Context: an optimization exercise on an open-source flow, tuned for small area, a short achievable clock period and few clock cycles per item. The choices shown serve that exercise and are no tape-out recipe.
At most, simulation tests tie the RTL to the original design; equivalence was not proved.
Not every run is shown, and edits may drop behaviour that the tests do not exercise.
Function not checked in runs 1, 13 and 14: the RTL went through the layout flow alone.
Power and IR drop assume default switching activity.

--- flow/design.v: outline only ---
// module matvecmult: 2230 lines
// module mv_fa: 4 lines
// module mv_or2: 3 lines
// module mv_xnor2: 3 lines
module matvecmult(
    CLK,
    RST,
    vector_x,
    vector_b,
    vector_y,
    Q,
    A,
    finish
);
  // ...
==> flow/flow/run.sh <==
#!/bin/bash
set -euo pipefail
export BUFFER_PORTS_ARGS="-buffer_cell sky130_fd_sc_hd__buf_1"
bash standard.sh > standard_make.log 2>&1
==> flow/standard.sh <==
#!/bin/bash
# synth_recipe.tcl (not shown) runs the flow's synth.tcl, then flattens the netlist and writes it again
# the make line also repeats each setting of config.mk as NAME=value (left out here)
make -C /OpenROAD-flow-scripts/flow DESIGN_CONFIG=/design/flow/config.mk WORK_HOME=/design/flow/orfs CLKGATE_MAP_FILE= SYNTH_SCRIPT=/design/flow/synth_recipe.tcl "${@:-finish}"
==> flow/config.mk <==
export PLATFORM = sky130hd
export DESIGN_NAME = matvecmult
export DESIGN_NICKNAME = matvecmult
export VERILOG_FILES = /design/flow/design.v
export SDC_FILE = /design/flow/constraint.sdc
export NUM_CORES = 4
export LEC_CHECK = 0
export CAP_MARGIN = 20
export CORE_MARGIN = 2
export CORE_UTILIZATION = 40
export SLEW_MARGIN = 20
export SYNTH_HIERARCHICAL = 1
export SYNTH_MINIMUM_KEEP_SIZE = 0
==> flow/constraint.sdc <==
create_clock -name core_clock -period 10.0 [get_ports {CLK}]
set_input_delay 2.0000 -clock core_clock [delete_from_list [all_inputs] [get_ports {CLK}]]
set_output_delay 2.0000 -clock core_clock [all_outputs]
set_load 0.01 [all_outputs]
Figure 1. PDN straps and rails (run 1).
Pins as bars on the die edge. Tap cells in gray.
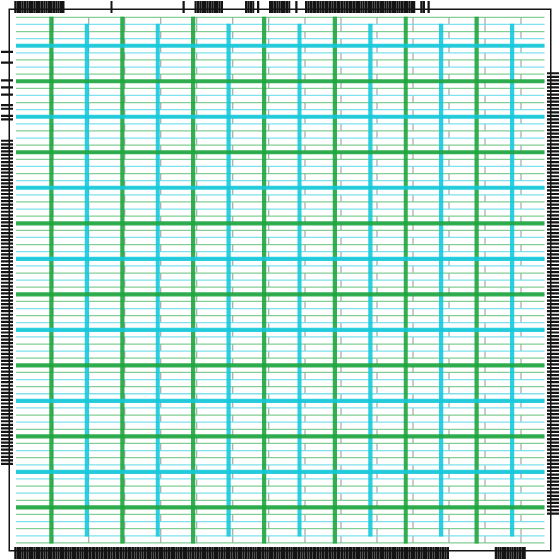
- cyan: VDD
- green: VSS
- signal pins: 519
- met4 straps: 14
- rows: 74
- tap cells: 532
- met1 rails: 75

Figure 2. Cells colored by class (run 1).
Bar = 50 um. Fill, decap, tap and diode cells in gray.
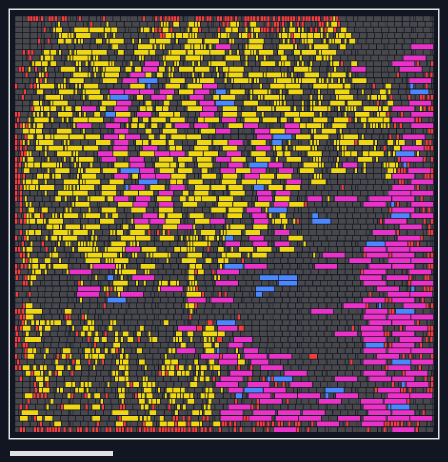
- yellow: remaining logic cells (cells 1157; share of their area 54%)
- magenta: registers (cells 235; share of their area 32%)
- red: remaining buffers and delay cells (cells 491; share of their area 9.8%)
- blue: clock drivers and dummy loads (cells 48; share of their area 4.4%)

Figure 3. Clock network drawn from the DEF (run 1).
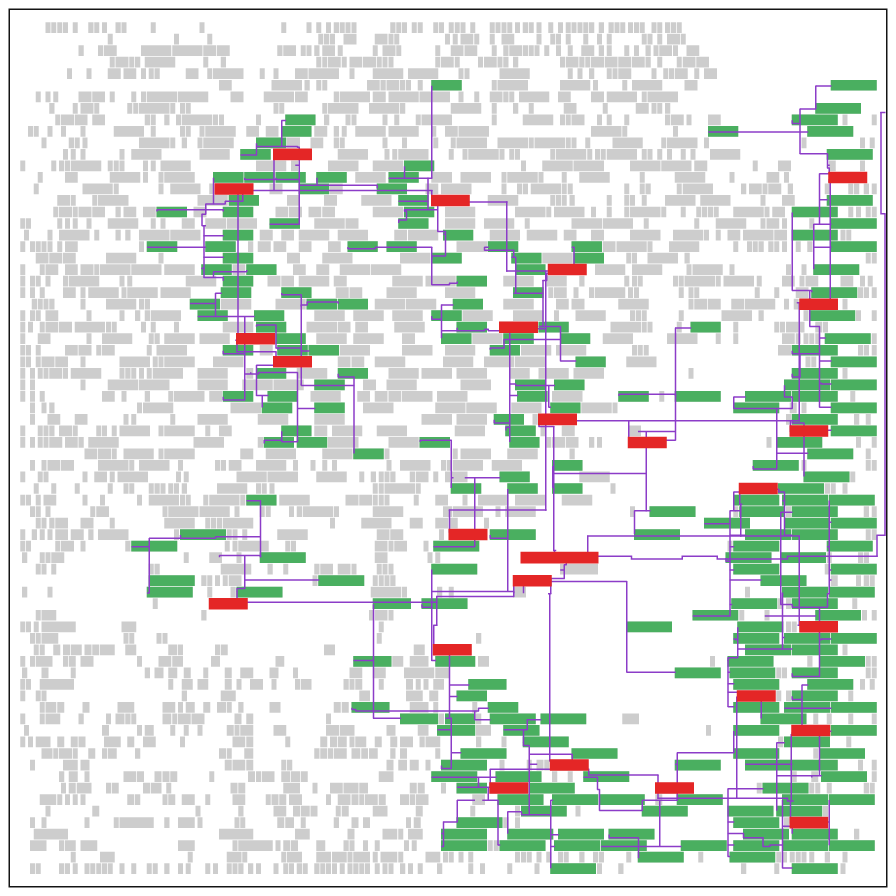
- green: flip-flops (count 235)
- red: clock-net drivers (count 26)
- purple: clock wires (length 3140 um)
- routed clock nets: 27

==> impl_metrics.csv, run 1 <==
group,metric,value,unit
sta,min_period,3.87,ns
cells_and_area,largest_register_ffs,128,
run_status,status,"complete, no violations",
clock_tree,holdBufCountCts,0,
global_route,grt_antenna_before_repair,8,
pwr,powerDensity,364,nW/um^2
sta,finalSetupViolations,0,
logic_synthesis,synth_adder_area_share,31.3,%
critical_path,cp.required,10.41,ns
logic_synthesis,synth_top_family_by_area,"adder cells",
logic_synthesis,synth_top_flop_cell,"edfxtp_1",
cells_and_area,postLayoutCellArea,19700,um^2
global_route,grt_max_degree,90,
floorplan,die_h,207,um
critical_path,path_common_cell,"fa_1",
critical_path,r2r_slack,6.33,ns
sta,maxSlewHeadroom,35.4,%
logic_synthesis,synth-compound-area-share,3.84,%
global_route,grt_pass1_wl,74200,um
route,wl_per_cell,20.6,um
critical_path,rr_worst_depth,8,
critical_path,path_cells,"buf_1 -> nand2_1 -> fa_1 -> fa_1 -> fa_1",
place,place.gp.congestion,0.886,
pwr,p_leak,6.75,nW
floorplan,start_util,40.4,%
cells_and_area,fin_util,48.4,%
critical_path,cp_num_buf_inv,1,
critical_path,critical_path.top_delay_family,"adder cells",
cells_and_area,instances_no_fill,2470,
critical_path,critPathSlowestCell,"fa_1",
route,vias_per_cell,4.93,
global_route,grt_use_total,23.5,%
place,placed_cell_area,18900,um^2
clock_tree,worstSkewPairLatency,0.52,ns
critical_path,slowest_delay,0.57,ns
sta,setup_ws,6.13,ns
critical_path,end_kind,"flip-flop",
logic_synthesis,yosys_warnings,8,
floorplan,rows,74,
critical_path,critPathLaunchType,"input pin",
floorplan,fp.dieW,207,um
route,wl,50800,um
min_path,hold_class,"flip-flop to flip-flop",
clock_tree,clk_path_buf_depth,3,
sta,rsz0062_at_grt,"no",
global_route,grt_pass1_vias,12600,
logic_synthesis,synth_edf_count,136,
logic_synthesis,yosys.area_share.simple,12.9,%
sta,finalHoldViolations,0,
floorplan,coreArea,40700,um^2
critical_path,worst-path-stages,5,
clock_tree,cts_sinks,235,
clock_tree,cts_resized,0,
floorplan,dieArea,42800,um^2
sta,fin_crit_sh,38.7,%
sta,tightest_slew,0.967,ns
clock_tree,cts_tree,"yes",
logic_synthesis,ys_ff_latch,235,
sta,whs,0.332,ns
logic_synthesis,synth_area,16500,um^2
cells_and_area,area_growth,19.8,%
sta,drv_slew,0,
logic_synthesis,postSynth.asyncResetShare,2.98,%
clock_tree,post_cts_buffers,0,
logic_synthesis,ys_types,59,
job,max-cap-violations,0,
logic_synthesis,synth_top_cell_by_area,"fa_1",
logic_synthesis,synth_top_area_share,31.2,%
logic_synthesis,synth_cells,1414,
critical_path,path_max_fanout,7,
cells_and_area,layout-drive-gt1-share,3.68,%
cells_and_area,nets,2555,
clock_tree,numCtsBuffers,26,
place,place_ws,5.54,ns
place,dp.cells,2415,
route,postRouteAntennaNets,0,
logic_synthesis,syn_area_per_cell,11.6,um^2
min_path,hold_depth,0,
logic_synthesis,synth_xor_area_share,10.5,%
route,drt_pass1_iterations,5,
logic_synthesis,synth.area.mux_share,2.86,%
logic_synthesis,ys_top_cells_by_area,"fa_1 (31%), edfxtp_1 (25%), dfxtp_1 (11%)",
clock_tree,h-tree-depth,1,
route,num_vias,12200,
floorplan,ios,519,
pwr,total_power,7.17,mW
sta,fin_tns_setup,0,ns
pwr,max-vdd-ir-drop,0.000908,V
critical_path,crit_arrival,4.28,ns
critical_path,crit_type,"input pin to flip-flop",
logic_synthesis,synth-seq-area-share,37.1,%
place,place_hpwl,43100,um
route,drc,0,
clock_tree,clkTransAtPathRegs,0.06,ns
sta,fin_worst_skew,0.0171,ns
global_route,grt-ovfl-total,0,
[run 1: cells in the mapped netlist, types with 2 or more instances]
master / instances
nor3b_1: 2
o21ai_0: 21
ha_1: 2
or2_1: 2
mux2_2: 9
edfxtp_1: 136
dfrtp_1: 7
nor4b_1: 3
a32o_1: 3
buf_1: 2
mux4_2: 6
o41ai_1: 2
o2111ai_1: 2
nor3_1: 7
o311ai_1: 2
nand2b_1: 6
xnor2_1: 197
buf_4: 7
o2bb2ai_1: 2
nand2_1: 465
o22ai_1: 7
nor2b_1: 5
a22oi_1: 3
or3_1: 3
inv_1: 24
inv_2: 2
a31oi_1: 3
o221ai_1: 4
and2b_1: 3
a21o_1: 3
buf_2: 17
mux2i_1: 20
clkbuf_1: 3
mux2_1: 3
a21oi_1: 26
and3_1: 2
nand3_1: 12
o21ai_1: 3
dfxtp_1: 92
fa_1: 256
a2bb2oi_1: 4
nor2_1: 19
[run 1: power by group]
group | internal, mW | switching [mW] | leakage (nW)
combinational | 2.08 | 2.36 | 4.19
sequential | 1.61 | 0.206 | 2.14
clock | 0.524 | 0.394 | 0.424
total | 4.21 | 2.96 | 6.75
[run 1: placed cells by master, fill, tap and decap left out, drive strengths merged, types with 4 or more instances in the layout]
cell type	count
a21oi	26
a2bb2oi	4
buf	491
clkbuf	31
clkinv	15
conb	8
dfrtp	7
dfxtp	92
diode	7
edfxtp	136
fa	256
inv	28
mux2	12
mux2i	20
mux4	6
nand2	465
nand2b	6
nand3	12
nor2	19
nor2b	5
nor3	7
o21ai	24
o221ai	4
o22ai	7
xnor2	197
[run 1: layer usage]
layer  vias to the layer above  GRT usage (%)  part of all wire (%)
li1                       5595              -                     -
met1                      6090           33.7                    44
met2                       443           37.3                    47
met3                        48           4.35                   7.6
met4                         0           5.14                   1.6
met5                         -              0                     0
[run 1: cell type report]
| cell class | instances | area, um^2 |
|---|---|---|
| Antenna cell | 7 | 17.5 |
| Clock buffer | 31 | 731 |
| Clock inverter | 17 | 103 |
| Fill cell | 3861 | 21000 |
| Inverter | 26 | 97.6 |
| Multi-Input combinational cell | 1131 | 10100 |
| Sequential cell | 235 | 6110 |
| Tap cell | 532 | 666 |
| Timing Repair Buffer | 491 | 1870 |
==> run 2, diff against run 1 <==
--- a/flow/design.v
+++ b/flow/design.v
@@ -25,11 +25,13 @@
 reg  [7:0] bsel;
 integer    i;
 reg        skip;                        
-wire [3:0] a_w;
-mv_or2 ua0 (.a(cnt[0]), .b(skip), .y(a_w[0]));
-assign a_w[3:1] = cnt[3:1];
+reg  [3:0] ar;                          
+wire [3:0] a_w = {cnt[3:1], cnt[0] ^ skip};    
+wire [3:0] a_o;
+mv_or2 ua0 (.a(ar[0]), .b(skip), .y(a_o[0]));
+assign a_o[3:1] = ar[3:1];
 wire       fetched = cnt[4];            
-assign A = a_w;
+assign A = a_o;
 assign finish = fin;
 always @(posedge CLK) begin
     rs   <= RST;
@@ -39,20 +41,20 @@
 always @(posedge CLK or posedge RST) begin
     if (RST) begin
         cnt  <= 5'd0;
+        ar   <= 4'd0;
         done <= {2{1'b0}};
         fin  <= 1'b0;
     end else begin
-        if (!fetched)
+        if (!fetched) begin
             cnt <= cnt + (skip ? 5'd2 : 5'd1);
+            ar  <= {ar[3:1] + {2'b0, ar[0]}, ~ar[0]} + {3'b0, skip};
+        end
         done <= {done, fetched};
         fin  <= done[1];
     end
 end
-always @(posedge CLK) begin
-    for (i = 0; i < 16; i = i + 1)
-        if (a_w == i)
-            bsel <= vector_b[8*i +: 8];
-end
+always @(posedge CLK)
+    bsel <= vector_b[8*a_w +: 8];
 wire p1;
 wire p2;
 wire p3;
Figure 4. Clock tree branches (run 2).
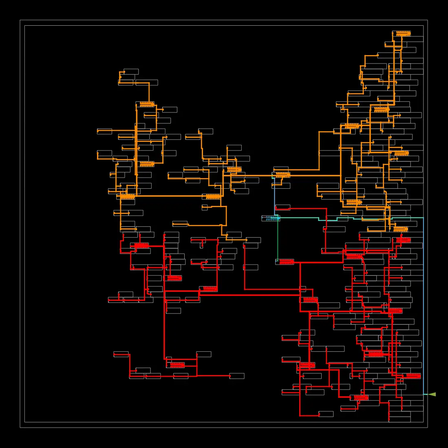
CTS sink count: 239
total CTS buffers: 26
clock root cell: clkbuf_16

Figure 5. Clock network drawn from the DEF (run 2).
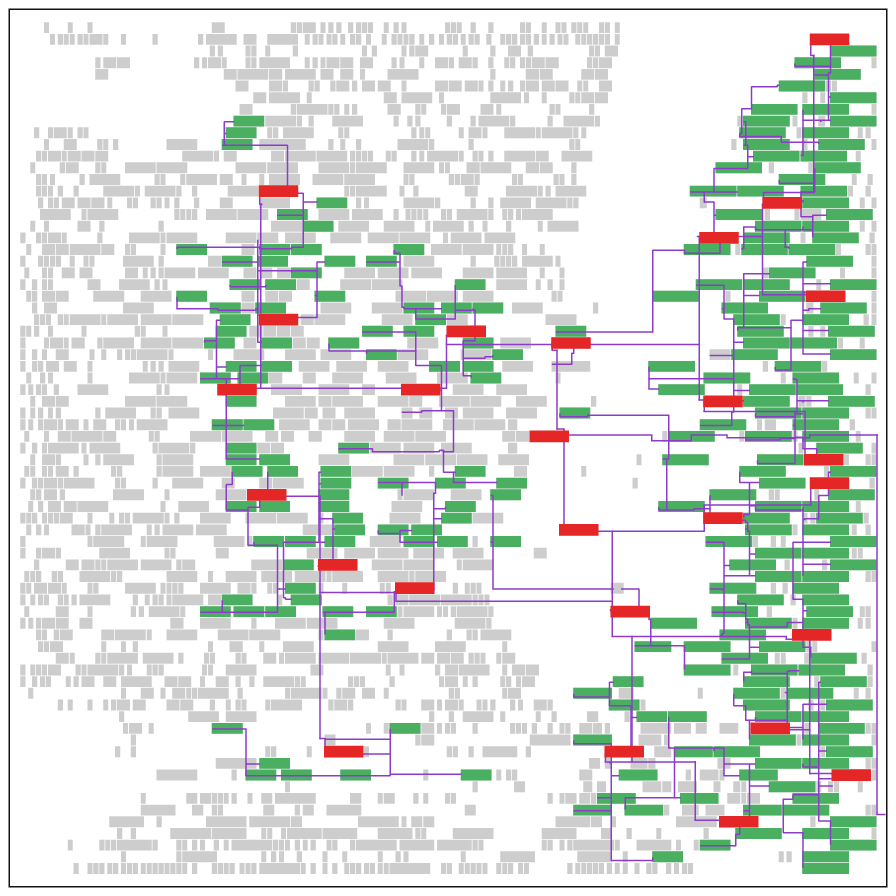
- purple: clock wires (length 3080 um)
- green: flip-flops (count 239)
- red: clock-net drivers (count 26)
- flops lie: spread over the die
- routed clock nets: 27

==> run 2 against run 1 <==
Cell area fell by 2.4%. Count of clock-buffer cells in the layout rose by 8. Clock power rose by 1%. Cell count fell by 6.6%. Hold slack improved by 0.00072 ns. Die area fell by 2.7%. Sequential power barely moved. Critical path type unchanged.
==> impl_metrics.csv, run 2 <==
group,metric,value,unit
run_status,status,"complete, no violations",
floorplan,dieArea,41600,um^2
logic_synthesis,ys_types,33,
clock_tree,h-tree-depth,1,
cells_and_area,nets,2407,
floorplan,coreArea,39600,um^2
cells_and_area,final_common_cell,"buf_1",
critical_path,path_max_fanout,7,
critical_path,slowest_delay,0.58,ns
floorplan,rows,73,
floorplan,start_util,40.4,%
cells_and_area,layout-drive-gt1-share,3.71,%
logic_synthesis,ys_top_cells_by_area,"fa_1 (32%), edfxtp_1 (24%), dfxtp_1 (13%)",
cells_and_area,fin_util,48.5,%
global_route,grt_max_degree,73,
critical_path,critPathLaunchType,"input pin",
cells_and_area,mostFrequentLayoutCells,"buf_1 (486), nand2_1 (457), fa_1 (256)",
job,max-cap-violations,0,
sta,rsz0062_at_grt,"no",
floorplan,die_h,204,um
logic_synthesis,synth_edf_count,128,
route,num_vias,11300,
route,drt_pass1_iterations,5,
route,vias_per_cell,4.88,
place,dp.cells,2256,
floorplan,fp.dieW,204,um
global_route,grt_use_total,22.6,%
global_route,grt_pass1_vias,12000,
place,place_hpwl,40600,um
critical_path,cp.required,10.40,ns
sta,fin_crit_sh,38.8,%
route,drc,0,
logic_synthesis,postSynth.asyncResetShare,4.60,%
route,postRouteAntennaNets,0,
critical_path,critPathSlowestCell,"fa_1",
pwr,powerDensity,367,nW/um^2
logic_synthesis,synth_top_flop_cell,"edfxtp_1",
global_route,grt_antenna_before_repair,4,
clock_tree,clk_path_buf_depth,3,
min_path,hold_depth,0,
logic_synthesis,syn_area_per_cell,12.7,um^2
critical_path,path_common_cell,"fa_1",
clock_tree,post_cts_buffers,0,
place,placed_cell_area,18400,um^2
cells_and_area,area_growth,20.2,%
clock_tree,worstSkewPairLatency,0.53,ns
logic_synthesis,synth_top_area_share,32.0,%
sta,min_period,3.88,ns
route,wl_per_cell,20.3,um
place,place.gp.congestion,0.902,
logic_synthesis,synth_cells,1258,
clock_tree,cts_tree,"yes",
route,wl,46800,um
critical_path,path_cells,"buf_1 -> nand2_1 -> fa_1 -> fa_1 -> fa_1",
sta,fin_tns_setup,0,ns
critical_path,crit_type,"input pin to flip-flop",
sta,whs,0.333,ns
sta,maxSlewHeadroom,34.7,%
logic_synthesis,synth_area,16000,um^2
cells_and_area,largest_register_ffs,128,
pwr,p_leak,6.57,nW
sta,drv_slew,0,
critical_path,end_kind,"flip-flop",
critical_path,rr_worst_depth,8,
logic_synthesis,yosysMostFrequentCell,"nand2_1",
logic_synthesis,synthTopCellsByCount,"nand2_1 (457), fa_1 (256), xnor2_1 (197), edfxtp_1 (128), dfxtp_1 (100)",
pwr,max-vdd-ir-drop,0.00102,V
sta,fin_worst_skew,0.0134,ns
min_path,hold_class,"flip-flop to flip-flop",
logic_synthesis,synth_top_cell_by_area,"fa_1",
clock_tree,clkTransAtPathRegs,0.06,ns
cells_and_area,postLayoutCellArea,19200,um^2
sta,tightest_slew,0.979,ns
clock_tree,holdBufCountCts,0,
critical_path,r2r_slack,6.34,ns
critical_path,crit_arrival,4.28,ns
Testbench counts for the RTL of run 2, summed over its fixed seeds: cycles 43,200, items 2,400.
==> run 2: changes by cell type after synthesis, sizes merged, moves of 8 or more <==
cell / delta
inv: -9
mux2: -8
edfxtp: -8
a22oi: +13
mux2i: -19
buf: -15
o21ai: -23
nor2: -16
nand3: -11
mux4: +26
a21oi: -25
nand2: -8
dfxtp: +8
==> run 2: stage by stage <==
step                setup WS (ns)  power, mW
floorplan                    6.34       4.99
global placement             5.56       6.20
detailed placement           5.55       6.27
CTS                          6.10       7.23
global route                 6.06       7.72
finish                       6.12       7.06
==> run 2: layout make-up <==
class / count / area, um^2
fill: 3707 / 20400
antenna: 2 / 5.00
multi-input combinational: 987 / 9710
clock inverter: 9 / 76.3
timing repair buffer: 488 / 1840
inverter: 17 / 63.8
tap: 525 / 657
sequential: 239 / 6120
clock buffer: 39 / 763
==> run 2: power breakdown <==
part | switching [mW] | internal, mW
logic | 2.25 | 2.04
clock network | 0.378 | 0.552
registers | 0.224 | 1.61
total | 2.85 | 4.21
==> run 2: worst max-delay path: cells and delay by family <==
| family | cells | cell delay, ns |
|---|---|---|
| buf+inv | 1 | 0.45 |
| simple gates | 1 | 0.25 |
| fa+ha+maj | 3 | 1.56 |
==> run 2: kinds of logic (layout without fill, tap and decap cells) <==
kind of cell | Yosys count | count (layout) | share of synthesized area, %
compound gates | 19 | 19 | 0.860
fa+ha+maj | 262 | 262 | 32.5
mux | 37 | 37 | 5.20
flops | 239 | 239 | 38.2
simple gates | 469 | 469 | 11.1
buf+inv | 32 | 553 | 1.12
other cells | 0 | 2 | 0
xor+xnor | 200 | 200 | 10.9
==> run 2: metal layers <==
metal	share of wire [%]	GRT usage, %	vias to the layer above
li1	-	-	5074
met1	41	29.4	5720
met2	50	39.4	396
met3	6.8	4.11	63
met4	2.0	4.92	4
met5	0.058	0	-
==> run 3, diff against run 2 <==
--- a/flow/config.mk
+++ b/flow/config.mk
@@ -7,7 +7,8 @@
 export LEC_CHECK = 0
 export CAP_MARGIN = 20
 export CORE_MARGIN = 2
-export CORE_UTILIZATION = 40
+export CORE_UTILIZATION = 55
+export CTS_BUF_LIST = sky130_fd_sc_hd__clkbuf_8
 export SLEW_MARGIN = 20
 export SYNTH_HIERARCHICAL = 1
 export SYNTH_MINIMUM_KEEP_SIZE = 0
Figure 6. Clock tree branches (run 3).
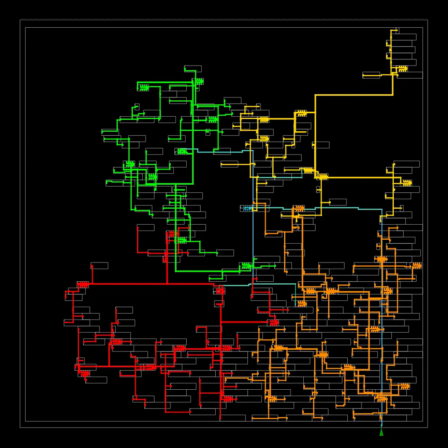
clock root cell: clkbuf_8
CTS H-tree depth: 2
count of flip-flops and latches: 239
total CTS buffers: 40

==> run 3 against run 2 <==
Clock skew grew 0.020 ns. Synthesized cell count unchanged. Setup slack worse by 0.011 ns. Hold slack worse by 0.0070 ns. Critical path depth is the same. Largest power group unchanged.
==> impl_metrics.csv, run 3 <==
group,metric,value,unit
run_status,status,"complete, no violations",
logic_synthesis,ys_top_cells_by_area,"fa_1 (32%), edfxtp_1 (24%), dfxtp_1 (13%)",
route,wl,45400,um
logic_synthesis,synth_top_cell_by_area,"fa_1",
global_route,grt-ovfl-total,0,
critical_path,r2r_slack,6.32,ns
cells_and_area,nets,2421,
place,place_hpwl,38900,um
critical_path,cp.required,10.42,ns
floorplan,ios,519,
sta,finalHoldViolations,0,
floorplan,fp.dieW,175,um
logic_synthesis,synth_top_flop_cell,"edfxtp_1",
critical_path,slowest_delay,0.66,ns
route,drt_pass1_iterations,4,
logic_synthesis,synth_cells,1258,
critical_path,path_cells,"buf_1 -> nand2_1 -> fa_1 -> fa_1 -> fa_1",
critical_path,end_kind,"flip-flop",
place,place.gp.congestion,0.951,
clock_tree,clkTransAtPathRegs,0.06,ns
clock_tree,holdBufCountCts,0,
critical_path,cp_num_buf_inv,1,
sta,maxSlewHeadroom,35.0,%
route,postRouteAntennaNets,0,
floorplan,dieArea,30500,um^2
cells_and_area,multi_input_area,9710,um^2
cells_and_area,final_common_cell,"buf_1",
critical_path,critPathLaunchType,"input pin",
place,place_ws,5.57,ns
route,drc,0,
pwr,powerDensity,366,nW/um^2
global_route,grt_pass1_vias,11800,
critical_path,critical_path.top_delay_family,"adder cells",
logic_synthesis,synthTopCellsByCount,"nand2_1 (457), fa_1 (256), xnor2_1 (197), edfxtp_1 (128), dfxtp_1 (100)",
critical_path,path_max_fanout,7,
route,num_vias,11300,
route,vias_per_cell,5.16,
clock_tree,cts_resized,0,
sta,fin_worst_skew,0.0335,ns
global_route,grt_pass1_wl,68100,um
clock_tree,post_cts_buffers,0,
critical_path,worst-path-stages,5,
cells_and_area,area_growth,18.8,%
logic_synthesis,synth_top_area_share,32.0,%
route,wl_per_cell,20.7,um
cells_and_area,layout-drive-gt1-share,4.49,%
logic_synthesis,yosysMostFrequentCell,"nand2_1",
logic_synthesis,postSynth.asyncResetShare,4.60,%
sta,drv_slew,0,
logic_synthesis,yosys_warnings,8,
min_path,hold_class,"flip-flop to flip-flop",
global_route,grt_use_total,30.3,%
sta,fin_tns_setup,0,ns
logic_synthesis,synth_edf_count,128,
clock_tree,cts_sinks,239,
critical_path,crit_type,"input pin to flip-flop",
floorplan,rows,62,
sta,fin_crit_sh,38.9,%
sta,finalSetupViolations,0,
critical_path,path_common_cell,"fa_1",
pwr,max-vdd-ir-drop,0.000747,V
clock_tree,worstSkewPairLatency,0.58,ns
cells_and_area,layout.area.seq,6120,um^2
sta,tightest_slew,0.975,ns
sta,fmax,0.257,GHz
job,max-cap-violations,0,
pwr,p_leak,6.60,nW
sta,rsz0062_at_grt,"no",
logic_synthesis,synth_area,16000,um^2
floorplan,die_h,175,um
critical_path,rr_worst_depth,8,
clock_tree,clk_path_buf_depth,3,
sta,setup_ws,6.11,ns
global_route,grt_max_degree,67,
critical_path,crit_arrival,4.32,ns
place,port_buffers,486,
sta,whs,0.326,ns
route,drt_iter0_drc,557,
critical_path,critPathSlowestCell,"fa_1",
logic_synthesis,ys_types,33,
logic_synthesis,synth-seq-area-share,38.2,%
cells_and_area,mostFrequentLayoutCells,"buf_1 (486), nand2_1 (457), fa_1 (256)",
min_path,hold_depth,0,
cells_and_area,largest_register_ffs,128,
logic_synthesis,ys_ff_latch,239,
global_route,grt_antenna_before_repair,4,
floorplan,start_util,55.8,%
logic_synthesis,syn_area_per_cell,12.7,um^2
sta,min_period,3.89,ns
clock_tree,cts_tree,"yes",
Figure 7. Placement view (run 3).
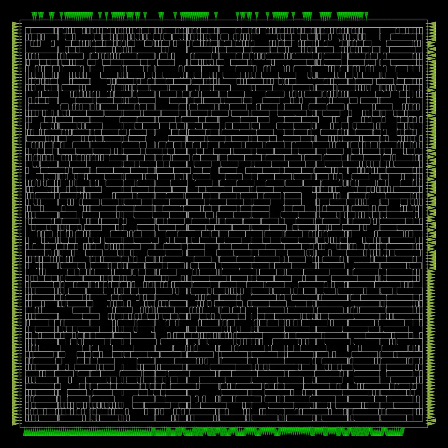
Core ar.: 28700 um^2
fillers: 2340
final core utilization: 66.3%

[run 3: cell counts after synthesis]
No cell type changed its count.
[run 3: power breakdown]
| part | switching (mW) | internal, mW |
|---|---|---|
| registers | 0.215 | 1.61 |
| logic | 2.23 | 2.04 |
| clock network | 0.411 | 0.452 |
[run 3: cell type report]
class	instances	share of cell area, %
diodes	6	0.0789
repair buffers	488	9.67
well taps	384	2.53
multi-input cells	987	51.0
clock buffers	42	3.04
inverters	17	0.335
clock inverters	30	1.11
flip-flops and latches	239	32.2
[run 3: kinds of logic after synthesis]
group / count (synthesis) / share of synthesized area, %
buf+inv: 32 / 1.12
mux: 37 / 5.20
fa+ha+maj: 262 / 32.5
simple gates: 469 / 11.1
xor+xnor: 200 / 10.9
flops: 239 / 38.2
compound gates: 19 / 0.860
[run 3: metrics by stage]
step                      instances  total power [mW]  area [um^2]
after floorplan                1258              4.99        16000
after global placement         2115              6.12        18200
after detailed placement       2115              6.19        18200
after CTS                      2187              7.06        19000
after global routing           2191              7.44        19000
final                          2193              6.95        19000
[run 3: worst register-to-register path, cell delays in order (launching register included)]
cell and delay [ns]:
dfxtp_1 0.35, fa_1 0.57, fa_1 0.44, fa_1 0.43, fa_1 0.57, fa_1 0.46
or3_1 0.35, xnor2_1 0.23, inv_1 0.06
[run 3: layer usage]
layer / vias to the layer above / global-route usage [%] / share of wire, %
li1: 5110 / - / -
met1: 5635 / 38.8 / 39
met2: 489 / 53.3 / 52
met3: 77 / 5.33 / 6.7
met4: 0 / 8.92 / 2.7
met5: - / 0 / 0
==> run 4, diff against run 3 <==
==> flow/flow/run.sh (replaced) <==
#!/bin/bash
set -euo pipefail
export BUFFER_PORTS_ARGS="-buffer_cell sky130_fd_sc_hd__buf_2"
bash standard.sh > standard_make.log 2>&1
--- a/flow/config.mk
+++ b/flow/config.mk
@@ -7,8 +7,7 @@
 export LEC_CHECK = 0
 export CAP_MARGIN = 20
 export CORE_MARGIN = 2
-export CORE_UTILIZATION = 55
-export CTS_BUF_LIST = sky130_fd_sc_hd__clkbuf_8
+export CORE_UTILIZATION = 40
 export SLEW_MARGIN = 20
 export SYNTH_HIERARCHICAL = 1
 export SYNTH_MINIMUM_KEEP_SIZE = 0
Figure 8. Cells colored by class (run 4).
Bar = 50 um. Fill, decap, tap and diode cells in gray.
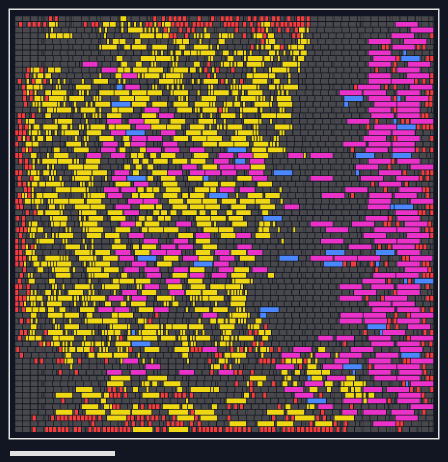
- magenta: registers (cells 239; share of their area 32%)
- blue: clock drivers and dummy loads (cells 43; share of their area 3.9%)
- red: remaining buffers and delay cells (cells 487; share of their area 13%)
- yellow: remaining logic cells (cells 1004; share of their area 51%)

==> run 4 against run 3 <==
Synthesized cell count unchanged. Sequential share of layout area decreased by 1.2 points. Non-clock buffer count shrank 1. Clock skew is 0.025 ns lower. Clock power barely moved. Hold slack gained 0.0058 ns. Fmax rose by 6.4%. Count of clock-buffer cells in the layout decreased by 7. Critical endpoint is now y_r[15][7]. Largest cell class unchanged.
==> impl_metrics.csv, run 4 <==
group,metric,value,unit
run_status,status,"complete, no violations",
clock_tree,cts_resized,0,
global_route,grt_antenna_before_repair,10,
floorplan,rows,73,
global_route,grtUsageMet1,29.5,%
sta,setup_ws,6.34,ns
floorplan,start_util,40.4,%
place,placed_cell_area,19000,um^2
place,dp.cells,2255,
route,drt_iter0_drc,522,
logic_synthesis,ys_ff_latch,239,
logic_synthesis,yosys_warnings,8,
sta,fin_crit_sh,36.6,%
pwr,max-vdd-ir-drop,0.000664,V
sta,fin_tns_setup,0,ns
cells_and_area,area_growth,23.5,%
logic_synthesis,synth_top_cell_by_area,"fa_1",
place,port_buffers,486,
cells_and_area,postLayoutCellArea,19800,um^2
cells_and_area,fillers,3615,
clock_tree,numCtsBuffers,25,
floorplan,ios,519,
global_route,grt_use_total,22.8,%
clock_tree,clkTransAtPathRegs,0.07,ns
clock_tree,holdBufCountCts,0,
logic_synthesis,yosysMostFrequentCell,"nand2_1",
critical_path,critPathLaunchType,"flip-flop",
sta,finalHoldViolations,0,
pwr,p_leak,7.87,nW
clock_tree,cts_sinks,239,
pwr,total_power,6.96,mW
cells_and_area,final_common_cell,"buf_2",
logic_synthesis,postSynth.asyncResetShare,4.60,%
floorplan,die_h,204,um
route,vias_per_cell,4.86,
cells_and_area,mostFrequentLayoutCells,"buf_2 (486), nand2_1 (457), fa_1 (256)",
global_route,grt_pass1_wl,70700,um
sta,finalSetupViolations,0,
critical_path,end_kind,"flip-flop",
job,max-cap-violations,0,
route,num_vias,11200,
cells_and_area,layout-drive-gt1-share,31.1,%
clock_tree,cts_tree,"yes",
floorplan,dieArea,41600,um^2
global_route,grt_max_degree,85,
sta,fmax,0.273,GHz
clock_tree,post_cts_buffers,0,
critical_path,path_max_fanout,2,
sta,min_period,3.66,ns
logic_synthesis,ys_top_cells_by_area,"fa_1 (32%), edfxtp_1 (24%), dfxtp_1 (13%)",
place,place_hpwl,41000,um
sta,drv_slew,0,
clock_tree,h-tree-depth,1,
clock_tree,worstSkewPairLatency,0.51,ns
logic_synthesis,synth_edf_count,128,
critical_path,crit_arrival,3.92,ns
cells_and_area,instances_no_fill,2303,
critical_path,crit_type,"flip-flop to flip-flop",
floorplan,coreArea,39600,um^2
logic_synthesis,synth_top_area_share,32.0,%
place,place_ws,5.84,ns
place,place.gp.congestion,0.919,
logic_synthesis,synth_top_flop_cell,"edfxtp_1",
cells_and_area,nets,2405,
logic_synthesis,synthTopCellsByCount,"nand2_1 (457), fa_1 (256), xnor2_1 (197), edfxtp_1 (128), dfxtp_1 (100)",
sta,fin_worst_skew,0.00819,ns
route,drc,0,
logic_synthesis,ys_types,33,
global_route,busiest_layer,"met2",
logic_synthesis,synth-seq-area-share,38.2,%
pwr,powerDensity,352,nW/um^2
route,postRouteAntennaNets,0,
cells_and_area,largest_register_ffs,128,
sta,tightest_slew,1.01,ns
min_path,hold_depth,0,
floorplan,fp.dieW,204,um
clock_tree,cts_root_buf,"clkbuf_16",
sta,rsz0062_at_grt,"no",
Figure 9. Signal wires by layer (run 4).
Bar = 50 um. Only two layers are drawn.
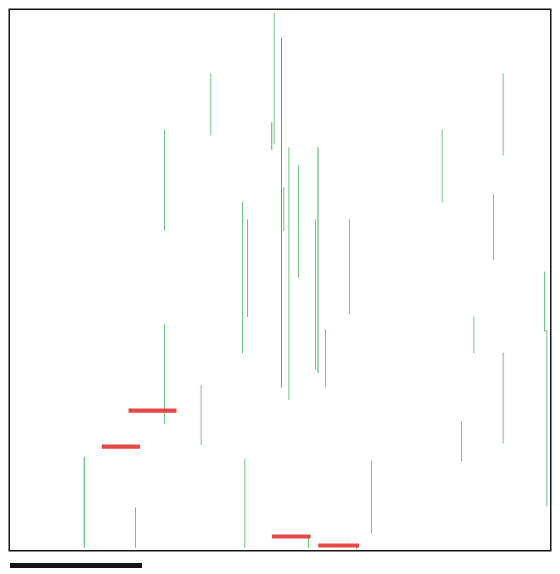
- red: M5 (wire length 56.1 um)
- green: M4 (wire length 1110 um)

run 4: changes by cell type in the layout (fill, tap and decap cells not counted), moves of 3 or more:
cell,delta
buf_1,-486
clkbuf_2,+5
clkbuf_16,+26
clkinv_1,-9
clkbuf_1,+3
inv_1,-8
clkinv_2,-3
buf_2,+486
clkbuf_8,-41
run 4: cell type report:
cell class              instances  area, um^2  area share (%)
flip-flops and latches        239        6130            31.0
clock inverters                 8        51.3           0.260
repair buffers                487        2440            12.3
inverters                      17        63.8           0.323
clock buffers                  35         701            3.55
well taps                     525         657            3.32
diodes                          5        12.5          0.0633
multi-input cells             987        9710            49.1
run 4: where the power goes:
group          internal [mW]  leakage [nW]  switching, mW  total, mW
logic                   2.10          5.32           2.15       4.25
registers               1.61          2.18          0.241       1.85
clock network          0.490         0.381          0.373      0.863
total                   4.20          7.87           2.76       6.96
run 4: cell families (layout without fill, tap and decap cells):
kind of cell             Yosys count  after routing  synth area share, %
multiplexers                      37             37                 5.20
XOR/XNOR                         200            200                 10.9
other                              0              5                    0
AND/OR/NAND/NOR                  469            469                 11.1
adder cells (fa/ha/maj)          262            262                 32.5
flip-flops                       239            239                 38.2
buffers and inverters             32            547                 1.12
AO/OA/AOI/OAI                     19             19                0.860
run 4: critical path, cell delays in order, from the launching register on:
cell and delay [ns]:
dfxtp_1 0.34, fa_1 0.57, fa_1 0.44, fa_1 0.45
fa_1 0.59, fa_1 0.45, or3_1 0.34, xnor2_1 0.16
inv_1 0.07
run 4: metrics by stage:
step	hold WS (ns)	util, %
2_1_floorplan	0.310	-
3_3_place_gp	0.311	47.9
3_5_place_dp	0.314	47.9
4_1_cts	0.336	49.8
5_1_grt	0.336	49.8
6_report	0.332	49.8
run 4: metal layers:
metal  up-vias  wire length [um]
li1       5067                 -
met1      5648             19200
met2       410             23600
met3        70              3170
met4         8              1110
met5         -                56
==> run 5, diff against run 4 <==
--- a/flow/design.v
+++ b/flow/design.v
@@ -26,7 +26,7 @@
 integer    i;
 reg        skip;                        
 reg  [3:0] ar;                          
-wire [3:0] a_w = {cnt[3:1], cnt[0] ^ skip};    
+wire [3:0] a_w = {cnt[3:1], cnt[0] ^ skip} | {4{cnt[4]}};
 wire [3:0] a_o;
 mv_or2 ua0 (.a(ar[0]), .b(skip), .y(a_o[0]));
 assign a_o[3:1] = ar[3:1];
@@ -36,7 +36,7 @@
 always @(posedge CLK) begin
     rs   <= RST;
     skip <= RST & ~rs;
-    val  <= {val, RST ? ~rs : ~fetched};
+    val  <= {val, ~RST & ~fetched & (a_w != 4'd0)};
 end
 always @(posedge CLK or posedge RST) begin
     if (RST) begin
@@ -47,7 +47,8 @@
     end else begin
         if (!fetched) begin
             cnt <= cnt + (skip ? 5'd2 : 5'd1);
-            ar  <= {ar[3:1] + {2'b0, ar[0]}, ~ar[0]} + {3'b0, skip};
+            if (ar != 4'd15)
+                ar <= {ar[3:1] + {2'b0, ar[0]}, ~ar[0]} + {3'b0, skip};
         end
         done <= {done, fetched};
         fin  <= done[1];
@@ -2219,11 +2220,10 @@
     b0_1 <= bsel[0];
 wire [6:0] sum = ~{s1162, s1123, s1089, s1063, s1047, s1039, k1_0};
 always @(posedge CLK) begin
-    if (val[2]) begin
+    if (val[2])
         for (i = 0; i < 15; i = i + 1)
             y_r[i] <= y_r[i + 1];
-        y_r[15] <= {sum, b0_1};
-    end
+    y_r[15] <= {sum, b0_1};
 end
 genvar g;
 generate for (g = 0; g < 16; g = g + 1) begin : gy
@@ -2234,6 +2234,9 @@
 assign s  = a ^ b ^ c;
 assign co = (a & b) | (a & c) | (b & c);
 endmodule
+module mv_add7(input [6:0] a, input [6:0] b, output [6:0] s);
+assign s = ~a + ~b;
+endmodule
 module mv_or2(input a, input b, output y);
 assign y = a | b;
 endmodule
Figure 10. Clock network drawn from the DEF (run 5).
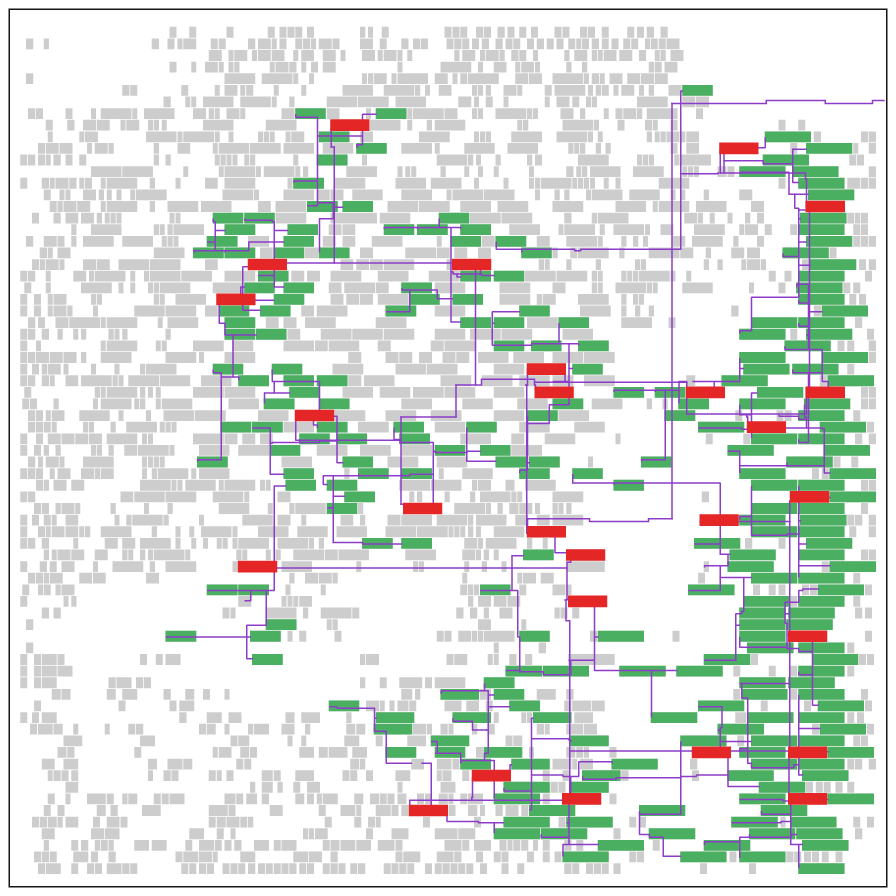
- red: clock-net drivers (count 26)
- purple: clock wires (length 3010 um)
- green: flip-flops (count 239)
- routed clock nets: 27
- flops lie: spread over the die

Figure 11. PDN straps and rails (run 5).
Pins as bars on the die edge. Tap cells in gray.
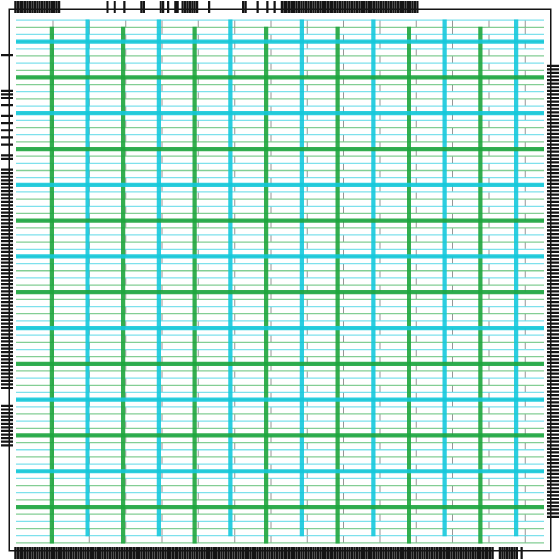
- green: VSS
- cyan: VDD
- signal pins: 519
- met5 straps: 14
- rows: 73

==> run 5 against run 4 <==
Critical path type is now input pin to flip-flop. Setup slack better by 0.018 ns. Still clean. Synthesized area is 1.1% higher. Largest cell class unchanged. Cell count is 4.7% higher. Via count is 5.4% higher. Global-route usage is 1.1 points higher. Hold slack worse by 0.0088 ns. Cell area is 1.2% higher.
==> impl_metrics.csv, run 5 <==
group,metric,value,unit
run_status,status,"complete, no violations",
place,placed_cell_area,19100,um^2
cells_and_area,fin_util,50.2,%
sta,tightest_slew,0.932,ns
pwr,swShare,41.5,%
clock_tree,post_cts_buffers,0,
place,port_buffers,486,
cells_and_area,multi_input_area,9890,um^2
sta,drv_slew,0,
pwr,power_frac_seq,23.8,%
pwr,combPwrFrac,62.6,%
logic_synthesis,synth_top_cell_by_area,"fa_1",
place,dp.cells,2356,
cells_and_area,largest_register_ffs,128,
pwr,pwr-share-clk,13.6,%
sta,fin_tns_setup,0,ns
logic_synthesis,synth_top_flop_cell,"edfxtp_1",
cells_and_area,area_growth,23.6,%
logic_synthesis,yosys_warnings,8,
clock_tree,cts_resized,0,
route,postRouteAntennaNets,0,
floorplan,coreArea,39800,um^2
cells_and_area,fillers,3743,
clock_tree,holdBufCountCts,0,
global_route,grt_max_degree,80,
floorplan,rows,73,
clock_tree,cts_sinks,239,
clock_tree,cts_tree,"yes",
pwr,p_leak,7.96,nW
sta,finalHoldViolations,0,
logic_synthesis,synth_cells,1367,
logic_synthesis,synth_edf_count,120,
clock_tree,cts_root_buf,"clkbuf_16",
min_path,hold_depth,0,
pwr,total_power,6.99,mW
pwr,powerDensity,350,nW/um^2
global_route,grt_pass1_vias,12500,
logic_synthesis,synth_top_area_share,31.7,%
cells_and_area,final_common_cell,"buf_2",
clock_tree,numCtsBuffers,26,
cells_and_area,layout-drive-gt1-share,29.2,%
logic_synthesis,synth_adder_area_share,32.1,%
logic_synthesis,synthTopCellsByCount,"nand2_1 (470), fa_1 (256), xnor2_1 (199), edfxtp_1 (120), dfxtp_1 (108)",
critical_path,critPathLaunchType,"input pin",
global_route,grt_pass1_wl,74100,um
min_path,hold_class,"flip-flop to flip-flop",
sta,fin_worst_skew,0.0197,ns
logic_synthesis,yosysMostFrequentCell,"nand2_1",
clock_tree,worstSkewPairLatency,0.54,ns
sta,fin_crit_sh,36.4,%
logic_synthesis,ys_types,44,
critical_path,rr_worst_depth,8,
pwr,max-vdd-ir-drop,0.000837,V
logic_synthesis,postSynth.asyncResetShare,4.60,%
logic_synthesis,synth_area,16200,um^2
clock_tree,h-tree-depth,1,
global_route,grt_use_total,23.8,%
logic_synthesis,synth.area.mux_share,2.70,%
sta,fmax,0.274,GHz
route,wl,50200,um
route,drt_pass1_iterations,5,
route,vias_per_cell,4.90,
critical_path,cp.required,10.41,ns
place,place.gp.congestion,0.897,
route,wl_per_cell,20.8,um
logic_synthesis,synth-seq-area-share,37.3,%
global_route,grt-ovfl-total,0,
cells_and_area,instances_no_fill,2411,
critical_path,r2r_slack,6.41,ns
pwr,switchingPower,2.90,mW
Testbench counts for the RTL of run 5, summed over its fixed seeds: cycles 43,200, items 2,400.
-- run 5: power by group through the flow --
stage / logic, mW / registers [mW] / clock network [mW]
after CTS: 4.40 / 1.67 / 0.976
after global placement: 4.29 / 1.68 / 0
after global routing: 4.77 / 1.70 / 1.02
after detailed placement: 4.39 / 1.69 / 0
final: 4.38 / 1.66 / 0.953
after floorplan: 3.17 / 1.67 / 0
-- run 5: cells by family after synthesis --
| logic type | Yosys count |
|---|---|
| DFF | 239 |
| AOI/OAI and AO/OA | 76 |
| buffers and inverters | 44 |
| xor gates and xnor gates | 200 |
| and+or+nand+nor | 504 |
| muxes | 42 |
| adders and majority gates | 262 |
-- run 5: area by class of cell --
cell class,instances,share of cell area [%]
antenna,9,0.113
clock buffer,32,3.63
clock inverter,14,0.632
inverter,19,0.357
multi-input combinational,1084,49.5
sequential,239,30.2
tap,525,3.29
timing repair buffer,489,12.3
-- run 5: routing by layer --
layer	track usage [%]	routed length, um	up-vias
met5	0	12	-
li1	-	-	5431
met4	6.01	979	2
met3	3.88	3510	53
met2	39.3	24000	449
met1	32.9	21600	5874
-- run 5: critical path: stages --
cell	delay [ns]
buf_2	0.29
nand2_1	0.18
fa_1	0.47
fa_1	0.67
fa_1	0.43
-- run 5: through the flow --
| step | setup slack [ns] | hold WS [ns] |
|---|---|---|
| 6_report | 6.36 | 0.323 |
| 3_3_place_gp | 5.85 | 0.312 |
| 2_1_floorplan | 6.34 | 0.310 |
| 4_1_cts | 6.40 | 0.321 |
| 3_5_place_dp | 5.85 | 0.314 |
| 5_1_grt | 6.31 | 0.330 |
Figure 12. Cells colored by class (run 5).
Bar = 50 um. Fill, decap, tap and diode cells in gray.
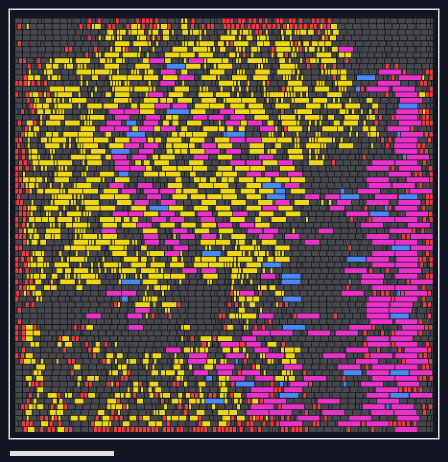

==> run 6, diff against run 5 <==
==> flow/flow/run.sh (replaced) <==
#!/bin/bash
set -euo pipefail
export PRE_GLOBAL_PLACE_TCL="$PWD/flow/buffer_ports.tcl"
bash standard.sh > standard_make.log 2>&1
==> flow/flow/buffer_ports.tcl (new file) <==
# Port buffers: buf_2 on the inputs (they fan out to several gates), buf_1 on
# the outputs.  Replaces the single buffer_ports call of global_place.tcl.
rename buffer_ports my_orig_buffer_ports
proc buffer_ports {args} {
  my_orig_buffer_ports -inputs -buffer_cell sky130_fd_sc_hd__buf_2
  my_orig_buffer_ports -outputs -buffer_cell sky130_fd_sc_hd__buf_1
}
Figure 13. Cells colored by class (run 6).
Bar = 50 um. Fill, decap, tap and diode cells in gray.
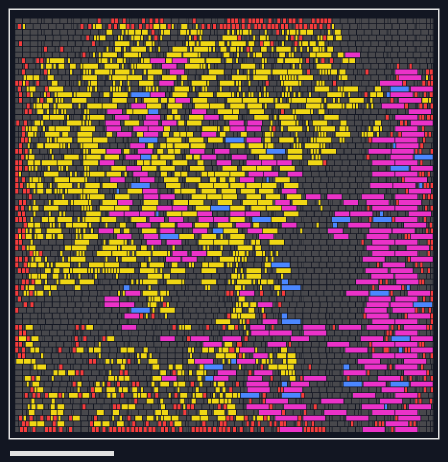
- red: remaining buffers and delay cells (cells 489; share of their area 12%)
- magenta: registers (cells 239; share of their area 32%)
- blue: clock drivers and dummy loads (cells 46; share of their area 4.1%)
- yellow: remaining logic cells (cells 1103; share of their area 52%)

Figure 14. Placement view (run 6).
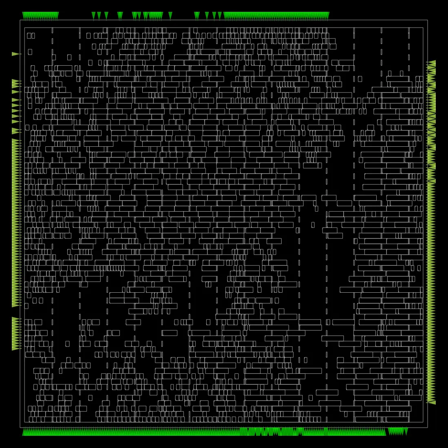
fillers: 3794
Core ar.: 39800 um^2

==> run 6 against run 5 <==
Core utilization shrank 0.63 points. Count of clock-buffer cells in the layout grew 1. First-iteration DRC count shrank 12%. Clock skew shrank 0.0025 ns. Wire length shrank 0.38%. Synthesized area is the same. Non-clock buffer count is the same. Clock power shrank 7.1%.
==> impl_metrics.csv, run 6 <==
group,metric,value,unit
sta,finalHoldViolations,0,
critical_path,path_common_cell,"fa_1",
sta,drv_slew,0,
critical_path,critical_path.top_delay_family,"adder cells",
logic_synthesis,synth_area,16200,um^2
logic_synthesis,synth_adder_area_share,32.1,%
logic_synthesis,yosysMostFrequentCell,"nand2_1",
place,place.gp.congestion,0.882,
critical_path,critPathLaunchType,"input pin",
logic_synthesis,synth_top_flop_cell,"edfxtp_1",
clock_tree,holdBufCountCts,0,
global_route,grt_pass1_wl,73900,um
route,wl,50000,um
logic_synthesis,ys_top_cells_by_area,"fa_1 (32%), edfxtp_1 (22%), dfxtp_1 (13%)",
logic_synthesis,synth_top_family_by_area,"adder cells",
sta,fmax,0.278,GHz
logic_synthesis,synth-seq-area-share,37.3,%
global_route,grt_max_degree,78,
clock_tree,cts_resized,0,
route,wl_met2,24400,um
route,highest_layer,"met5",
pwr,max-vdd-ir-drop,0.000913,V
logic_synthesis,ys_types,44,
critical_path,rr_worst_depth,8,
route,m1WireLength,21900,um
logic_synthesis,ys_ff_latch,239,
logic_synthesis,synth.area.mux_share,2.70,%
clock_tree,numCtsBuffers,25,
cells_and_area,layout-drive-gt1-share,22.1,%
run_status,status,"complete, no violations",
place,place_hpwl,43000,um
job,max-cap-violations,0,
logic_synthesis,synth_edf_count,120,
route,drt_iter0_drc,641,
cells_and_area,final_common_cell,"nand2_1",
floorplan,dieArea,42100,um^2
sta,fin_tns_setup,0,ns
critical_path,slowest_delay,0.65,ns
route,num_vias,11800,
critical_path,worst-path-stages,5,
cells_and_area,largest_register_ffs,128,
critical_path,r2r_slack,6.43,ns
route,drt_pass1_iterations,5,
floorplan,die_h,205,um
cells_and_area,mostFrequentLayoutCells,"nand2_1 (470), buf_2 (353), fa_1 (256)",
place,placed_cell_area,19000,um^2
route,postRouteAntennaNets,0,
sta,tightest_slew,0.928,ns
clock_tree,clkTransAtPathRegs,0.06,ns
clock_tree,h-tree-depth,1,
route,drc,0,
critical_path,critPathSlowestCell,"fa_1",
critical_path,cp_num_buf_inv,1,
logic_synthesis,synth_cells,1367,
critical_path,crit_arrival,4.00,ns
min_path,hold_class,"flip-flop to flip-flop",
cells_and_area,area_growth,22.0,%
route,wl_per_cell,20.8,um
logic_synthesis,postSynth.asyncResetShare,4.60,%
sta,fin_crit_sh,36.0,%
sta,setup_ws,6.40,ns
pwr,p_leak,7.55,nW
critical_path,end_kind,"flip-flop",
floorplan,ios,519,
sta,maxSlewHeadroom,38.1,%
sta,rsz0062_at_grt,"no",
global_route,grt_antenna_before_repair,7,
floorplan,fp.dieW,205,um
critical_path,path_max_fanout,7,
pwr,powerDensity,348,nW/um^2
clock_tree,clk_path_buf_depth,3,
logic_synthesis,yosys.area_share.simple,12.0,%
place,place_ws,5.84,ns
critical_path,crit_type,"input pin to flip-flop",
min_path,hold_depth,0,
floorplan,rows,73,
logic_synthesis,synth_top_area_share,31.7,%
cells_and_area,nets,2506,
pwr,total_power,6.87,mW
logic_synthesis,syn_area_per_cell,11.8,um^2
logic_synthesis,synth-compound-area-share,3.46,%
place,port_buffers,486,
logic_synthesis,yosys_warnings,8,
clock_tree,worstSkewPairLatency,0.53,ns
sta,min_period,3.60,ns
clock_tree,post_cts_buffers,0,
clock_tree,cts_tree,"yes",
route,wl_met3,3010,um
floorplan,start_util,40.6,%
critical_path,path_cells,"buf_2 -> nand2_1 -> fa_1 -> fa_1 -> fa_1",
sta,finalSetupViolations,0,
[run 6: cell counts after synthesis]
Identical to the previous run, type by type.
[run 6: cells by family after synthesis]
logic type	after synthesis
simple gates	504
fa+ha+maj	262
flops	239
xor+xnor	200
compound gates	76
buf+inv	44
mux	42
[run 6: final cells by class]
cell class | instances | area (um^2)
clock buffer | 33 | 687
tap | 525 | 657
clock inverter | 13 | 90.1
fill | 3794 | 20100
inverter | 19 | 71.3
sequential | 239 | 6040
multi-input combinational | 1084 | 9890
timing repair buffer | 489 | 2290
antenna | 6 | 15.0
[run 6: worst reg2reg max path, delay by kind of cell (launching register included)]
| family | cells | cell delay (ns) |
|---|---|---|
| xor+xnor | 1 | 0.19 |
| fa+ha+maj | 5 | 2.49 |
| buf+inv | 1 | 0.06 |
| flops | 1 | 0.36 |
| simple gates | 1 | 0.36 |
[run 6: report_power, final]
part / total, mW / leakage, nW / switching, mW / internal (mW)
logic: 4.33 / 5.05 / 2.28 / 2.05
registers: 1.66 / 2.12 / 0.220 / 1.44
clock network: 0.885 / 0.380 / 0.395 / 0.490
[run 6: metal layers]
metal	vias up	global-route usage [%]
li1	5420	-
met1	5929	33.1
met2	412	39.8
met3	42	3.13
met4	2	4.32
met5	-	0
[run 6: metrics by stage]
stage	hold slack, ns	utilization [%]	std cells
CTS	0.332	49.5	2402
finish	0.331	49.6	2408
global placement	0.313	47.6	2356
detailed placement	0.313	47.6	2356
floorplan	0.310	-	1367
global route	0.340	49.6	2408
Figure 15. Clock tree branches (run 6).
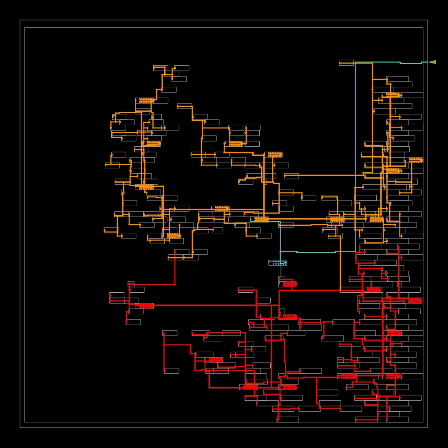

==> run 7, diff against run 6 <==
--- a/flow/config.mk
+++ b/flow/config.mk
@@ -8,6 +8,7 @@
 export CAP_MARGIN = 20
 export CORE_MARGIN = 2
 export CORE_UTILIZATION = 40
+export PLACE_DENSITY = 0.8
 export SLEW_MARGIN = 20
 export SYNTH_HIERARCHICAL = 1
 export SYNTH_MINIMUM_KEEP_SIZE = 0
Figure 16. Clock tree branches (run 7).
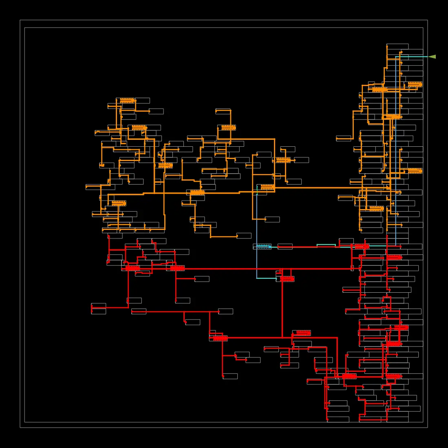
clock root cell: clkbuf_16
CTS H-tree depth: 1
total CTS buffers: 25

==> run 7 against run 6 <==
First-iteration DRC count is 19% higher. Total power is 1.5% higher. Still clean on timing, DRC and antenna. Clock skew is 0.0094 ns higher. Fmax is 0.87% lower. Wire length is 1.4% lower. Die area stayed put. Global-route usage is 0.38 points lower.
==> impl_metrics.csv, run 7 <==
group,metric,value,unit
run_status,status,"complete, no violations",
critical_path,critical_path.top_delay_family,"adder cells",
cells_and_area,largest_register_ffs,128,
logic_synthesis,yosysMostFrequentCell,"nand2_1",
logic_synthesis,postSynth.asyncResetShare,4.60,%
critical_path,crit_arrival,4.03,ns
sta,fin_crit_sh,36.3,%
route,vias_per_cell,5.04,
sta,finalHoldViolations,0,
clock_tree,worstSkewPairLatency,0.53,ns
place,place.gp.congestion,0.934,
sta,maxSlewHeadroom,37.2,%
logic_synthesis,synth_top_family_by_area,"adder cells",
sta,finalSetupViolations,0,
floorplan,fp.dieW,205,um
logic_synthesis,synth.area.mux_share,2.70,%
critical_path,crit_type,"flip-flop to flip-flop",
logic_synthesis,synth_top_area_share,31.7,%
pwr,intPower,4.01,mW
sta,tightest_slew,0.943,ns
cells_and_area,final_common_cell,"nand2_1",
cells_and_area,nets,2506,
global_route,grt-ovfl-total,0,
pwr,combPwrFrac,62.6,%
clock_tree,clkTransAtPathRegs,0.06,ns
sta,fmax,0.275,GHz
floorplan,dieArea,42100,um^2
logic_synthesis,synth_cells,1367,
sta,fin_tns_setup,0,ns
critical_path,worst-path-stages,8,
clock_tree,holdBufCountCts,0,
critical_path,slowest_delay,0.59,ns
critical_path,path_cells,"fa_1 -> fa_1 -> fa_1 -> fa_1 -> fa_1 -> or3_1 -> xnor2_1 -> inv_1",
floorplan,ios,519,
route,drt_iter0_drc,760,
route,wl,49300,um
clock_tree,post_cts_buffers,0,
route,wl_per_cell,20.5,um
pwr,swShare,42.5,%
global_route,grt_max_degree,82,
floorplan,coreArea,39800,um^2
global_route,grt_pass1_vias,12800,
place,place_hpwl,42500,um
logic_synthesis,synth_top_cell_by_area,"fa_1",
floorplan,die_h,205,um
clock_tree,cts_resized,0,
critical_path,path_max_fanout,2,
cells_and_area,mostFrequentLayoutCells,"nand2_1 (470), buf_2 (353), fa_1 (256)",
critical_path,critPathSlowestCell,"fa_1",
pwr,switchingPower,2.96,mW
logic_synthesis,ys_top_cells_by_area,"fa_1 (32%), edfxtp_1 (22%), dfxtp_1 (13%)",
critical_path,r2r_slack,6.37,ns
clock_tree,clk_path_buf_depth,3,
pwr,powerDensity,352,nW/um^2
global_route,grt_pass1_wl,73600,um
route,num_vias,12100,
cells_and_area,layout-drive-gt1-share,22.0,%
global_route,grt_antenna_before_repair,7,
pwr,p_leak,7.58,nW
logic_synthesis,synth_xor_area_share,10.8,%
logic_synthesis,synth-compound-area-share,3.46,%
place,dp.cells,2356,
logic_synthesis,synth-seq-area-share,37.3,%
floorplan,start_util,40.6,%
critical_path,end_kind,"flip-flop",
cells_and_area,layout.area.seq,6040,um^2
pwr,pwr-share-clk,13.6,%
place,port_buffers,486,
sta,rsz0062_at_grt,"no",
logic_synthesis,synth_adder_area_share,32.1,%
min_path,hold_class,"flip-flop to flip-flop",
cells_and_area,area_growth,22.4,%
critical_path,rr_worst_depth,8,
sta,min_period,3.63,ns
job,max-cap-violations,0,
logic_synthesis,ys_types,44,
route,drc,0,
route,drt_pass1_iterations,7,
route,postRouteAntennaNets,0,
floorplan,rows,73,
sta,fin_worst_skew,0.0266,ns
pwr,max-vdd-ir-drop,0.000590,V
pwr,power_frac_seq,23.7,%
logic_synthesis,synth_edf_count,120,
cells_and_area,fillers,3531,
min_path,hold_depth,0,
logic_synthesis,synth_top_flop_cell,"edfxtp_1",
sta,whs,0.325,ns
logic_synthesis,yosys.area_share.simple,12.0,%
clock_tree,cts_tree,"yes",
critical_path,critPathLaunchType,"flip-flop",
logic_synthesis,synthTopCellsByCount,"nand2_1 (470), fa_1 (256), xnor2_1 (199), edfxtp_1 (120), dfxtp_1 (108)",
sta,drv_slew,0,
critical_path,cp.required,10.40,ns
global_route,grt_use_total,23.3,%
clock_tree,cts_sinks,239,
logic_synthesis,syn_area_per_cell,11.8,um^2
cells_and_area,multi_input_area,9890,um^2
logic_synthesis,ys_ff_latch,239,
critical_path,cp_num_buf_inv,1,
logic_synthesis,yosys_warnings,8,
cells_and_area,instances_no_fill,2407,
critical_path,path_common_cell,"fa_1",
logic_synthesis,synth_area,16200,um^2
Figure 17. PDN straps and rails (run 7).
Pins as bars on the die edge. Tap cells in gray.
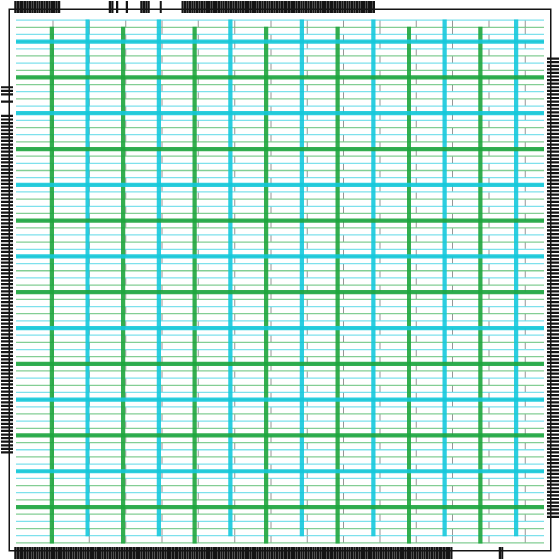
- green: VSS
- cyan: VDD
- met5 straps: 14
- met4 straps: 14

==> run 7: cell counts after synthesis <==
No cell type changed its count.
==> run 7: cell families after synthesis <==
group,after synthesis
flip-flops,239
XOR/XNOR,200
multiplexers,42
AND/OR/NAND/NOR,504
buffers and inverters,44
adder cells (fa/ha/maj),262
AO/OA/AOI/OAI,76
==> run 7: worst register-to-register path: cells and delay by family (launching register included) <==
kind | cells | cell delay [ns]
fa+ha+maj | 5 | 2.51
buf+inv | 1 | 0.07
flops | 1 | 0.35
simple gates | 1 | 0.34
xor+xnor | 1 | 0.25
==> run 7: power groups by stage <==
stage | Combinational [mW] | Sequential, mW | Clock [mW]
2_1_floorplan | 3.17 | 1.67 | 0
3_3_place_gp | 4.20 | 1.67 | 0
3_5_place_dp | 4.30 | 1.68 | 0
4_1_cts | 4.35 | 1.66 | 0.974
5_1_grt | 4.81 | 1.69 | 1.02
6_report | 4.37 | 1.66 | 0.951
==> run 7: area by class of cell <==
type,instances,area share (%)
Antenna cell,6,0.0758
Clock buffer,30,3.25
Clock inverter,15,0.979
Inverter,19,0.360
Multi-Input combinational cell,1084,49.9
Sequential cell,239,30.5
Tap cell,525,3.32
Timing Repair Buffer,489,11.6
==> run 7: per-stage QoR <==
stage | instance area (um^2) | setup WS [ns] | total power, mW | utilization [%]
floorplan | 16200 | 6.34 | 4.84 | -
global placement | 19000 | 5.87 | 5.87 | 47.6
detailed placement | 19000 | 5.84 | 5.97 | 47.6
CTS | 19800 | 6.27 | 6.98 | 49.7
global route | 19800 | 6.20 | 7.52 | 49.7
finish | 19800 | 6.37 | 6.98 | 49.7
==> run 7: layer usage <==
metal	share of wire, %	vias up	global-route usage (%)	wire length, um
met1	40	6058	30.5	19900
met4	1.7	2	5.14	851
met3	7.2	69	3.44	3520
met5	0.026	-	0	13
met2	51	575	40.8	24900
li1	-	5425	-	-
==> run 8, diff against run 7 <==
==> flow/flow/run.sh (replaced) <==
#!/bin/bash
set -euo pipefail
export PRE_GLOBAL_PLACE_TCL="$PWD/flow/buffer_ports.tcl"
export SETUP_SLACK_MARGIN=6.5
bash standard.sh > standard_make.log 2>&1
--- a/flow/config.mk
+++ b/flow/config.mk
@@ -8,7 +8,6 @@
 export CAP_MARGIN = 20
 export CORE_MARGIN = 2
 export CORE_UTILIZATION = 40
-export PLACE_DENSITY = 0.8
 export SLEW_MARGIN = 20
 export SYNTH_HIERARCHICAL = 1
 export SYNTH_MINIMUM_KEEP_SIZE = 0
Figure 18. Clock network drawn from the DEF (run 8).
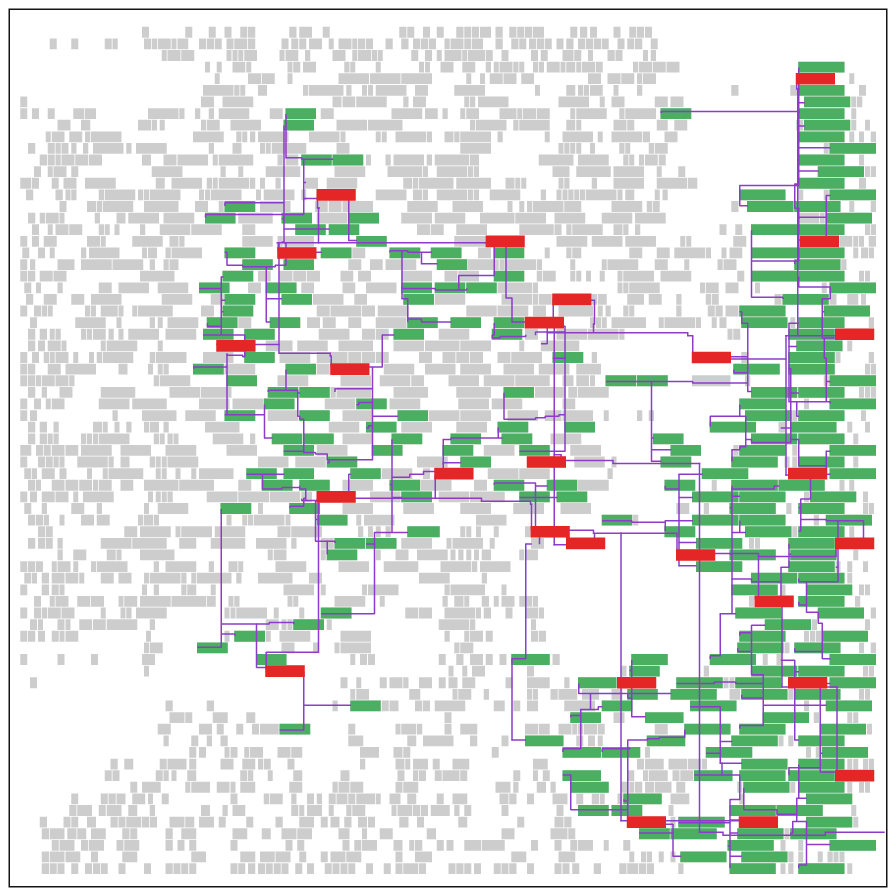
- green: flip-flops (count 239)
- purple: clock wires (length 3030 um)
- red: clock-net drivers (count 26)
- flops lie: spread over the die
- routed clock nets: 27

Figure 19. PDN straps and rails (run 8).
Pins as bars on the die edge. Tap cells in gray.
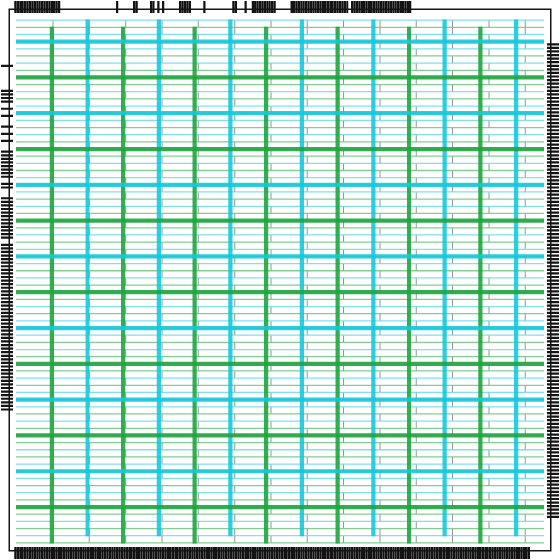
- cyan: VDD
- green: VSS
- tap cells: 525
- met1 rails: 74
- rows: 73

==> run 8 against run 7 <==
Global-route usage increased by 0.43 points. Synthesized cell count unchanged. Clock skew decreased by 0.012 ns. Critical path depth decreased by 3. Total power increased by 5.0%. Wire length increased by 1.3%. Critical endpoint is now cut1[5]. Critical path type is now input pin to flip-flop. Largest cell class unchanged. Setup slack improved by 0.14 ns. Still clean. Register-to-register slack improved by 0.20 ns.
==> impl_metrics.csv, run 8 <==
group,metric,value,unit
clock_tree,numCtsBuffers,26,
cells_and_area,nets,2508,
global_route,grt_pass1_vias,12400,
global_route,grt_use_total,23.7,%
sta,fin_crit_sh,34.9,%
cells_and_area,final_common_cell,"nand2_1",
global_route,grt_max_degree,90,
cells_and_area,fin_util,51.1,%
pwr,intPower,4.32,mW
critical_path,r2r_slack,6.57,ns
critical_path,path_max_fanout,7,
sta,finalSetupViolations,0,
logic_synthesis,synth_edf_count,120,
logic_synthesis,yosys_warnings,8,
critical_path,critPathSlowestCell,"fa_1",
sta,maxSlewHeadroom,30.4,%
critical_path,path_cells,"clkbuf_4 -> nand2_1 -> fa_1 -> fa_1 -> fa_1",
logic_synthesis,synth-seq-area-share,37.3,%
route,wl_per_cell,20.7,um
critical_path,crit_arrival,3.89,ns
clock_tree,holdBufCountCts,0,
clock_tree,cts_sinks,239,
floorplan,start_util,40.6,%
min_path,hold_depth,0,
route,postRouteAntennaNets,0,
place,dp.cells,2356,
sta,fmax,0.286,GHz
pwr,pwr-share-clk,12.6,%
sta,tightest_slew,1.04,ns
pwr,p_leak,7.68,nW
cells_and_area,instances_no_fill,2415,
logic_synthesis,ys_ff_latch,239,
cells_and_area,postLayoutCellArea,20400,um^2
floorplan,die_h,205,um
sta,min_period,3.49,ns
sta,rsz0062_at_grt,"yes",
cells_and_area,mostFrequentLayoutCells,"nand2_1 (412), buf_2 (338), fa_1 (213)",
clock_tree,h-tree-depth,1,
pwr,total_power,7.33,mW
sta,fin_worst_skew,0.0149,ns
logic_synthesis,synth_area,16200,um^2
route,wl,49900,um
sta,fin_tns_setup,0,ns
floorplan,dieArea,42100,um^2
pwr,swShare,41.0,%
route,wl_met2,24000,um
critical_path,end_kind,"flip-flop",
route,vias_per_cell,4.88,
place,port_buffers,486,
cells_and_area,largest_register_ffs,128,
run_status,status,"complete, no violations",
place,place.gp.congestion,0.883,
logic_synthesis,synth_top_cell_by_area,"fa_1",
logic_synthesis,ys_types,44,
clock_tree,clkTransAtPathRegs,0.06,ns
global_route,grt-ovfl-total,0,
global_route,grt_pass1_wl,74000,um
clock_tree,cts_tree,"yes",
floorplan,coreArea,39800,um^2
critical_path,critical_path.top_delay_family,"adder cells",
pwr,powerDensity,360,nW/um^2
job,max-cap-violations,0,
critical_path,cp.required,10.40,ns
logic_synthesis,synthTopCellsByCount,"nand2_1 (470), fa_1 (256), xnor2_1 (199), edfxtp_1 (120), dfxtp_1 (108)",
logic_synthesis,synth_top_area_share,31.7,%
route,drc,0,
critical_path,worst-path-stages,5,
pwr,combPwrFrac,64.8,%
route,wl_met3,3180,um
critical_path,path_common_cell,"fa_1",
route,highest_layer,"met4",
sta,drv_slew,0,
cells_and_area,area_growth,25.8,%
clock_tree,worstSkewPairLatency,0.53,ns
place,placed_cell_area,19400,um^2
clock_tree,cts_root_buf,"clkbuf_16",
logic_synthesis,synth_top_flop_cell,"edfxtp_1",
route,drt_iter0_drc,686,
logic_synthesis,synth_cells,1367,
critical_path,crit_type,"input pin to flip-flop",
global_route,grt_antenna_before_repair,9,
route,num_vias,11800,
cells_and_area,layout-drive-gt1-share,27.7,%
critical_path,rr_worst_depth,8,
logic_synthesis,syn_area_per_cell,11.8,um^2
logic_synthesis,postSynth.asyncResetShare,4.60,%
pwr,power_frac_seq,22.6,%
min_path,hold_class,"flip-flop to flip-flop",
floorplan,fp.dieW,205,um
floorplan,ios,519,
route,drt_pass1_iterations,5,
place,place_hpwl,43200,um
critical_path,critPathLaunchType,"input pin",
pwr,switchingPower,3.00,mW
critical_path,cp_num_buf_inv,1,
pwr,max-vdd-ir-drop,0.00107,V
critical_path,slowest_delay,0.62,ns
logic_synthesis,yosysMostFrequentCell,"nand2_1",
route,m1WireLength,21800,um
logic_synthesis,ys_top_cells_by_area,"fa_1 (32%), edfxtp_1 (22%), dfxtp_1 (13%)",
clock_tree,clk_path_buf_depth,3,
floorplan,rows,73,
sta,finalHoldViolations,0,
==> run 8: timing repair <==
item / 4_1_cts / 5_1_grt
buffers inserted: 1 / 0
endpoints found under the setup margin: 11 / 13
pin swaps: 4 / 11
resized for setup: 10 / 23
==> run 8: routing by layer <==
layer	GRT usage, %	vias to the layer above
li1	-	5430
met3	3.72	48
met2	39.2	397
met1	32.8	5904
met5	0	-
met4	5.60	0
==> run 8: cells by family after synthesis <==
family	count (synthesis)	share of synthesized area (%)
and+or+nand+nor	504	12.0
adders and majority gates	262	32.1
DFF	239	37.3
xor gates and xnor gates	200	10.8
AOI/OAI and AO/OA	76	3.46
buffers and inverters	44	1.55
muxes	42	2.70
==> run 8: per-stage QoR <==
step                      setup WS [ns]  hold WS (ns)
after detailed placement           5.82         0.313
after global placement             5.84         0.311
after global routing               6.46         0.330
after floorplan                    6.37         0.310
final                              6.51         0.328
after CTS                          6.48         0.327
==> run 8: power groups by stage <==
stage | registers, mW | clock network [mW] | logic, mW
floorplan | 1.67 | 0 | 3.18
global placement | 1.68 | 0 | 4.37
detailed placement | 1.68 | 0 | 4.41
CTS | 1.66 | 0.950 | 4.58
global route | 1.69 | 0.986 | 5.30
finish | 1.65 | 0.927 | 4.75
==> run 8: layout make-up <==
type	count	area [um^2]
Clock buffer	36	753
Tap cell	525	657
Multi-Input combinational cell	1084	10400
Antenna cell	10	25.0
Sequential cell	239	6050
Clock inverter	12	81.3
Timing Repair Buffer	490	2340
Fill cell	3639	19500
Inverter	19	71.3
==> run 8: worst register-to-register path, delay by kind of cell (launching register included) <==
kind	cells	cell delay [ns]
and+or+nand+nor	1	0.36
xor gates and xnor gates	1	0.15
adders and majority gates	5	2.44
buffers and inverters	1	0.06
DFF	1	0.33
==> run 9, diff against run 8 <==
==> flow/flow/run.sh (replaced) <==
#!/bin/bash
set -euo pipefail
export PRE_GLOBAL_PLACE_TCL="$PWD/flow/buffer_ports.tcl"
export SETUP_SLACK_MARGIN=6.7
bash standard.sh > standard_make.log 2>&1
==> run 9 against run 8 <==
Total power is 0.95% lower. Critical path depth rose by 3. First-iteration DRC count shrank 12%. Global-route usage grew 0.56 points. Clock skew grew 0.0063 ns. Combinational power is 3% lower. Cell area rose by 9.3%. Die area unchanged. Critical endpoint is now y_r[15][7].
==> impl_metrics.csv, run 9 <==
group,metric,value,unit
route,wl_met3,3100,um
cells_and_area,mostFrequentLayoutCells,"nand2_1 (277), buf_2 (211), xnor2_1 (198)",
min_path,hold_class,"flip-flop to flip-flop",
logic_synthesis,yosys_warnings,8,
clock_tree,h-tree-depth,1,
route,postRouteAntennaNets,0,
global_route,grt_pass1_vias,12500,
cells_and_area,nets,2513,
sta,finalSetupViolations,0,
cells_and_area,largest_register_ffs,128,
sta,rsz0062_at_grt,"yes",
critical_path,rr_worst_depth,8,
sta,fmax,0.295,GHz
place,placed_cell_area,19600,um^2
cells_and_area,layout-drive-gt1-share,37.9,%
sta,fin_tns_setup,0,ns
floorplan,start_util,40.6,%
critical_path,cp.required,10.42,ns
pwr,max-vdd-ir-drop,0.000745,V
route,drt_pass1_iterations,5,
critical_path,end_kind,"flip-flop",
clock_tree,holdBufCountCts,0,
sta,tightest_slew,1.01,ns
clock_tree,clkTransAtPathRegs,0.06,ns
critical_path,r2r_slack,6.61,ns
logic_synthesis,synth_cells,1367,
clock_tree,worstSkewPairLatency,0.54,ns
sta,fin_worst_skew,0.0212,ns
logic_synthesis,postSynth.asyncResetShare,4.60,%
route,m1WireLength,22100,um
floorplan,rows,73,
sta,setup_ws,6.61,ns
cells_and_area,area_growth,37.6,%
sta,whs,0.327,ns
place,place_hpwl,43500,um
min_path,hold_depth,0,
global_route,grt-ovfl-total,0,
pwr,p_leak,8.35,nW
global_route,grt_use_total,24.3,%
sta,drv_slew,0,
route,wl,51700,um
pwr,powerDensity,326,nW/um^2
logic_synthesis,ys_top_cells_by_area,"fa_1 (32%), edfxtp_1 (22%), dfxtp_1 (13%)",
critical_path,path_common_cell,"fa_2",
logic_synthesis,synth-seq-area-share,37.3,%
critical_path,critPathSlowestCell,"fa_2",
clock_tree,cts_root_buf,"clkbuf_16",
cells_and_area,final_common_cell,"nand2_1",
run_status,status,"complete, no violations",
floorplan,fp.dieW,205,um
sta,maxSlewHeadroom,32.9,%
place,place.gp.congestion,0.859,
clock_tree,clk_path_buf_depth,3,
critical_path,critPathLaunchType,"flip-flop",
pwr,total_power,7.26,mW
critical_path,path_cells,"fa_2 -> fa_2 -> fa_2 -> fa_1 -> fa_1 -> or3_1 -> xnor2_1 -> inv_1",
clock_tree,cts_sinks,239,
sta,min_period,3.39,ns
critical_path,slowest_delay,0.59,ns
route,wl_per_cell,21.4,um
cells_and_area,instances_no_fill,2415,
global_route,grt_pass1_wl,75300,um
global_route,grt_max_degree,84,
job,max-cap-violations,0,
route,drc,0,
route,num_vias,12000,
critical_path,path_max_fanout,2,
sta,finalHoldViolations,0,
floorplan,die_h,205,um
place,dp.cells,2356,
critical_path,crit_arrival,3.81,ns
sta,fin_crit_sh,33.9,%
logic_synthesis,synthTopCellsByCount,"nand2_1 (470), fa_1 (256), xnor2_1 (199), edfxtp_1 (120), dfxtp_1 (108)",
route,vias_per_cell,4.96,
logic_synthesis,ys_ff_latch,239,
clock_tree,cts_tree,"yes",
logic_synthesis,synth_top_area_share,31.7,%
place,port_buffers,486,
logic_synthesis,syn_area_per_cell,11.8,um^2
logic_synthesis,synth_area,16200,um^2
route,drt_iter0_drc,606,
route,highest_layer,"met5",
route,wl_met2,25200,um
logic_synthesis,synth_top_cell_by_area,"fa_1",
critical_path,crit_type,"flip-flop to flip-flop",
logic_synthesis,synth_edf_count,120,
floorplan,coreArea,39800,um^2
floorplan,ios,519,
logic_synthesis,yosysMostFrequentCell,"nand2_1",
logic_synthesis,ys_types,44,
global_route,grt_antenna_before_repair,6,
cells_and_area,postLayoutCellArea,22300,um^2
logic_synthesis,synth_top_flop_cell,"edfxtp_1",
floorplan,dieArea,42100,um^2
place,place_ws,5.80,ns
==> run 9: cell counts after synthesis <==
Identical to the previous run, type by type.
==> run 9: area by class of cell <==
type,count,area [um^2]
Clock buffer,31,712
Antenna cell,5,12.5
Multi-Input combinational cell,1084,11100
Tap cell,525,657
Inverter,19,71.3
Sequential cell,239,6050
Timing Repair Buffer,495,3490
Fill cell,3413,17600
Clock inverter,17,158
==> run 9: kinds of logic (layout without fill, tap and decap cells) <==
kind of cell    Yosys count  count (layout)  share of synthesized area (%)
compound gates           76              76                           3.46
other cells               0               5                              0
buf+inv                  44             562                           1.55
mux                      42              42                           2.70
fa+ha+maj               262             262                           32.1
simple gates            504             504                           12.0
flops                   239             239                           37.3
xor+xnor                200             200                           10.8
==> run 9: critical path: cells and delay by family, from the launching register on <==
family        cells  cell delay (ns)
fa+ha+maj         5             2.42
buf+inv           1             0.05
simple gates      1             0.33
flops             1             0.33
xor+xnor          1             0.14
==> run 9: where the power goes <==
group          leakage (nW)  total [mW]  internal [mW]  switching, mW
Combinational          5.81        4.63           2.36           2.26
Sequential             2.12        1.66           1.45          0.212
Clock                 0.422       0.970          0.565          0.405
Total                  8.35        7.26           4.37           2.88
==> run 9: per-layer routing <==
| metal | vias up | GRT usage (%) |
|---|---|---|
| met5 | - | 0 |
| met2 | 422 | 40.2 |
| met4 | 2 | 6.50 |
| met3 | 72 | 3.93 |
| li1 | 5461 | - |
| met1 | 6015 | 33.2 |
==> run 9: what timing repair did <==
action | CTS | global route
setup buffers | 4 | 2
pin swaps | 75 | 116
gates resized for setup | 255 | 278
setup endpoints to repair | 57 | 24
Figure 20. Placement view (run 9).
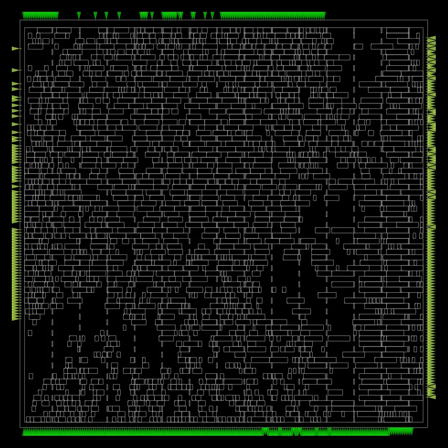
fillers: 3413
final core utilization: 55.9%

Figure 21. Clock tree branches (run 9).
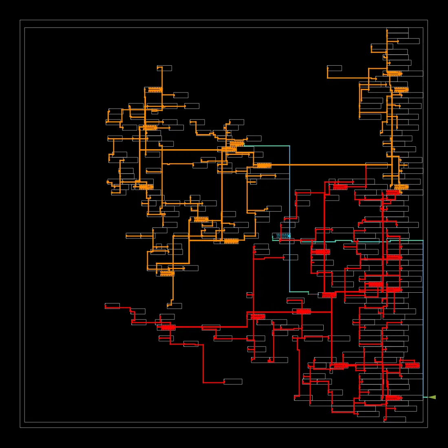
total CTS buffers: 26

==> run 10, diff against run 9 <==
==> flow/flow/run.sh (replaced) <==
#!/bin/bash
set -euo pipefail
export PRE_GLOBAL_PLACE_TCL="$PWD/flow/buffer_ports.tcl"
bash standard.sh > standard_make.log 2>&1
--- a/flow/config.mk
+++ b/flow/config.mk
@@ -7,7 +7,8 @@
 export LEC_CHECK = 0
 export CAP_MARGIN = 20
 export CORE_MARGIN = 2
-export CORE_UTILIZATION = 40
+export CORE_UTILIZATION = 55
+export PLACE_DENSITY = 0.7
 export SLEW_MARGIN = 20
 export SYNTH_HIERARCHICAL = 1
 export SYNTH_MINIMUM_KEEP_SIZE = 0
Figure 22. Cells colored by class (run 10).
Bar = 50 um. Fill, decap, tap and diode cells in gray.
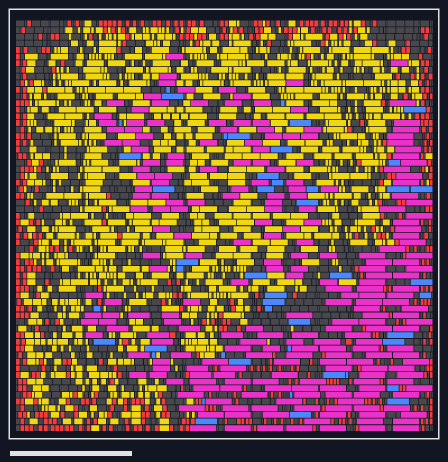
- red: remaining buffers and delay cells (cells 489; share of their area 12%)
- magenta: registers (cells 239; share of their area 32%)
- yellow: remaining logic cells (cells 1103; share of their area 52%)
- blue: clock drivers and dummy loads (cells 46; share of their area 4.4%)

Figure 23. PDN straps and rails (run 10).
Pins as bars on the die edge. Tap cells in gray.
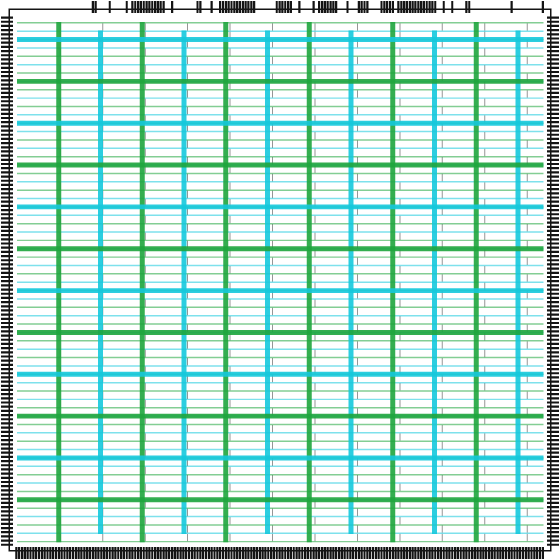
- green: VSS
- cyan: VDD
- met1 rails: 63
- rows: 62
- tap cells: 384
- met5 straps: 12

==> run 10 against run 9 <==
Still clean. Non-clock buffer count shrank 6. Total power shrank 4.8%. Hold slack barely moved. Sequential share of layout area rose by 3.6 points. Critical path type is now input pin to flip-flop. Largest cell class unchanged.
==> impl_metrics.csv, run 10 <==
group,metric,value,unit
clock_tree,clk_path_buf_depth,3,
critical_path,path_max_fanout,7,
sta,fin_tns_setup,0,ns
route,vias_per_cell,5.28,
pwr,max-vdd-ir-drop,0.000507,V
route,postRouteAntennaNets,0,
sta,maxSlewHeadroom,41.5,%
pwr,total_power,6.91,mW
critical_path,slowest_delay,0.48,ns
critical_path,critical_path.top_delay_family,"adder cells",
floorplan,fp.dieW,176,um
logic_synthesis,yosys_warnings,8,
cells_and_area,fillers,2289,
global_route,grtUsageMet2,53.9,%
critical_path,crit_arrival,3.97,ns
clock_tree,numCtsBuffers,25,
clock_tree,holdBufCountCts,0,
sta,rsz0062_at_grt,"no",
min_path,hold_depth,0,
global_route,grt_max_degree,69,
clock_tree,cts_sinks,239,
floorplan,rows,62,
global_route,grt_pass1_vias,12700,
clock_tree,cts_resized,0,
place,place_ws,5.90,ns
logic_synthesis,ys_ff_latch,239,
critical_path,path_common_cell,"fa_1",
logic_synthesis,syn_area_per_cell,11.8,um^2
pwr,powerDensity,352,nW/um^2
critical_path,rr_worst_depth,8,
sta,min_period,3.55,ns
critical_path,r2r_slack,6.50,ns
sta,tightest_slew,0.878,ns
global_route,busiest_layer,"met2",
logic_synthesis,synth_area,16200,um^2
pwr,p_leak,7.59,nW
critical_path,cp.required,10.42,ns
cells_and_area,area_growth,21.4,%
critical_path,critPathSlowestCell,"fa_1",
cells_and_area,layout-drive-gt1-share,22.1,%
pwr,power_frac_seq,24.1,%
logic_synthesis,ys_top_cells_by_area,"fa_1 (32%), edfxtp_1 (22%), dfxtp_1 (13%)",
logic_synthesis,synth-seq-area-share,37.3,%
logic_synthesis,postSynth.asyncResetShare,4.60,%
cells_and_area,mostFrequentLayoutCells,"nand2_1 (470), buf_2 (353), fa_1 (256)",
floorplan,coreArea,28900,um^2
logic_synthesis,ys_types,44,
route,wl,47500,um
route,num_vias,12000,
route,drc,0,
sta,drv_slew,0,
sta,fmax,0.282,GHz
pwr,intPower,4.04,mW
clock_tree,clkTransAtPathRegs,0.06,ns
place,port_buffers,486,
cells_and_area,postLayoutCellArea,19600,um^2
logic_synthesis,synthTopCellsByCount,"nand2_1 (470), fa_1 (256), xnor2_1 (199), edfxtp_1 (120), dfxtp_1 (108)",
run_status,status,"complete, no violations",
sta,fin_crit_sh,35.5,%
place,place_hpwl,39900,um
global_route,grt-ovfl-total,0,
route,drt_pass1_iterations,8,
clock_tree,worstSkewPairLatency,0.54,ns
global_route,grt_antenna_before_repair,10,
clock_tree,cts_root_buf,"clkbuf_16",
sta,fin_worst_skew,0.0145,ns
job,max-cap-violations,0,
logic_synthesis,synth_top_flop_cell,"edfxtp_1",
route,wl_per_cell,20.9,um
route,drt_iter0_drc,806,
min_path,hold_class,"flip-flop to flip-flop",
critical_path,worst-path-stages,6,
clock_tree,h-tree-depth,1,
clock_tree,post_cts_buffers,0,
critical_path,crit_type,"input pin to flip-flop",
pwr,pwr-share-clk,13.6,%
floorplan,die_h,176,um
floorplan,dieArea,30800,um^2
place,placed_cell_area,18800,um^2
place,place.gp.congestion,0.906,
sta,setup_ws,6.45,ns
critical_path,critPathLaunchType,"input pin",
logic_synthesis,synth_edf_count,120,
global_route,use_met3,6.97,%
sta,finalHoldViolations,0,
logic_synthesis,synth_top_area_share,31.7,%
floorplan,ios,519,
pwr,combPwrFrac,62.4,%
sta,finalSetupViolations,0,
floorplan,start_util,56.1,%
critical_path,path_cells,"buf_2 -> nand2_1 -> fa_1 -> fa_1 -> fa_1 -> xnor2_1",
global_route,grt_pass1_wl,70900,um
global_route,grtUsageMet1,38.9,%
pwr,swShare,41.5,%
pwr,switchingPower,2.87,mW
cells_and_area,nets,2506,
logic_synthesis,synth_cells,1367,
cells_and_area,final_common_cell,"nand2_1",
critical_path,cp_num_buf_inv,1,
run 10: cell count changes in the layout (fill, tap and decap cells not counted), sizes merged:
cell      previous run  this run
diode                5         9
clkinvlp             3         0
bufinv               2         1
inv                 24        22
buf                491       489
run 10: metrics by stage:
| step | instances | hold slack (ns) | utilization, % |
|---|---|---|---|
| global route | 2270 | 0.331 | 68.1 |
| detailed placement | 2215 | 0.313 | 65.1 |
| finish | 2270 | 0.327 | 68.1 |
| global placement | 2215 | 0.311 | 65.1 |
| floorplan | 1367 | 0.310 | - |
| CTS | 2261 | 0.328 | 68.0 |
run 10: logic make-up (layout without fill, tap and decap cells):
group	after synthesis	after routing	share of synthesized area, %
compound gates	76	76	3.46
fa+ha+maj	262	262	32.1
other cells	0	9	0
mux	42	42	2.70
simple gates	504	504	12.0
buf+inv	44	554	1.55
xor+xnor	200	200	10.8
flops	239	239	37.3
run 10: routing by layer:
layer | vias to the layer above | wire length (um)
li1 | 5418 | -
met1 | 5968 | 18200
met2 | 540 | 24100
met3 | 70 | 4000
met4 | 0 | 1240
met5 | - | 0
run 10: power groups by stage:
stage | registers, mW | logic (mW) | clock network [mW]
3_5_place_dp | 1.68 | 4.28 | 0
5_1_grt | 1.70 | 4.76 | 0.989
4_1_cts | 1.67 | 4.32 | 0.950
6_report | 1.66 | 4.31 | 0.936
3_3_place_gp | 1.67 | 4.25 | 0
2_1_floorplan | 1.67 | 3.17 | 0
run 10: worst register-to-register path, cell delays in order, from the launching register on:
cell and delay, ns:
dfxtp_1 0.35, fa_1 0.58, fa_1 0.44, fa_1 0.43, fa_1 0.56, fa_1 0.46, or3_1 0.36, xnor2_1 0.17
inv_1 0.06
run 10: area by class of cell:
class	count	area [um^2]	share of cell area [%]
multi-input combinational	1084	9890	50.4
sequential	239	6040	30.8
timing repair buffer	489	2290	11.7
clock buffer	35	734	3.74
tap	384	480	2.45
clock inverter	11	106	0.541
inverter	19	71.3	0.363
antenna	9	22.5	0.115
==> run 11, diff against run 10 <==
--- a/flow/config.mk
+++ b/flow/config.mk
@@ -7,8 +7,8 @@
 export LEC_CHECK = 0
 export CAP_MARGIN = 20
 export CORE_MARGIN = 2
-export CORE_UTILIZATION = 55
-export PLACE_DENSITY = 0.7
+export CORE_UTILIZATION = 62
+export PLACE_DENSITY = 0.75
 export SLEW_MARGIN = 20
 export SYNTH_HIERARCHICAL = 1
 export SYNTH_MINIMUM_KEEP_SIZE = 0
Figure 24. Cells colored by class (run 11).
Bar = 50 um. Fill, decap, tap and diode cells in gray.
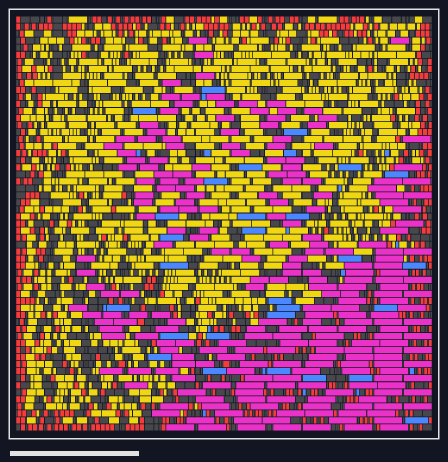
- blue: clock drivers and dummy loads (cells 44; share of their area 4.2%)
- yellow: remaining logic cells (cells 1103; share of their area 52%)
- magenta: registers (cells 239; share of their area 32%)
- red: remaining buffers and delay cells (cells 489; share of their area 12%)

==> run 11 against run 10 <==
Clock skew is 0.0033 ns higher. Via count rose by 1.4%. Flip-flop and latch count unchanged. Still clean on timing, DRC and antenna. Critical path type unchanged. Die area is 11% lower. Combinational power rose by 2%. Cell area is 0.46% lower. Critical path depth down 1. Clock power is 2.9% lower. Register-to-register slack got worse by 0.08 ns.
==> impl_metrics.csv, run 11 <==
group,metric,value,unit
run_status,status,"complete, no violations",
place,dp.cells,2166,
critical_path,path_max_fanout,7,
place,place_hpwl,39500,um
pwr,p_leak,7.56,nW
floorplan,dieArea,27400,um^2
clock_tree,cts_root_buf,"clkbuf_16",
place,port_buffers,486,
sta,finalSetupViolations,0,
clock_tree,clkTransAtPathRegs,0.06,ns
floorplan,start_util,62.6,%
logic_synthesis,synth_top_cell_by_area,"fa_1",
sta,setup_ws,6.39,ns
cells_and_area,layout-drive-gt1-share,21.8,%
pwr,max-vdd-ir-drop,0.000557,V
pwr,swShare,42.1,%
pwr,powerDensity,356,nW/um^2
clock_tree,cts_tree,"yes",
global_route,grt-ovfl-total,0,
sta,finalHoldViolations,0,
place,place_ws,5.90,ns
sta,fin_tns_setup,0,ns
clock_tree,post_cts_buffers,0,
route,num_vias,12200,
sta,fin_crit_sh,36.1,%
logic_synthesis,ys_ff_latch,239,
pwr,intPower,4.03,mW
clock_tree,holdBufCountCts,0,
cells_and_area,mostFrequentLayoutCells,"nand2_1 (470), buf_2 (353), fa_1 (256)",
cells_and_area,instances_no_fill,2223,
floorplan,fp.dieW,166,um
critical_path,cp.required,10.40,ns
pwr,switchingPower,2.93,mW
sta,drv_slew,0,
clock_tree,h-tree-depth,1,
cells_and_area,largest_register_ffs,128,
global_route,grt_antenna_before_repair,14,
sta,rsz0062_at_grt,"no",
route,wl_per_cell,21.2,um
clock_tree,numCtsBuffers,24,
critical_path,rr_worst_depth,8,
pwr,pwr-share-clk,13.1,%
pwr,total_power,6.96,mW
place,placed_cell_area,18700,um^2
route,drt_pass1_iterations,7,
clock_tree,clk_path_buf_depth,3,
critical_path,crit_type,"input pin to flip-flop",
logic_synthesis,synth_top_area_share,31.7,%
sta,fmax,0.277,GHz
global_route,grt_use_total,34.3,%
pwr,combPwrFrac,63.2,%
cells_and_area,area_growth,20.8,%
critical_path,r2r_slack,6.42,ns
min_path,hold_class,"flip-flop to flip-flop",
clock_tree,worstSkewPairLatency,0.53,ns
logic_synthesis,yosysMostFrequentCell,"nand2_1",
clock_tree,cts_resized,0,
logic_synthesis,postSynth.asyncResetShare,4.60,%
global_route,grt_max_degree,78,
floorplan,coreArea,25800,um^2
sta,min_period,3.61,ns
floorplan,ios,519,
critical_path,end_kind,"flip-flop",
logic_synthesis,syn_area_per_cell,11.8,um^2
cells_and_area,nets,2505,
logic_synthesis,synth_edf_count,120,
route,vias_per_cell,5.47,
logic_synthesis,ys_types,44,
route,drc,0,
floorplan,die_h,166,um
Figure 25. Signal wires by layer (run 11).
Bar = 50 um. Only two layers are drawn.
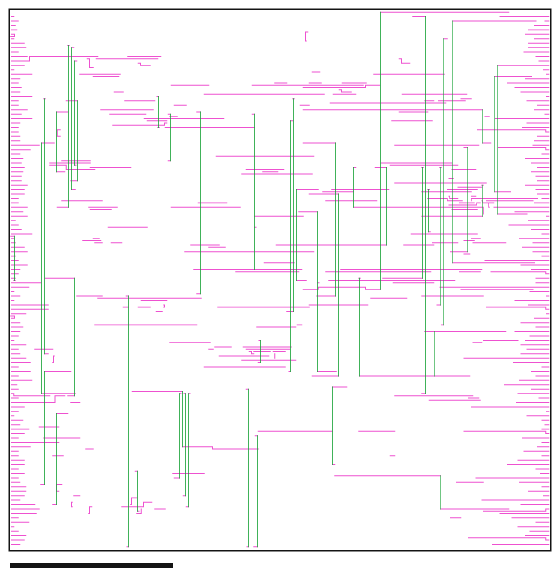
- green: M4 (wire length 1870 um)
- magenta: M3 (wire length 3740 um)

run 11: per-layer routing:
metal | track usage, % | share of wire, % | wire length, um | vias to the layer above
met2 | 59.6 | 52 | 24400 | 657
met4 | 14.5 | 4.0 | 1870 | 0
met3 | 4.27 | 7.9 | 3740 | 103
met1 | 43.7 | 36 | 17100 | 5976
li1 | - | - | - | 5425
met5 | 0 | 0 | 0 | -
run 11: logic make-up (layout without fill, tap and decap cells):
group	count (synthesis)	after routing	share of synthesized area, %
buffers and inverters	44	552	1.55
other	0	13	0
XOR/XNOR	200	200	10.8
flip-flops	239	239	37.3
multiplexers	42	42	2.70
AO/OA/AOI/OAI	76	76	3.46
AND/OR/NAND/NOR	504	504	12.0
adder cells (fa/ha/maj)	262	262	32.1
run 11: worst max-delay path, cell delays in order:
cell and delay [ns]:
buf_2 0.20, nand2_1 0.16, fa_1 0.53, fa_1 0.67, fa_1 0.44
run 11: layout make-up:
cell class / count / area [um^2]
multi-input combinational: 1084 / 9890
fill: 1856 / 6290
sequential: 239 / 6040
timing repair buffer: 489 / 2290
clock buffer: 30 / 633
tap: 335 / 419
clock inverter: 14 / 168
inverter: 19 / 71.3
antenna: 13 / 32.5
run 11: power by group through the flow:
| stage | sequential, mW | combinational (mW) | clock [mW] |
|---|---|---|---|
| 5_1_grt | 1.68 | 4.84 | 0.958 |
| 2_1_floorplan | 1.67 | 3.17 | 0 |
| 4_1_cts | 1.65 | 4.47 | 0.919 |
| 6_report | 1.65 | 4.40 | 0.909 |
| 3_5_place_dp | 1.66 | 4.39 | 0 |
| 3_3_place_gp | 1.66 | 4.31 | 0 |
==> run 12, diff against run 11 <==
--- a/flow/config.mk
+++ b/flow/config.mk
@@ -7,8 +7,8 @@
 export LEC_CHECK = 0
 export CAP_MARGIN = 20
 export CORE_MARGIN = 2
-export CORE_UTILIZATION = 62
-export PLACE_DENSITY = 0.75
+export CORE_UTILIZATION = 40
+export CTS_BUF_LIST = sky130_fd_sc_hd__clkbuf_4 sky130_fd_sc_hd__clkbuf_8
 export SLEW_MARGIN = 20
 export SYNTH_HIERARCHICAL = 1
 export SYNTH_MINIMUM_KEEP_SIZE = 0
Figure 26. Signal wires by layer (run 12).
Bar = 50 um. Only two layers are drawn.
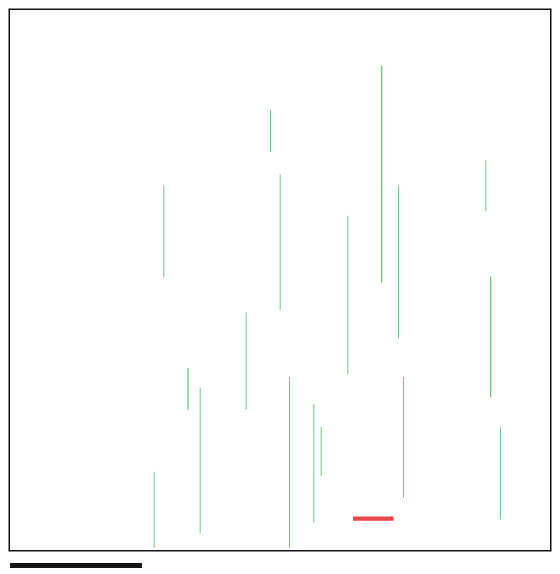
- green: M4 (wire length 711 um)
- red: M5 (wire length 13.8 um)

Figure 27. Clock network drawn from the DEF (run 12).
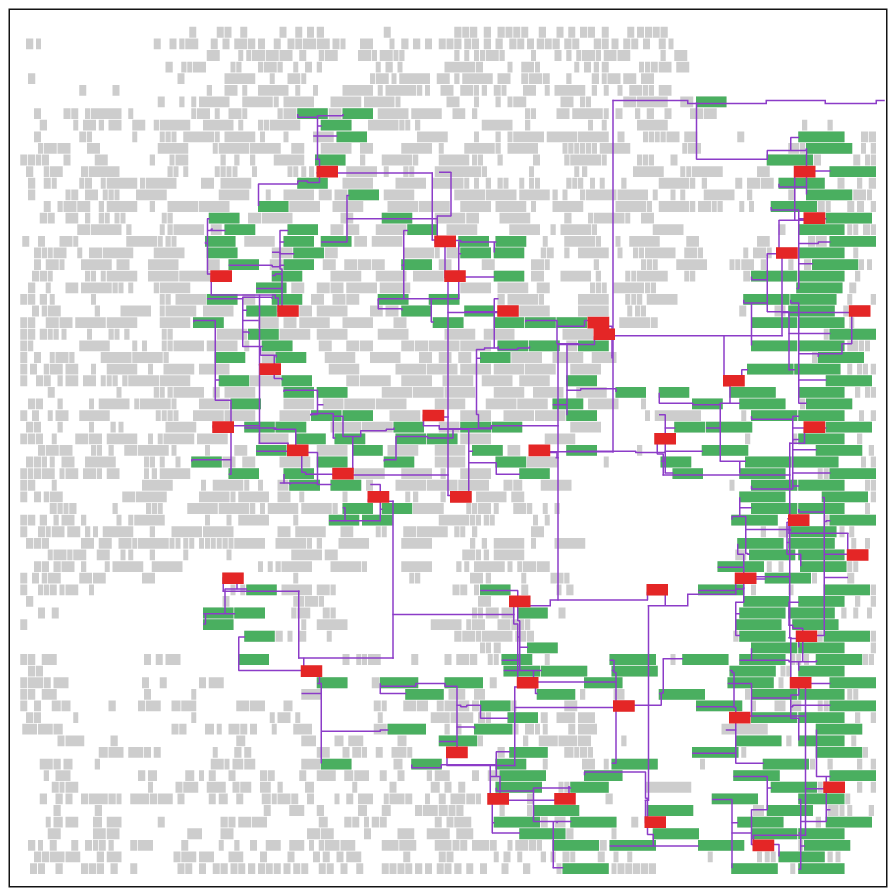
- purple: clock wires (length 3250 um)
- green: flip-flops (count 239)
- red: clock-net drivers (count 41)
- routed clock nets: 42
- flops lie: spread over the die

==> run 12 against run 11 <==
Sequential share of layout area fell by 0.56 points. Critical path depth did not move. Synthesized cell count did not move. Synthesized area did not move. Critical endpoint unchanged.
==> impl_metrics.csv, run 12 <==
group,metric,value,unit
critical_path,path_common_cell,"fa_1",
run_status,status,"complete, no violations",
clock_tree,cts_resized,0,
floorplan,rows,73,
pwr,total_power,6.98,mW
sta,maxSlewHeadroom,38.4,%
place,port_buffers,486,
global_route,grt_pass1_wl,74100,um
route,m1WireLength,21800,um
logic_synthesis,syn_area_per_cell,11.8,um^2
critical_path,worst-path-stages,5,
logic_synthesis,synthTopCellsByCount,"nand2_1 (470), fa_1 (256), xnor2_1 (199), edfxtp_1 (120), dfxtp_1 (108)",
clock_tree,clk_path_buf_depth,3,
clock_tree,holdBufCountCts,0,
route,wl_per_cell,20.6,um
logic_synthesis,ys_types,44,
sta,tightest_slew,0.924,ns
cells_and_area,nets,2522,
cells_and_area,multi_input_area,9890,um^2
critical_path,path_max_fanout,7,
critical_path,cp.required,10.43,ns
route,postRouteAntennaNets,0,
clock_tree,worstSkewPairLatency,0.56,ns
logic_synthesis,yosysMostFrequentCell,"nand2_1",
logic_synthesis,ys_ff_latch,239,
critical_path,cp_num_buf_inv,1,
floorplan,dieArea,42100,um^2
logic_synthesis,synth_edf_count,120,
clock_tree,cts_sinks,239,
sta,min_period,3.56,ns
pwr,p_leak,7.67,nW
critical_path,r2r_slack,6.44,ns
clock_tree,cts_root_buf,"clkbuf_8",
cells_and_area,final_common_cell,"nand2_1",
floorplan,start_util,40.6,%
global_route,grt_antenna_before_repair,6,
logic_synthesis,ys_top_cells_by_area,"fa_1 (32%), edfxtp_1 (22%), dfxtp_1 (13%)",
logic_synthesis,synth_cells,1367,
floorplan,ios,519,
clock_tree,cts_tree,"yes",
route,drc,0,
global_route,grt_use_total,23.8,%
route,drt_iter0_drc,641,
global_route,grt_max_degree,78,
clock_tree,post_cts_buffers,0,
clock_tree,numCtsBuffers,41,
floorplan,die_h,205,um
cells_and_area,layout-drive-gt1-share,23.5,%
cells_and_area,largest_register_ffs,128,
clock_tree,h-tree-depth,2,
clock_tree,clkTransAtPathRegs,0.07,ns
sta,rsz0062_at_grt,"no",
critical_path,critPathLaunchType,"input pin",
place,place_hpwl,43000,um
route,wl_met2,24500,um
logic_synthesis,synth_top_cell_by_area,"fa_1",
critical_path,end_kind,"flip-flop",
pwr,powerDensity,351,nW/um^2
route,drt_pass1_iterations,7,
sta,fin_crit_sh,35.6,%
logic_synthesis,synth_top_flop_cell,"edfxtp_1",
floorplan,fp.dieW,205,um
route,highest_layer,"met5",
cells_and_area,fillers,3765,
critical_path,path_cells,"buf_2 -> nand2_1 -> fa_1 -> fa_1 -> fa_1",
## run 12: layout make-up
type                            count  area share [%]
Multi-Input combinational cell   1084            49.7
Tap cell                          525            3.30
Antenna cell                        5          0.0628
Clock inverter                     13           0.911
Timing Repair Buffer              489            11.5
Inverter                           19           0.358
Clock buffer                       62            3.81
Sequential cell                   239            30.4
## run 12: cell families (layout without fill, tap and decap cells)
logic type | after synthesis | count (layout) | synth area share, %
mux | 42 | 42 | 2.70
simple gates | 504 | 504 | 12.0
compound gates | 76 | 76 | 3.46
flops | 239 | 239 | 37.3
xor+xnor | 200 | 200 | 10.8
fa+ha+maj | 262 | 262 | 32.1
other cells | 0 | 5 | 0
buf+inv | 44 | 583 | 1.55
## run 12: power breakdown
group / leakage [nW] / switching [mW] / internal (mW) / total, mW
clock: 0.496 / 0.401 / 0.593 / 0.994
combinational: 5.05 / 2.28 / 2.05 / 4.32
sequential: 2.12 / 0.219 / 1.44 / 1.66
total: 7.67 / 2.90 / 4.09 / 6.98
## run 12: per-stage QoR
stage	worst slack, ns	instances	hold slack (ns)	cell area [um^2]	utilization [%]
finish	6.44	2436	0.323	19900	50.0
CTS	6.43	2431	0.320	19900	50.0
floorplan	6.34	1367	0.310	16200	-
global placement	5.85	2356	0.313	19000	47.6
detailed placement	5.84	2356	0.313	19000	47.6
global route	6.37	2436	0.339	19900	50.0
## run 12: layer usage
metal	up-vias	global-route usage (%)
li1	5458	-
met1	5986	32.7
met2	416	39.8
met3	51	4.04
met4	2	5.16
met5	-	0
==> run 13, diff against run 12 <==
--- a/flow/design.v
+++ b/flow/design.v
@@ -2067,7 +2067,7 @@
 mv_fa us1083 (.a(s1075), .b(c1058), .c(c1060), .s(s1083), .co(c1084));
 mv_fa us1085 (.a(s1077), .b(s1079), .c(s1081), .s(s1085), .co(c1086));
 mv_fa us1087 (.a(c1062), .b(s1083), .c(s1085), .s(s1087), .co(c1088));
-mv_xnor2 us1089 (.a(c1064), .b(s1087), .s(s1089));
+mv_xor2 us1089 (.a(c1064), .b(s1087), .s(s1089));
 assign c1090 = c1064 | s1087;
 mv_fa us1091 (.a(k1_44), .b(k1_45), .c(k1_46), .s(s1091), .co(c1092));
 mv_fa us1093 (.a(k1_47), .b(k1_48), .c(k1_49), .s(s1093), .co(c1094));
@@ -2085,7 +2085,7 @@
 mv_fa us1117 (.a(s1109), .b(s1111), .c(c1084), .s(s1117), .co(c1118));
 mv_fa us1119 (.a(c1086), .b(s1113), .c(s1115), .s(s1119), .co(c1120));
 mv_fa us1121 (.a(s1117), .b(c1088), .c(s1119), .s(s1121), .co(c1122));
-mv_xnor2 us1123 (.a(c1090), .b(s1121), .s(s1123));
+mv_xor2 us1123 (.a(c1090), .b(s1121), .s(s1123));
 assign c1124 = c1090 | s1121;
 mv_xnor2 us1125 (.a(k1_65), .b(k1_66), .s(s1125));
 mv_xnor2 us1126 (.a(k1_67), .b(k1_68), .s(s1126));
@@ -2124,7 +2124,7 @@
 mv_xnor2 us1159 (.a(c1120), .b(s1157), .s(s1159));
 mv_xnor2 us1160 (.a(s1158), .b(s1159), .s(s1160));
 mv_xnor2 us1161 (.a(c1122), .b(s1160), .s(s1161));
-mv_xnor2 us1162 (.a(c1124), .b(s1161), .s(s1162));
+mv_xor2 us1162 (.a(c1124), .b(s1161), .s(s1162));
 reg [86:0] cut1;
 wire k1_0 = cut1[0];
 wire k1_1 = cut1[1];
@@ -2218,7 +2218,7 @@
 reg b0_1;
 always @(posedge CLK)
     b0_1 <= bsel[0];
-wire [6:0] sum = ~{s1162, s1123, s1089, s1063, s1047, s1039, k1_0};
+wire [6:0] sum = {s1162, s1123, s1089, ~s1063, ~s1047, ~s1039, ~k1_0};
 always @(posedge CLK) begin
     if (val[2])
         for (i = 0; i < 15; i = i + 1)
@@ -2240,6 +2240,9 @@
 module mv_or2(input a, input b, output y);
 assign y = a | b;
 endmodule
+module mv_xor2(input a, input b, output s);
+assign s = a ^ b;
+endmodule
 module mv_xnor2(input a, input b, output s);
 assign s = ~(a ^ b);
 endmodule
--- a/flow/config.mk
+++ b/flow/config.mk
@@ -8,7 +8,6 @@
 export CAP_MARGIN = 20
 export CORE_MARGIN = 2
 export CORE_UTILIZATION = 40
-export CTS_BUF_LIST = sky130_fd_sc_hd__clkbuf_4 sky130_fd_sc_hd__clkbuf_8
 export SLEW_MARGIN = 20
 export SYNTH_HIERARCHICAL = 1
 export SYNTH_MINIMUM_KEEP_SIZE = 0
==> run 13 against run 12 <==
Combinational power decreased by 7.6%. Clock skew decreased by 0.037 ns. Cell area decreased by 0.13%. Via count decreased by 0.96%. Sequential power about the same. Synthesized area about the same. Critical path depth unchanged. Cell count decreased by 0.94%. Fmax decreased by 1.6%. Die area about the same.
==> impl_metrics.csv, run 13 <==
group,metric,value,unit
logic_synthesis,yosys_warnings,8,
clock_tree,holdBufCountCts,0,
job,max-cap-violations,0,
critical_path,path_cells,"buf_2 -> nand2_1 -> fa_1 -> fa_1 -> fa_1",
place,place_hpwl,43400,um
cells_and_area,area_growth,23.0,%
sta,fin_tns_setup,0,ns
critical_path,path_common_cell,"fa_1",
pwr,p_leak,7.61,nW
sta,rsz0062_at_grt,"no",
clock_tree,cts_resized,0,
logic_synthesis,synth_edf_count,120,
critical_path,cp.required,10.40,ns
critical_path,path_max_fanout,7,
clock_tree,post_cts_buffers,0,
cells_and_area,largest_register_ffs,128,
floorplan,dieArea,42000,um^2
logic_synthesis,ys_types,44,
pwr,max-vdd-ir-drop,0.000859,V
clock_tree,clkTransAtPathRegs,0.06,ns
place,place.gp.congestion,0.898,
critical_path,cp_num_buf_inv,1,
pwr,pwr-share-clk,15.1,%
critical_path,critPathSlowestCell,"fa_1",
clock_tree,h-tree-depth,1,
run_status,status,"complete, no violations",
global_route,grt_pass1_vias,12300,
pwr,power_frac_seq,25.0,%
logic_synthesis,synth_top_cell_by_area,"fa_1",
route,drt_iter0_drc,650,
cells_and_area,nets,2505,
pwr,total_power,6.66,mW
logic_synthesis,synth_top_flop_cell,"edfxtp_1",
pwr,swShare,41.0,%
global_route,grt_use_total,23.8,%
logic_synthesis,postSynth.asyncResetShare,4.60,%
sta,finalSetupViolations,0,
logic_synthesis,synth_cells,1364,
floorplan,rows,73,
sta,drv_slew,0,
floorplan,start_util,40.6,%
critical_path,critical_path.top_delay_family,"adder cells",
route,vias_per_cell,4.89,
route,num_vias,11800,
sta,fin_crit_sh,36.2,%
place,port_buffers,486,
pwr,intPower,3.93,mW
floorplan,die_h,205,um
pwr,powerDensity,335,nW/um^2
logic_synthesis,synth_area,16200,um^2
cells_and_area,fillers,3725,
route,wl,50400,um
logic_synthesis,synth_top_area_share,31.7,%
critical_path,r2r_slack,6.53,ns
logic_synthesis,synthTopCellsByCount,"nand2_1 (470), fa_1 (256), xnor2_1 (196), edfxtp_1 (120), dfxtp_1 (108)",
route,drc,0,
global_route,grt_antenna_before_repair,10,
route,drt_pass1_iterations,7,
logic_synthesis,syn_area_per_cell,11.9,um^2
clock_tree,cts_sinks,239,
logic_synthesis,yosysMostFrequentCell,"nand2_1",
critical_path,end_kind,"flip-flop",
place,placed_cell_area,18900,um^2
route,wl_per_cell,20.9,um
cells_and_area,final_common_cell,"nand2_1",
logic_synthesis,ys_top_cells_by_area,"fa_1 (32%), edfxtp_1 (22%), dfxtp_1 (13%)",
critical_path,crit_type,"input pin to flip-flop",
min_path,hold_depth,0,
pwr,switchingPower,2.73,mW
critical_path,rr_worst_depth,7,
global_route,grt-ovfl-total,0,
clock_tree,cts_root_buf,"clkbuf_16",
cells_and_area,layout-drive-gt1-share,22.3,%
floorplan,coreArea,39800,um^2
sta,finalHoldViolations,0,
pwr,combPwrFrac,59.9,%
logic_synthesis,ys_ff_latch,239,
clock_tree,worstSkewPairLatency,0.53,ns
floorplan,fp.dieW,205,um
sta,maxSlewHeadroom,31.2,%
sta,whs,0.324,ns
critical_path,worst-path-stages,5,
sta,min_period,3.62,ns
sta,fin_worst_skew,0.0152,ns
sta,fmax,0.276,GHz
cells_and_area,fin_util,49.9,%
floorplan,ios,519,
logic_synthesis,synth-seq-area-share,37.4,%
global_route,grt_pass1_wl,74100,um
route,postRouteAntennaNets,0,
sta,tightest_slew,1.03,ns
min_path,hold_class,"flip-flop to flip-flop",
clock_tree,cts_tree,"yes",
critical_path,critPathLaunchType,"input pin",
cells_and_area,postLayoutCellArea,19900,um^2
critical_path,crit_arrival,4.02,ns
global_route,grt_max_degree,88,
cells_and_area,mostFrequentLayoutCells,"nand2_1 (470), buf_2 (353), fa_1 (256)",
critical_path,slowest_delay,0.64,ns
clock_tree,clk_path_buf_depth,3,
## run 13: cell types whose count changed after synthesis, sizes merged
cell   before  now
inv        19   16
xor2        1    4
xnor2     199  196
## run 13: layout make-up
type	instances	area, um^2	share of cell area (%)
multi-input cells	1084	9890	49.8
flip-flops and latches	239	6040	30.4
repair buffers	489	2290	11.5
clock buffers	31	722	3.63
well taps	525	657	3.30
clock inverters	18	190	0.957
inverters	16	60.1	0.302
diodes	11	27.5	0.138
## run 13: kinds of logic after synthesis
| group | Yosys count | share of synthesized area (%) |
|---|---|---|
| mux | 42 | 2.70 |
| compound gates | 76 | 3.46 |
| flops | 239 | 37.4 |
| buf+inv | 41 | 1.48 |
| simple gates | 504 | 12.0 |
| fa+ha+maj | 262 | 32.2 |
| xor+xnor | 200 | 10.8 |
## run 13: metal layers
| metal | GRT usage [%] | vias to the layer above | routed length (um) |
|---|---|---|---|
| li1 | - | 5429 | - |
| met1 | 32.4 | 5878 | 21400 |
| met2 | 40.2 | 450 | 24800 |
| met3 | 3.98 | 42 | 3420 |
| met4 | 5.24 | 0 | 758 |
| met5 | 0 | - | 0 |
## run 13: power by group through the flow
stage	sequential, mW	clock, mW	combinational (mW)
after floorplan	1.67	0	2.91
after global placement	1.68	0	3.96
after detailed placement	1.69	0	4.05
after CTS	1.67	1.03	4.06
after global routing	1.70	1.07	4.38
final	1.66	1.00	3.99
## run 13: through the flow
step	std cells	setup WS, ns
2_1_floorplan	1364	6.34
3_5_place_dp	2353	5.87
3_3_place_gp	2353	5.87
4_1_cts	2402	6.41
5_1_grt	2410	6.37
6_report	2413	6.38
Figure 28. Signal wires by layer (run 13).
Bar = 50 um. Only two layers are drawn.
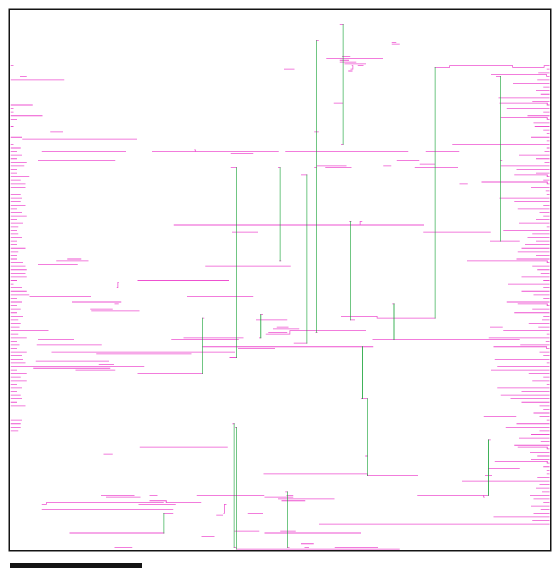
- green: M4 (wire length 758 um)
- magenta: M3 (wire length 3420 um)

Figure 29. Clock tree branches (run 13).
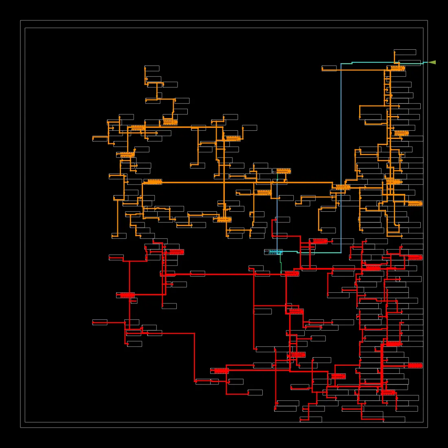
total CTS buffers: 27

Figure 30. Placement view (run 13).
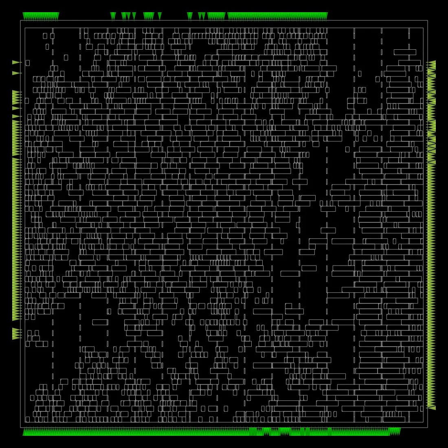

==> run 14, diff against run 13 <==
--- a/flow/config.mk
+++ b/flow/config.mk
@@ -7,7 +7,8 @@
 export LEC_CHECK = 0
 export CAP_MARGIN = 20
 export CORE_MARGIN = 2
-export CORE_UTILIZATION = 40
+export CORE_UTILIZATION = 55
+export PLACE_DENSITY = 0.7
 export SLEW_MARGIN = 20
 export SYNTH_HIERARCHICAL = 1
 export SYNTH_MINIMUM_KEEP_SIZE = 0
Figure 31. Placement view (run 14).
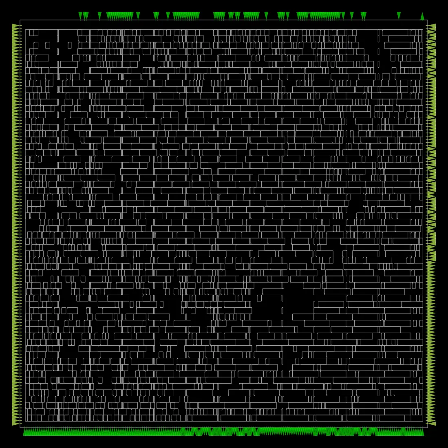
Core ar.: 28900 um^2
std cell rows: 62
TAP cells: 384
fillers: 2301
post-route insts no fill: 2264

==> run 14 against run 13 <==
Still clean. Flip-flop and latch count unchanged. Critical path depth unchanged. First-iteration DRC count increased by 32%. Setup slack improved by 0.027 ns. Critical path type unchanged. Largest cell class unchanged. Highest routed layer is now met5.
==> impl_metrics.csv, run 14 <==
group,metric,value,unit
route,drt_iter0_drc,857,
clock_tree,clkTransAtPathRegs,0.06,ns
clock_tree,clk_path_buf_depth,3,
place,port_buffers,486,
logic_synthesis,yosys_warnings,8,
logic_synthesis,yosysMostFrequentCell,"nand2_1",
pwr,p_leak,7.55,nW
cells_and_area,mostFrequentLayoutCells,"nand2_1 (470), buf_2 (353), fa_1 (256)",
sta,finalSetupViolations,0,
sta,drv_slew,0,
clock_tree,post_cts_buffers,0,
critical_path,cp.required,10.40,ns
clock_tree,cts_sinks,239,
sta,tightest_slew,0.950,ns
logic_synthesis,ys_top_cells_by_area,"fa_1 (32%), edfxtp_1 (22%), dfxtp_1 (13%)",
sta,finalHoldViolations,0,
logic_synthesis,synth_area,16200,um^2
cells_and_area,final_common_cell,"nand2_1",
min_path,hold_depth,0,
global_route,grt_pass1_wl,70900,um
critical_path,rr_worst_depth,7,
pwr,max-vdd-ir-drop,0.000586,V
critical_path,slowest_delay,0.55,ns
logic_synthesis,syn_area_per_cell,11.9,um^2
min_path,hold_class,"flip-flop to flip-flop",
critical_path,crit_arrival,4.00,ns
global_route,busiest_layer,"met2",
critical_path,r2r_slack,6.54,ns
sta,fin_worst_skew,0.00975,ns
logic_synthesis,synth_top_flop_cell,"edfxtp_1",
global_route,use_met3,4.35,%
sta,min_period,3.59,ns
clock_tree,worstSkewPairLatency,0.53,ns
place,placed_cell_area,18800,um^2
route,wl_per_cell,20.8,um
place,place_ws,5.90,ns
pwr,total_power,6.48,mW
clock_tree,holdBufCountCts,0,
sta,fin_crit_sh,35.9,%
global_route,grt_use_total,30.7,%
sta,maxSlewHeadroom,36.6,%
clock_tree,cts_root_buf,"clkbuf_16",
route,vias_per_cell,5.33,
route,drc,0,
logic_synthesis,ys_types,44,
critical_path,crit_type,"input pin to flip-flop",
floorplan,ios,519,
place,place.gp.congestion,0.930,
clock_tree,cts_resized,0,
cells_and_area,nets,2503,
logic_synthesis,synth_edf_count,120,
critical_path,path_common_cell,"fa_1",
route,postRouteAntennaNets,0,
critical_path,end_kind,"flip-flop",
floorplan,die_h,175,um
logic_synthesis,synthTopCellsByCount,"nand2_1 (470), fa_1 (256), xnor2_1 (196), edfxtp_1 (120), dfxtp_1 (108)",
logic_synthesis,synth_top_cell_by_area,"fa_1",
critical_path,path_cells,"buf_2 -> nand2_1 -> fa_1 -> fa_1 -> fa_1",
sta,rsz0062_at_grt,"no",
run_status,status,"complete, no violations",
sta,fmax,0.278,GHz
critical_path,critPathLaunchType,"input pin",
floorplan,dieArea,30800,um^2
place,place_hpwl,40000,um
global_route,grt_antenna_before_repair,9,
cells_and_area,area_growth,21.1,%
critical_path,path_max_fanout,7,
logic_synthesis,synth-seq-area-share,37.4,%
sta,setup_ws,6.41,ns
logic_synthesis,synth_top_area_share,31.7,%
sta,fin_tns_setup,0,ns
clock_tree,numCtsBuffers,25,
pwr,powerDensity,331,nW/um^2
cells_and_area,postLayoutCellArea,19600,um^2
route,drt_pass1_iterations,5,
route,wl,47200,um
Figure 32. Signal wires by layer (run 14).
Bar = 50 um. Only two layers are drawn.
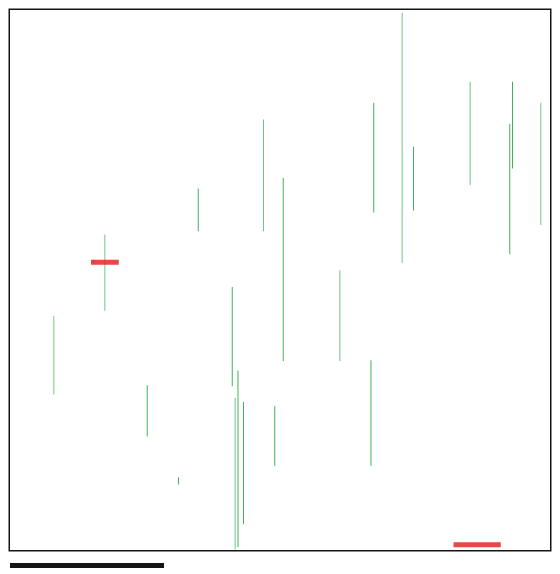
- red: M5 (wire length 21.2 um)
- green: M4 (wire length 717 um)

-- run 14: cell families after synthesis --
kind of cell	synth area share (%)
XOR/XNOR	10.8
AO/OA/AOI/OAI	3.46
multiplexers	2.70
adder cells (fa/ha/maj)	32.2
flip-flops	37.4
AND/OR/NAND/NOR	12.0
buffers and inverters	1.48
-- run 14: metrics by stage --
| stage | hold slack, ns | instances | utilization, % |
|---|---|---|---|
| after floorplan | 0.310 | 1364 | - |
| after global placement | 0.311 | 2212 | 65.0 |
| after detailed placement | 0.315 | 2212 | 65.0 |
| after CTS | 0.330 | 2257 | 67.8 |
| after global routing | 0.337 | 2262 | 67.8 |
| final | 0.327 | 2264 | 67.8 |
-- run 14: critical path, delay by kind of cell --
kind / cells / cell delay, ns
AND/OR/NAND/NOR: 1 / 0.21
buffers and inverters: 1 / 0.24
adder cells (fa/ha/maj): 3 / 1.54
-- run 14: final cells by class --
| type | instances | area [um^2] | area share (%) |
|---|---|---|---|
| diodes | 7 | 17.5 | 0.0895 |
| clock buffers | 31 | 689 | 3.52 |
| clock inverters | 14 | 103 | 0.524 |
| inverters | 16 | 60.1 | 0.307 |
| multi-input cells | 1084 | 9890 | 50.5 |
| flip-flops and latches | 239 | 6040 | 30.9 |
| well taps | 384 | 480 | 2.45 |
| repair buffers | 489 | 2290 | 11.7 |
-- run 14: metal layers --
metal / up-vias / share of wire (%)
li1: 5419 / -
met1: 6071 / 39
met2: 518 / 52
met3: 52 / 7.1
met4: 4 / 1.5
met5: - / 0.045
-- run 14: power by group --
| part | internal (mW) | total [mW] | switching (mW) |
|---|---|---|---|
| clock network | 0.497 | 0.892 | 0.395 |
| registers | 1.43 | 1.65 | 0.217 |
| logic | 1.85 | 3.93 | 2.08 |
| total | 3.78 | 6.48 | 2.69 |

==> notes/layouts.md <==
Pictures saved along the way, in no particular order.

Placement view.
Plate I
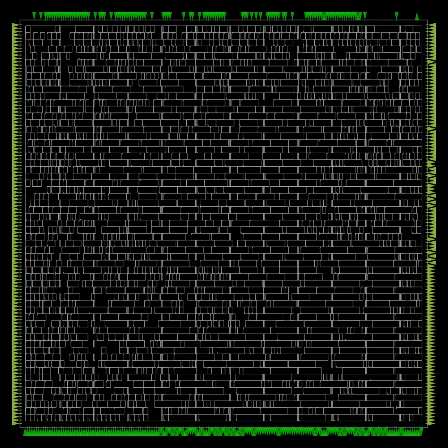
Plate II
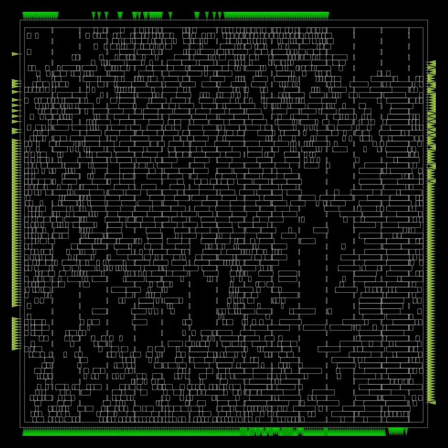
Plate III
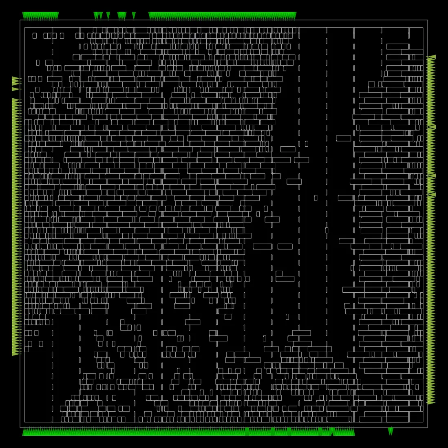
- run 5 = Plate II
- run 11 = Plate I
- run 7 = Plate III
The one with the highest utilization is Plate I.


==> gallery <==
Cells colored by class.
Bar = 50 um. Fill, decap, tap and diode cells in gray.
shot_01.png
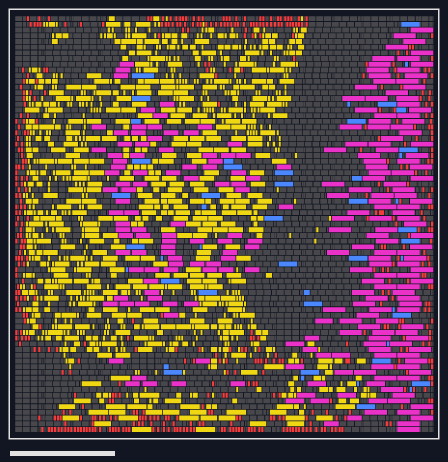
shot_02.png
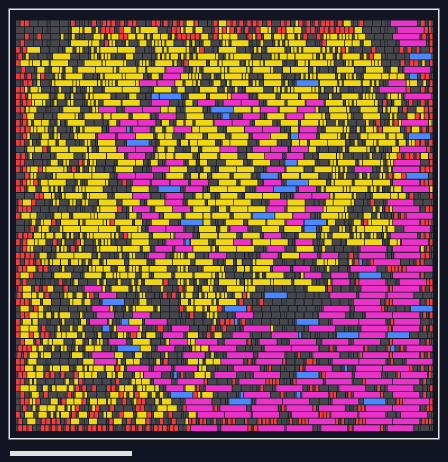
- highest utilization: shot_02.png
run 2 -> shot_01.png
run 14 -> shot_02.png

Key to shot_01.png:
- magenta: registers (cells 239; share of their area 33%)
- red: remaining buffers and delay cells (cells 488; share of their area 9.9%)
- yellow: remaining logic cells (cells 1004; share of their area 53%)
- blue: clock drivers and dummy loads (cells 48; share of their area 4.5%)

==> afterwards: timing with drivers on the ports <==
Ports are ideal in the flow. The routed layouts listed here were re-timed in OpenROAD. Step 1 sets driving cells, clkbuf_16 on the clock port and buf_2 on the other inputs (assumed; they add their load-dependent delay and slew). Step 2, shift: input delay + t, output delay - t, t = (earliest + latest rising clock arrival at the registers) / 2. This alone moves slack from input paths to output paths. Three values: ideal, step 1, step 2; two values: the first two.
run | t (ns) | slack for setup (ns) | hold WS [ns] | latest minus earliest clock arrival (ns)
run 1 | 0.569 | 6.130 / 6.158 / 5.589 | 0.332 / 0.332 / 0.332 | 0.024 / 0.023
run 2 | 0.569 | 6.117 / 6.141 / 5.572 | 0.333 / 0.333 / 0.333 | 0.014 / 0.014
run 3 | 0.605 | 6.106 / 6.118 / 5.512 | 0.326 / 0.326 / 0.326 | 0.035 / 0.035
run 4 | 0.556 | 6.339 / 6.339 / 5.816 | 0.332 / 0.332 / 0.332 | 0.011 / 0.011
run 5 | 0.580 | 6.357 / 6.387 / 5.807 | 0.323 / 0.323 / 0.323 | 0.025 / 0.024
run 6 | 0.569 | 6.400 / 6.427 / 5.858 | 0.331 / 0.331 / 0.331 | 0.020 / 0.019
run 7 | 0.569 | 6.368 / 6.368 / 5.841 | 0.325 / 0.325 / 0.325 | 0.029 / 0.029
run 8 | 0.575 | 6.505 / 6.527 / 5.952 | 0.328 / 0.328 / 0.328 | 0.016 / 0.016
run 9 | 0.583 | 6.607 / 6.607 / 6.046 | 0.327 / 0.327 / 0.327 | 0.022 / 0.022
run 10 | 0.585 | 6.448 / 6.477 / 5.893 | 0.327 / 0.327 / 0.327 | 0.018 / 0.019
run 11 | 0.571 | 6.386 / 6.414 / 5.843 | 0.325 / 0.325 / 0.325 | 0.018 / 0.017
run 12 | 0.578 | 6.437 / 6.442 / 5.885 | 0.323 / 0.323 / 0.323 | 0.053 / 0.053
run 13 | 0.571 | 6.379 / 6.405 / 5.833 | 0.324 / 0.324 / 0.324 | 0.016 / 0.015
run 14 | 0.577 | 6.406 / 6.434 / 5.858 | 0.327 / 0.327 / 0.327 | 0.010 / 0.009
After both steps every run listed still meets setup and hold. The setup slack of run 3, which loses most, moves by +0.012 ns with the drivers and by -0.594 ns with both steps.
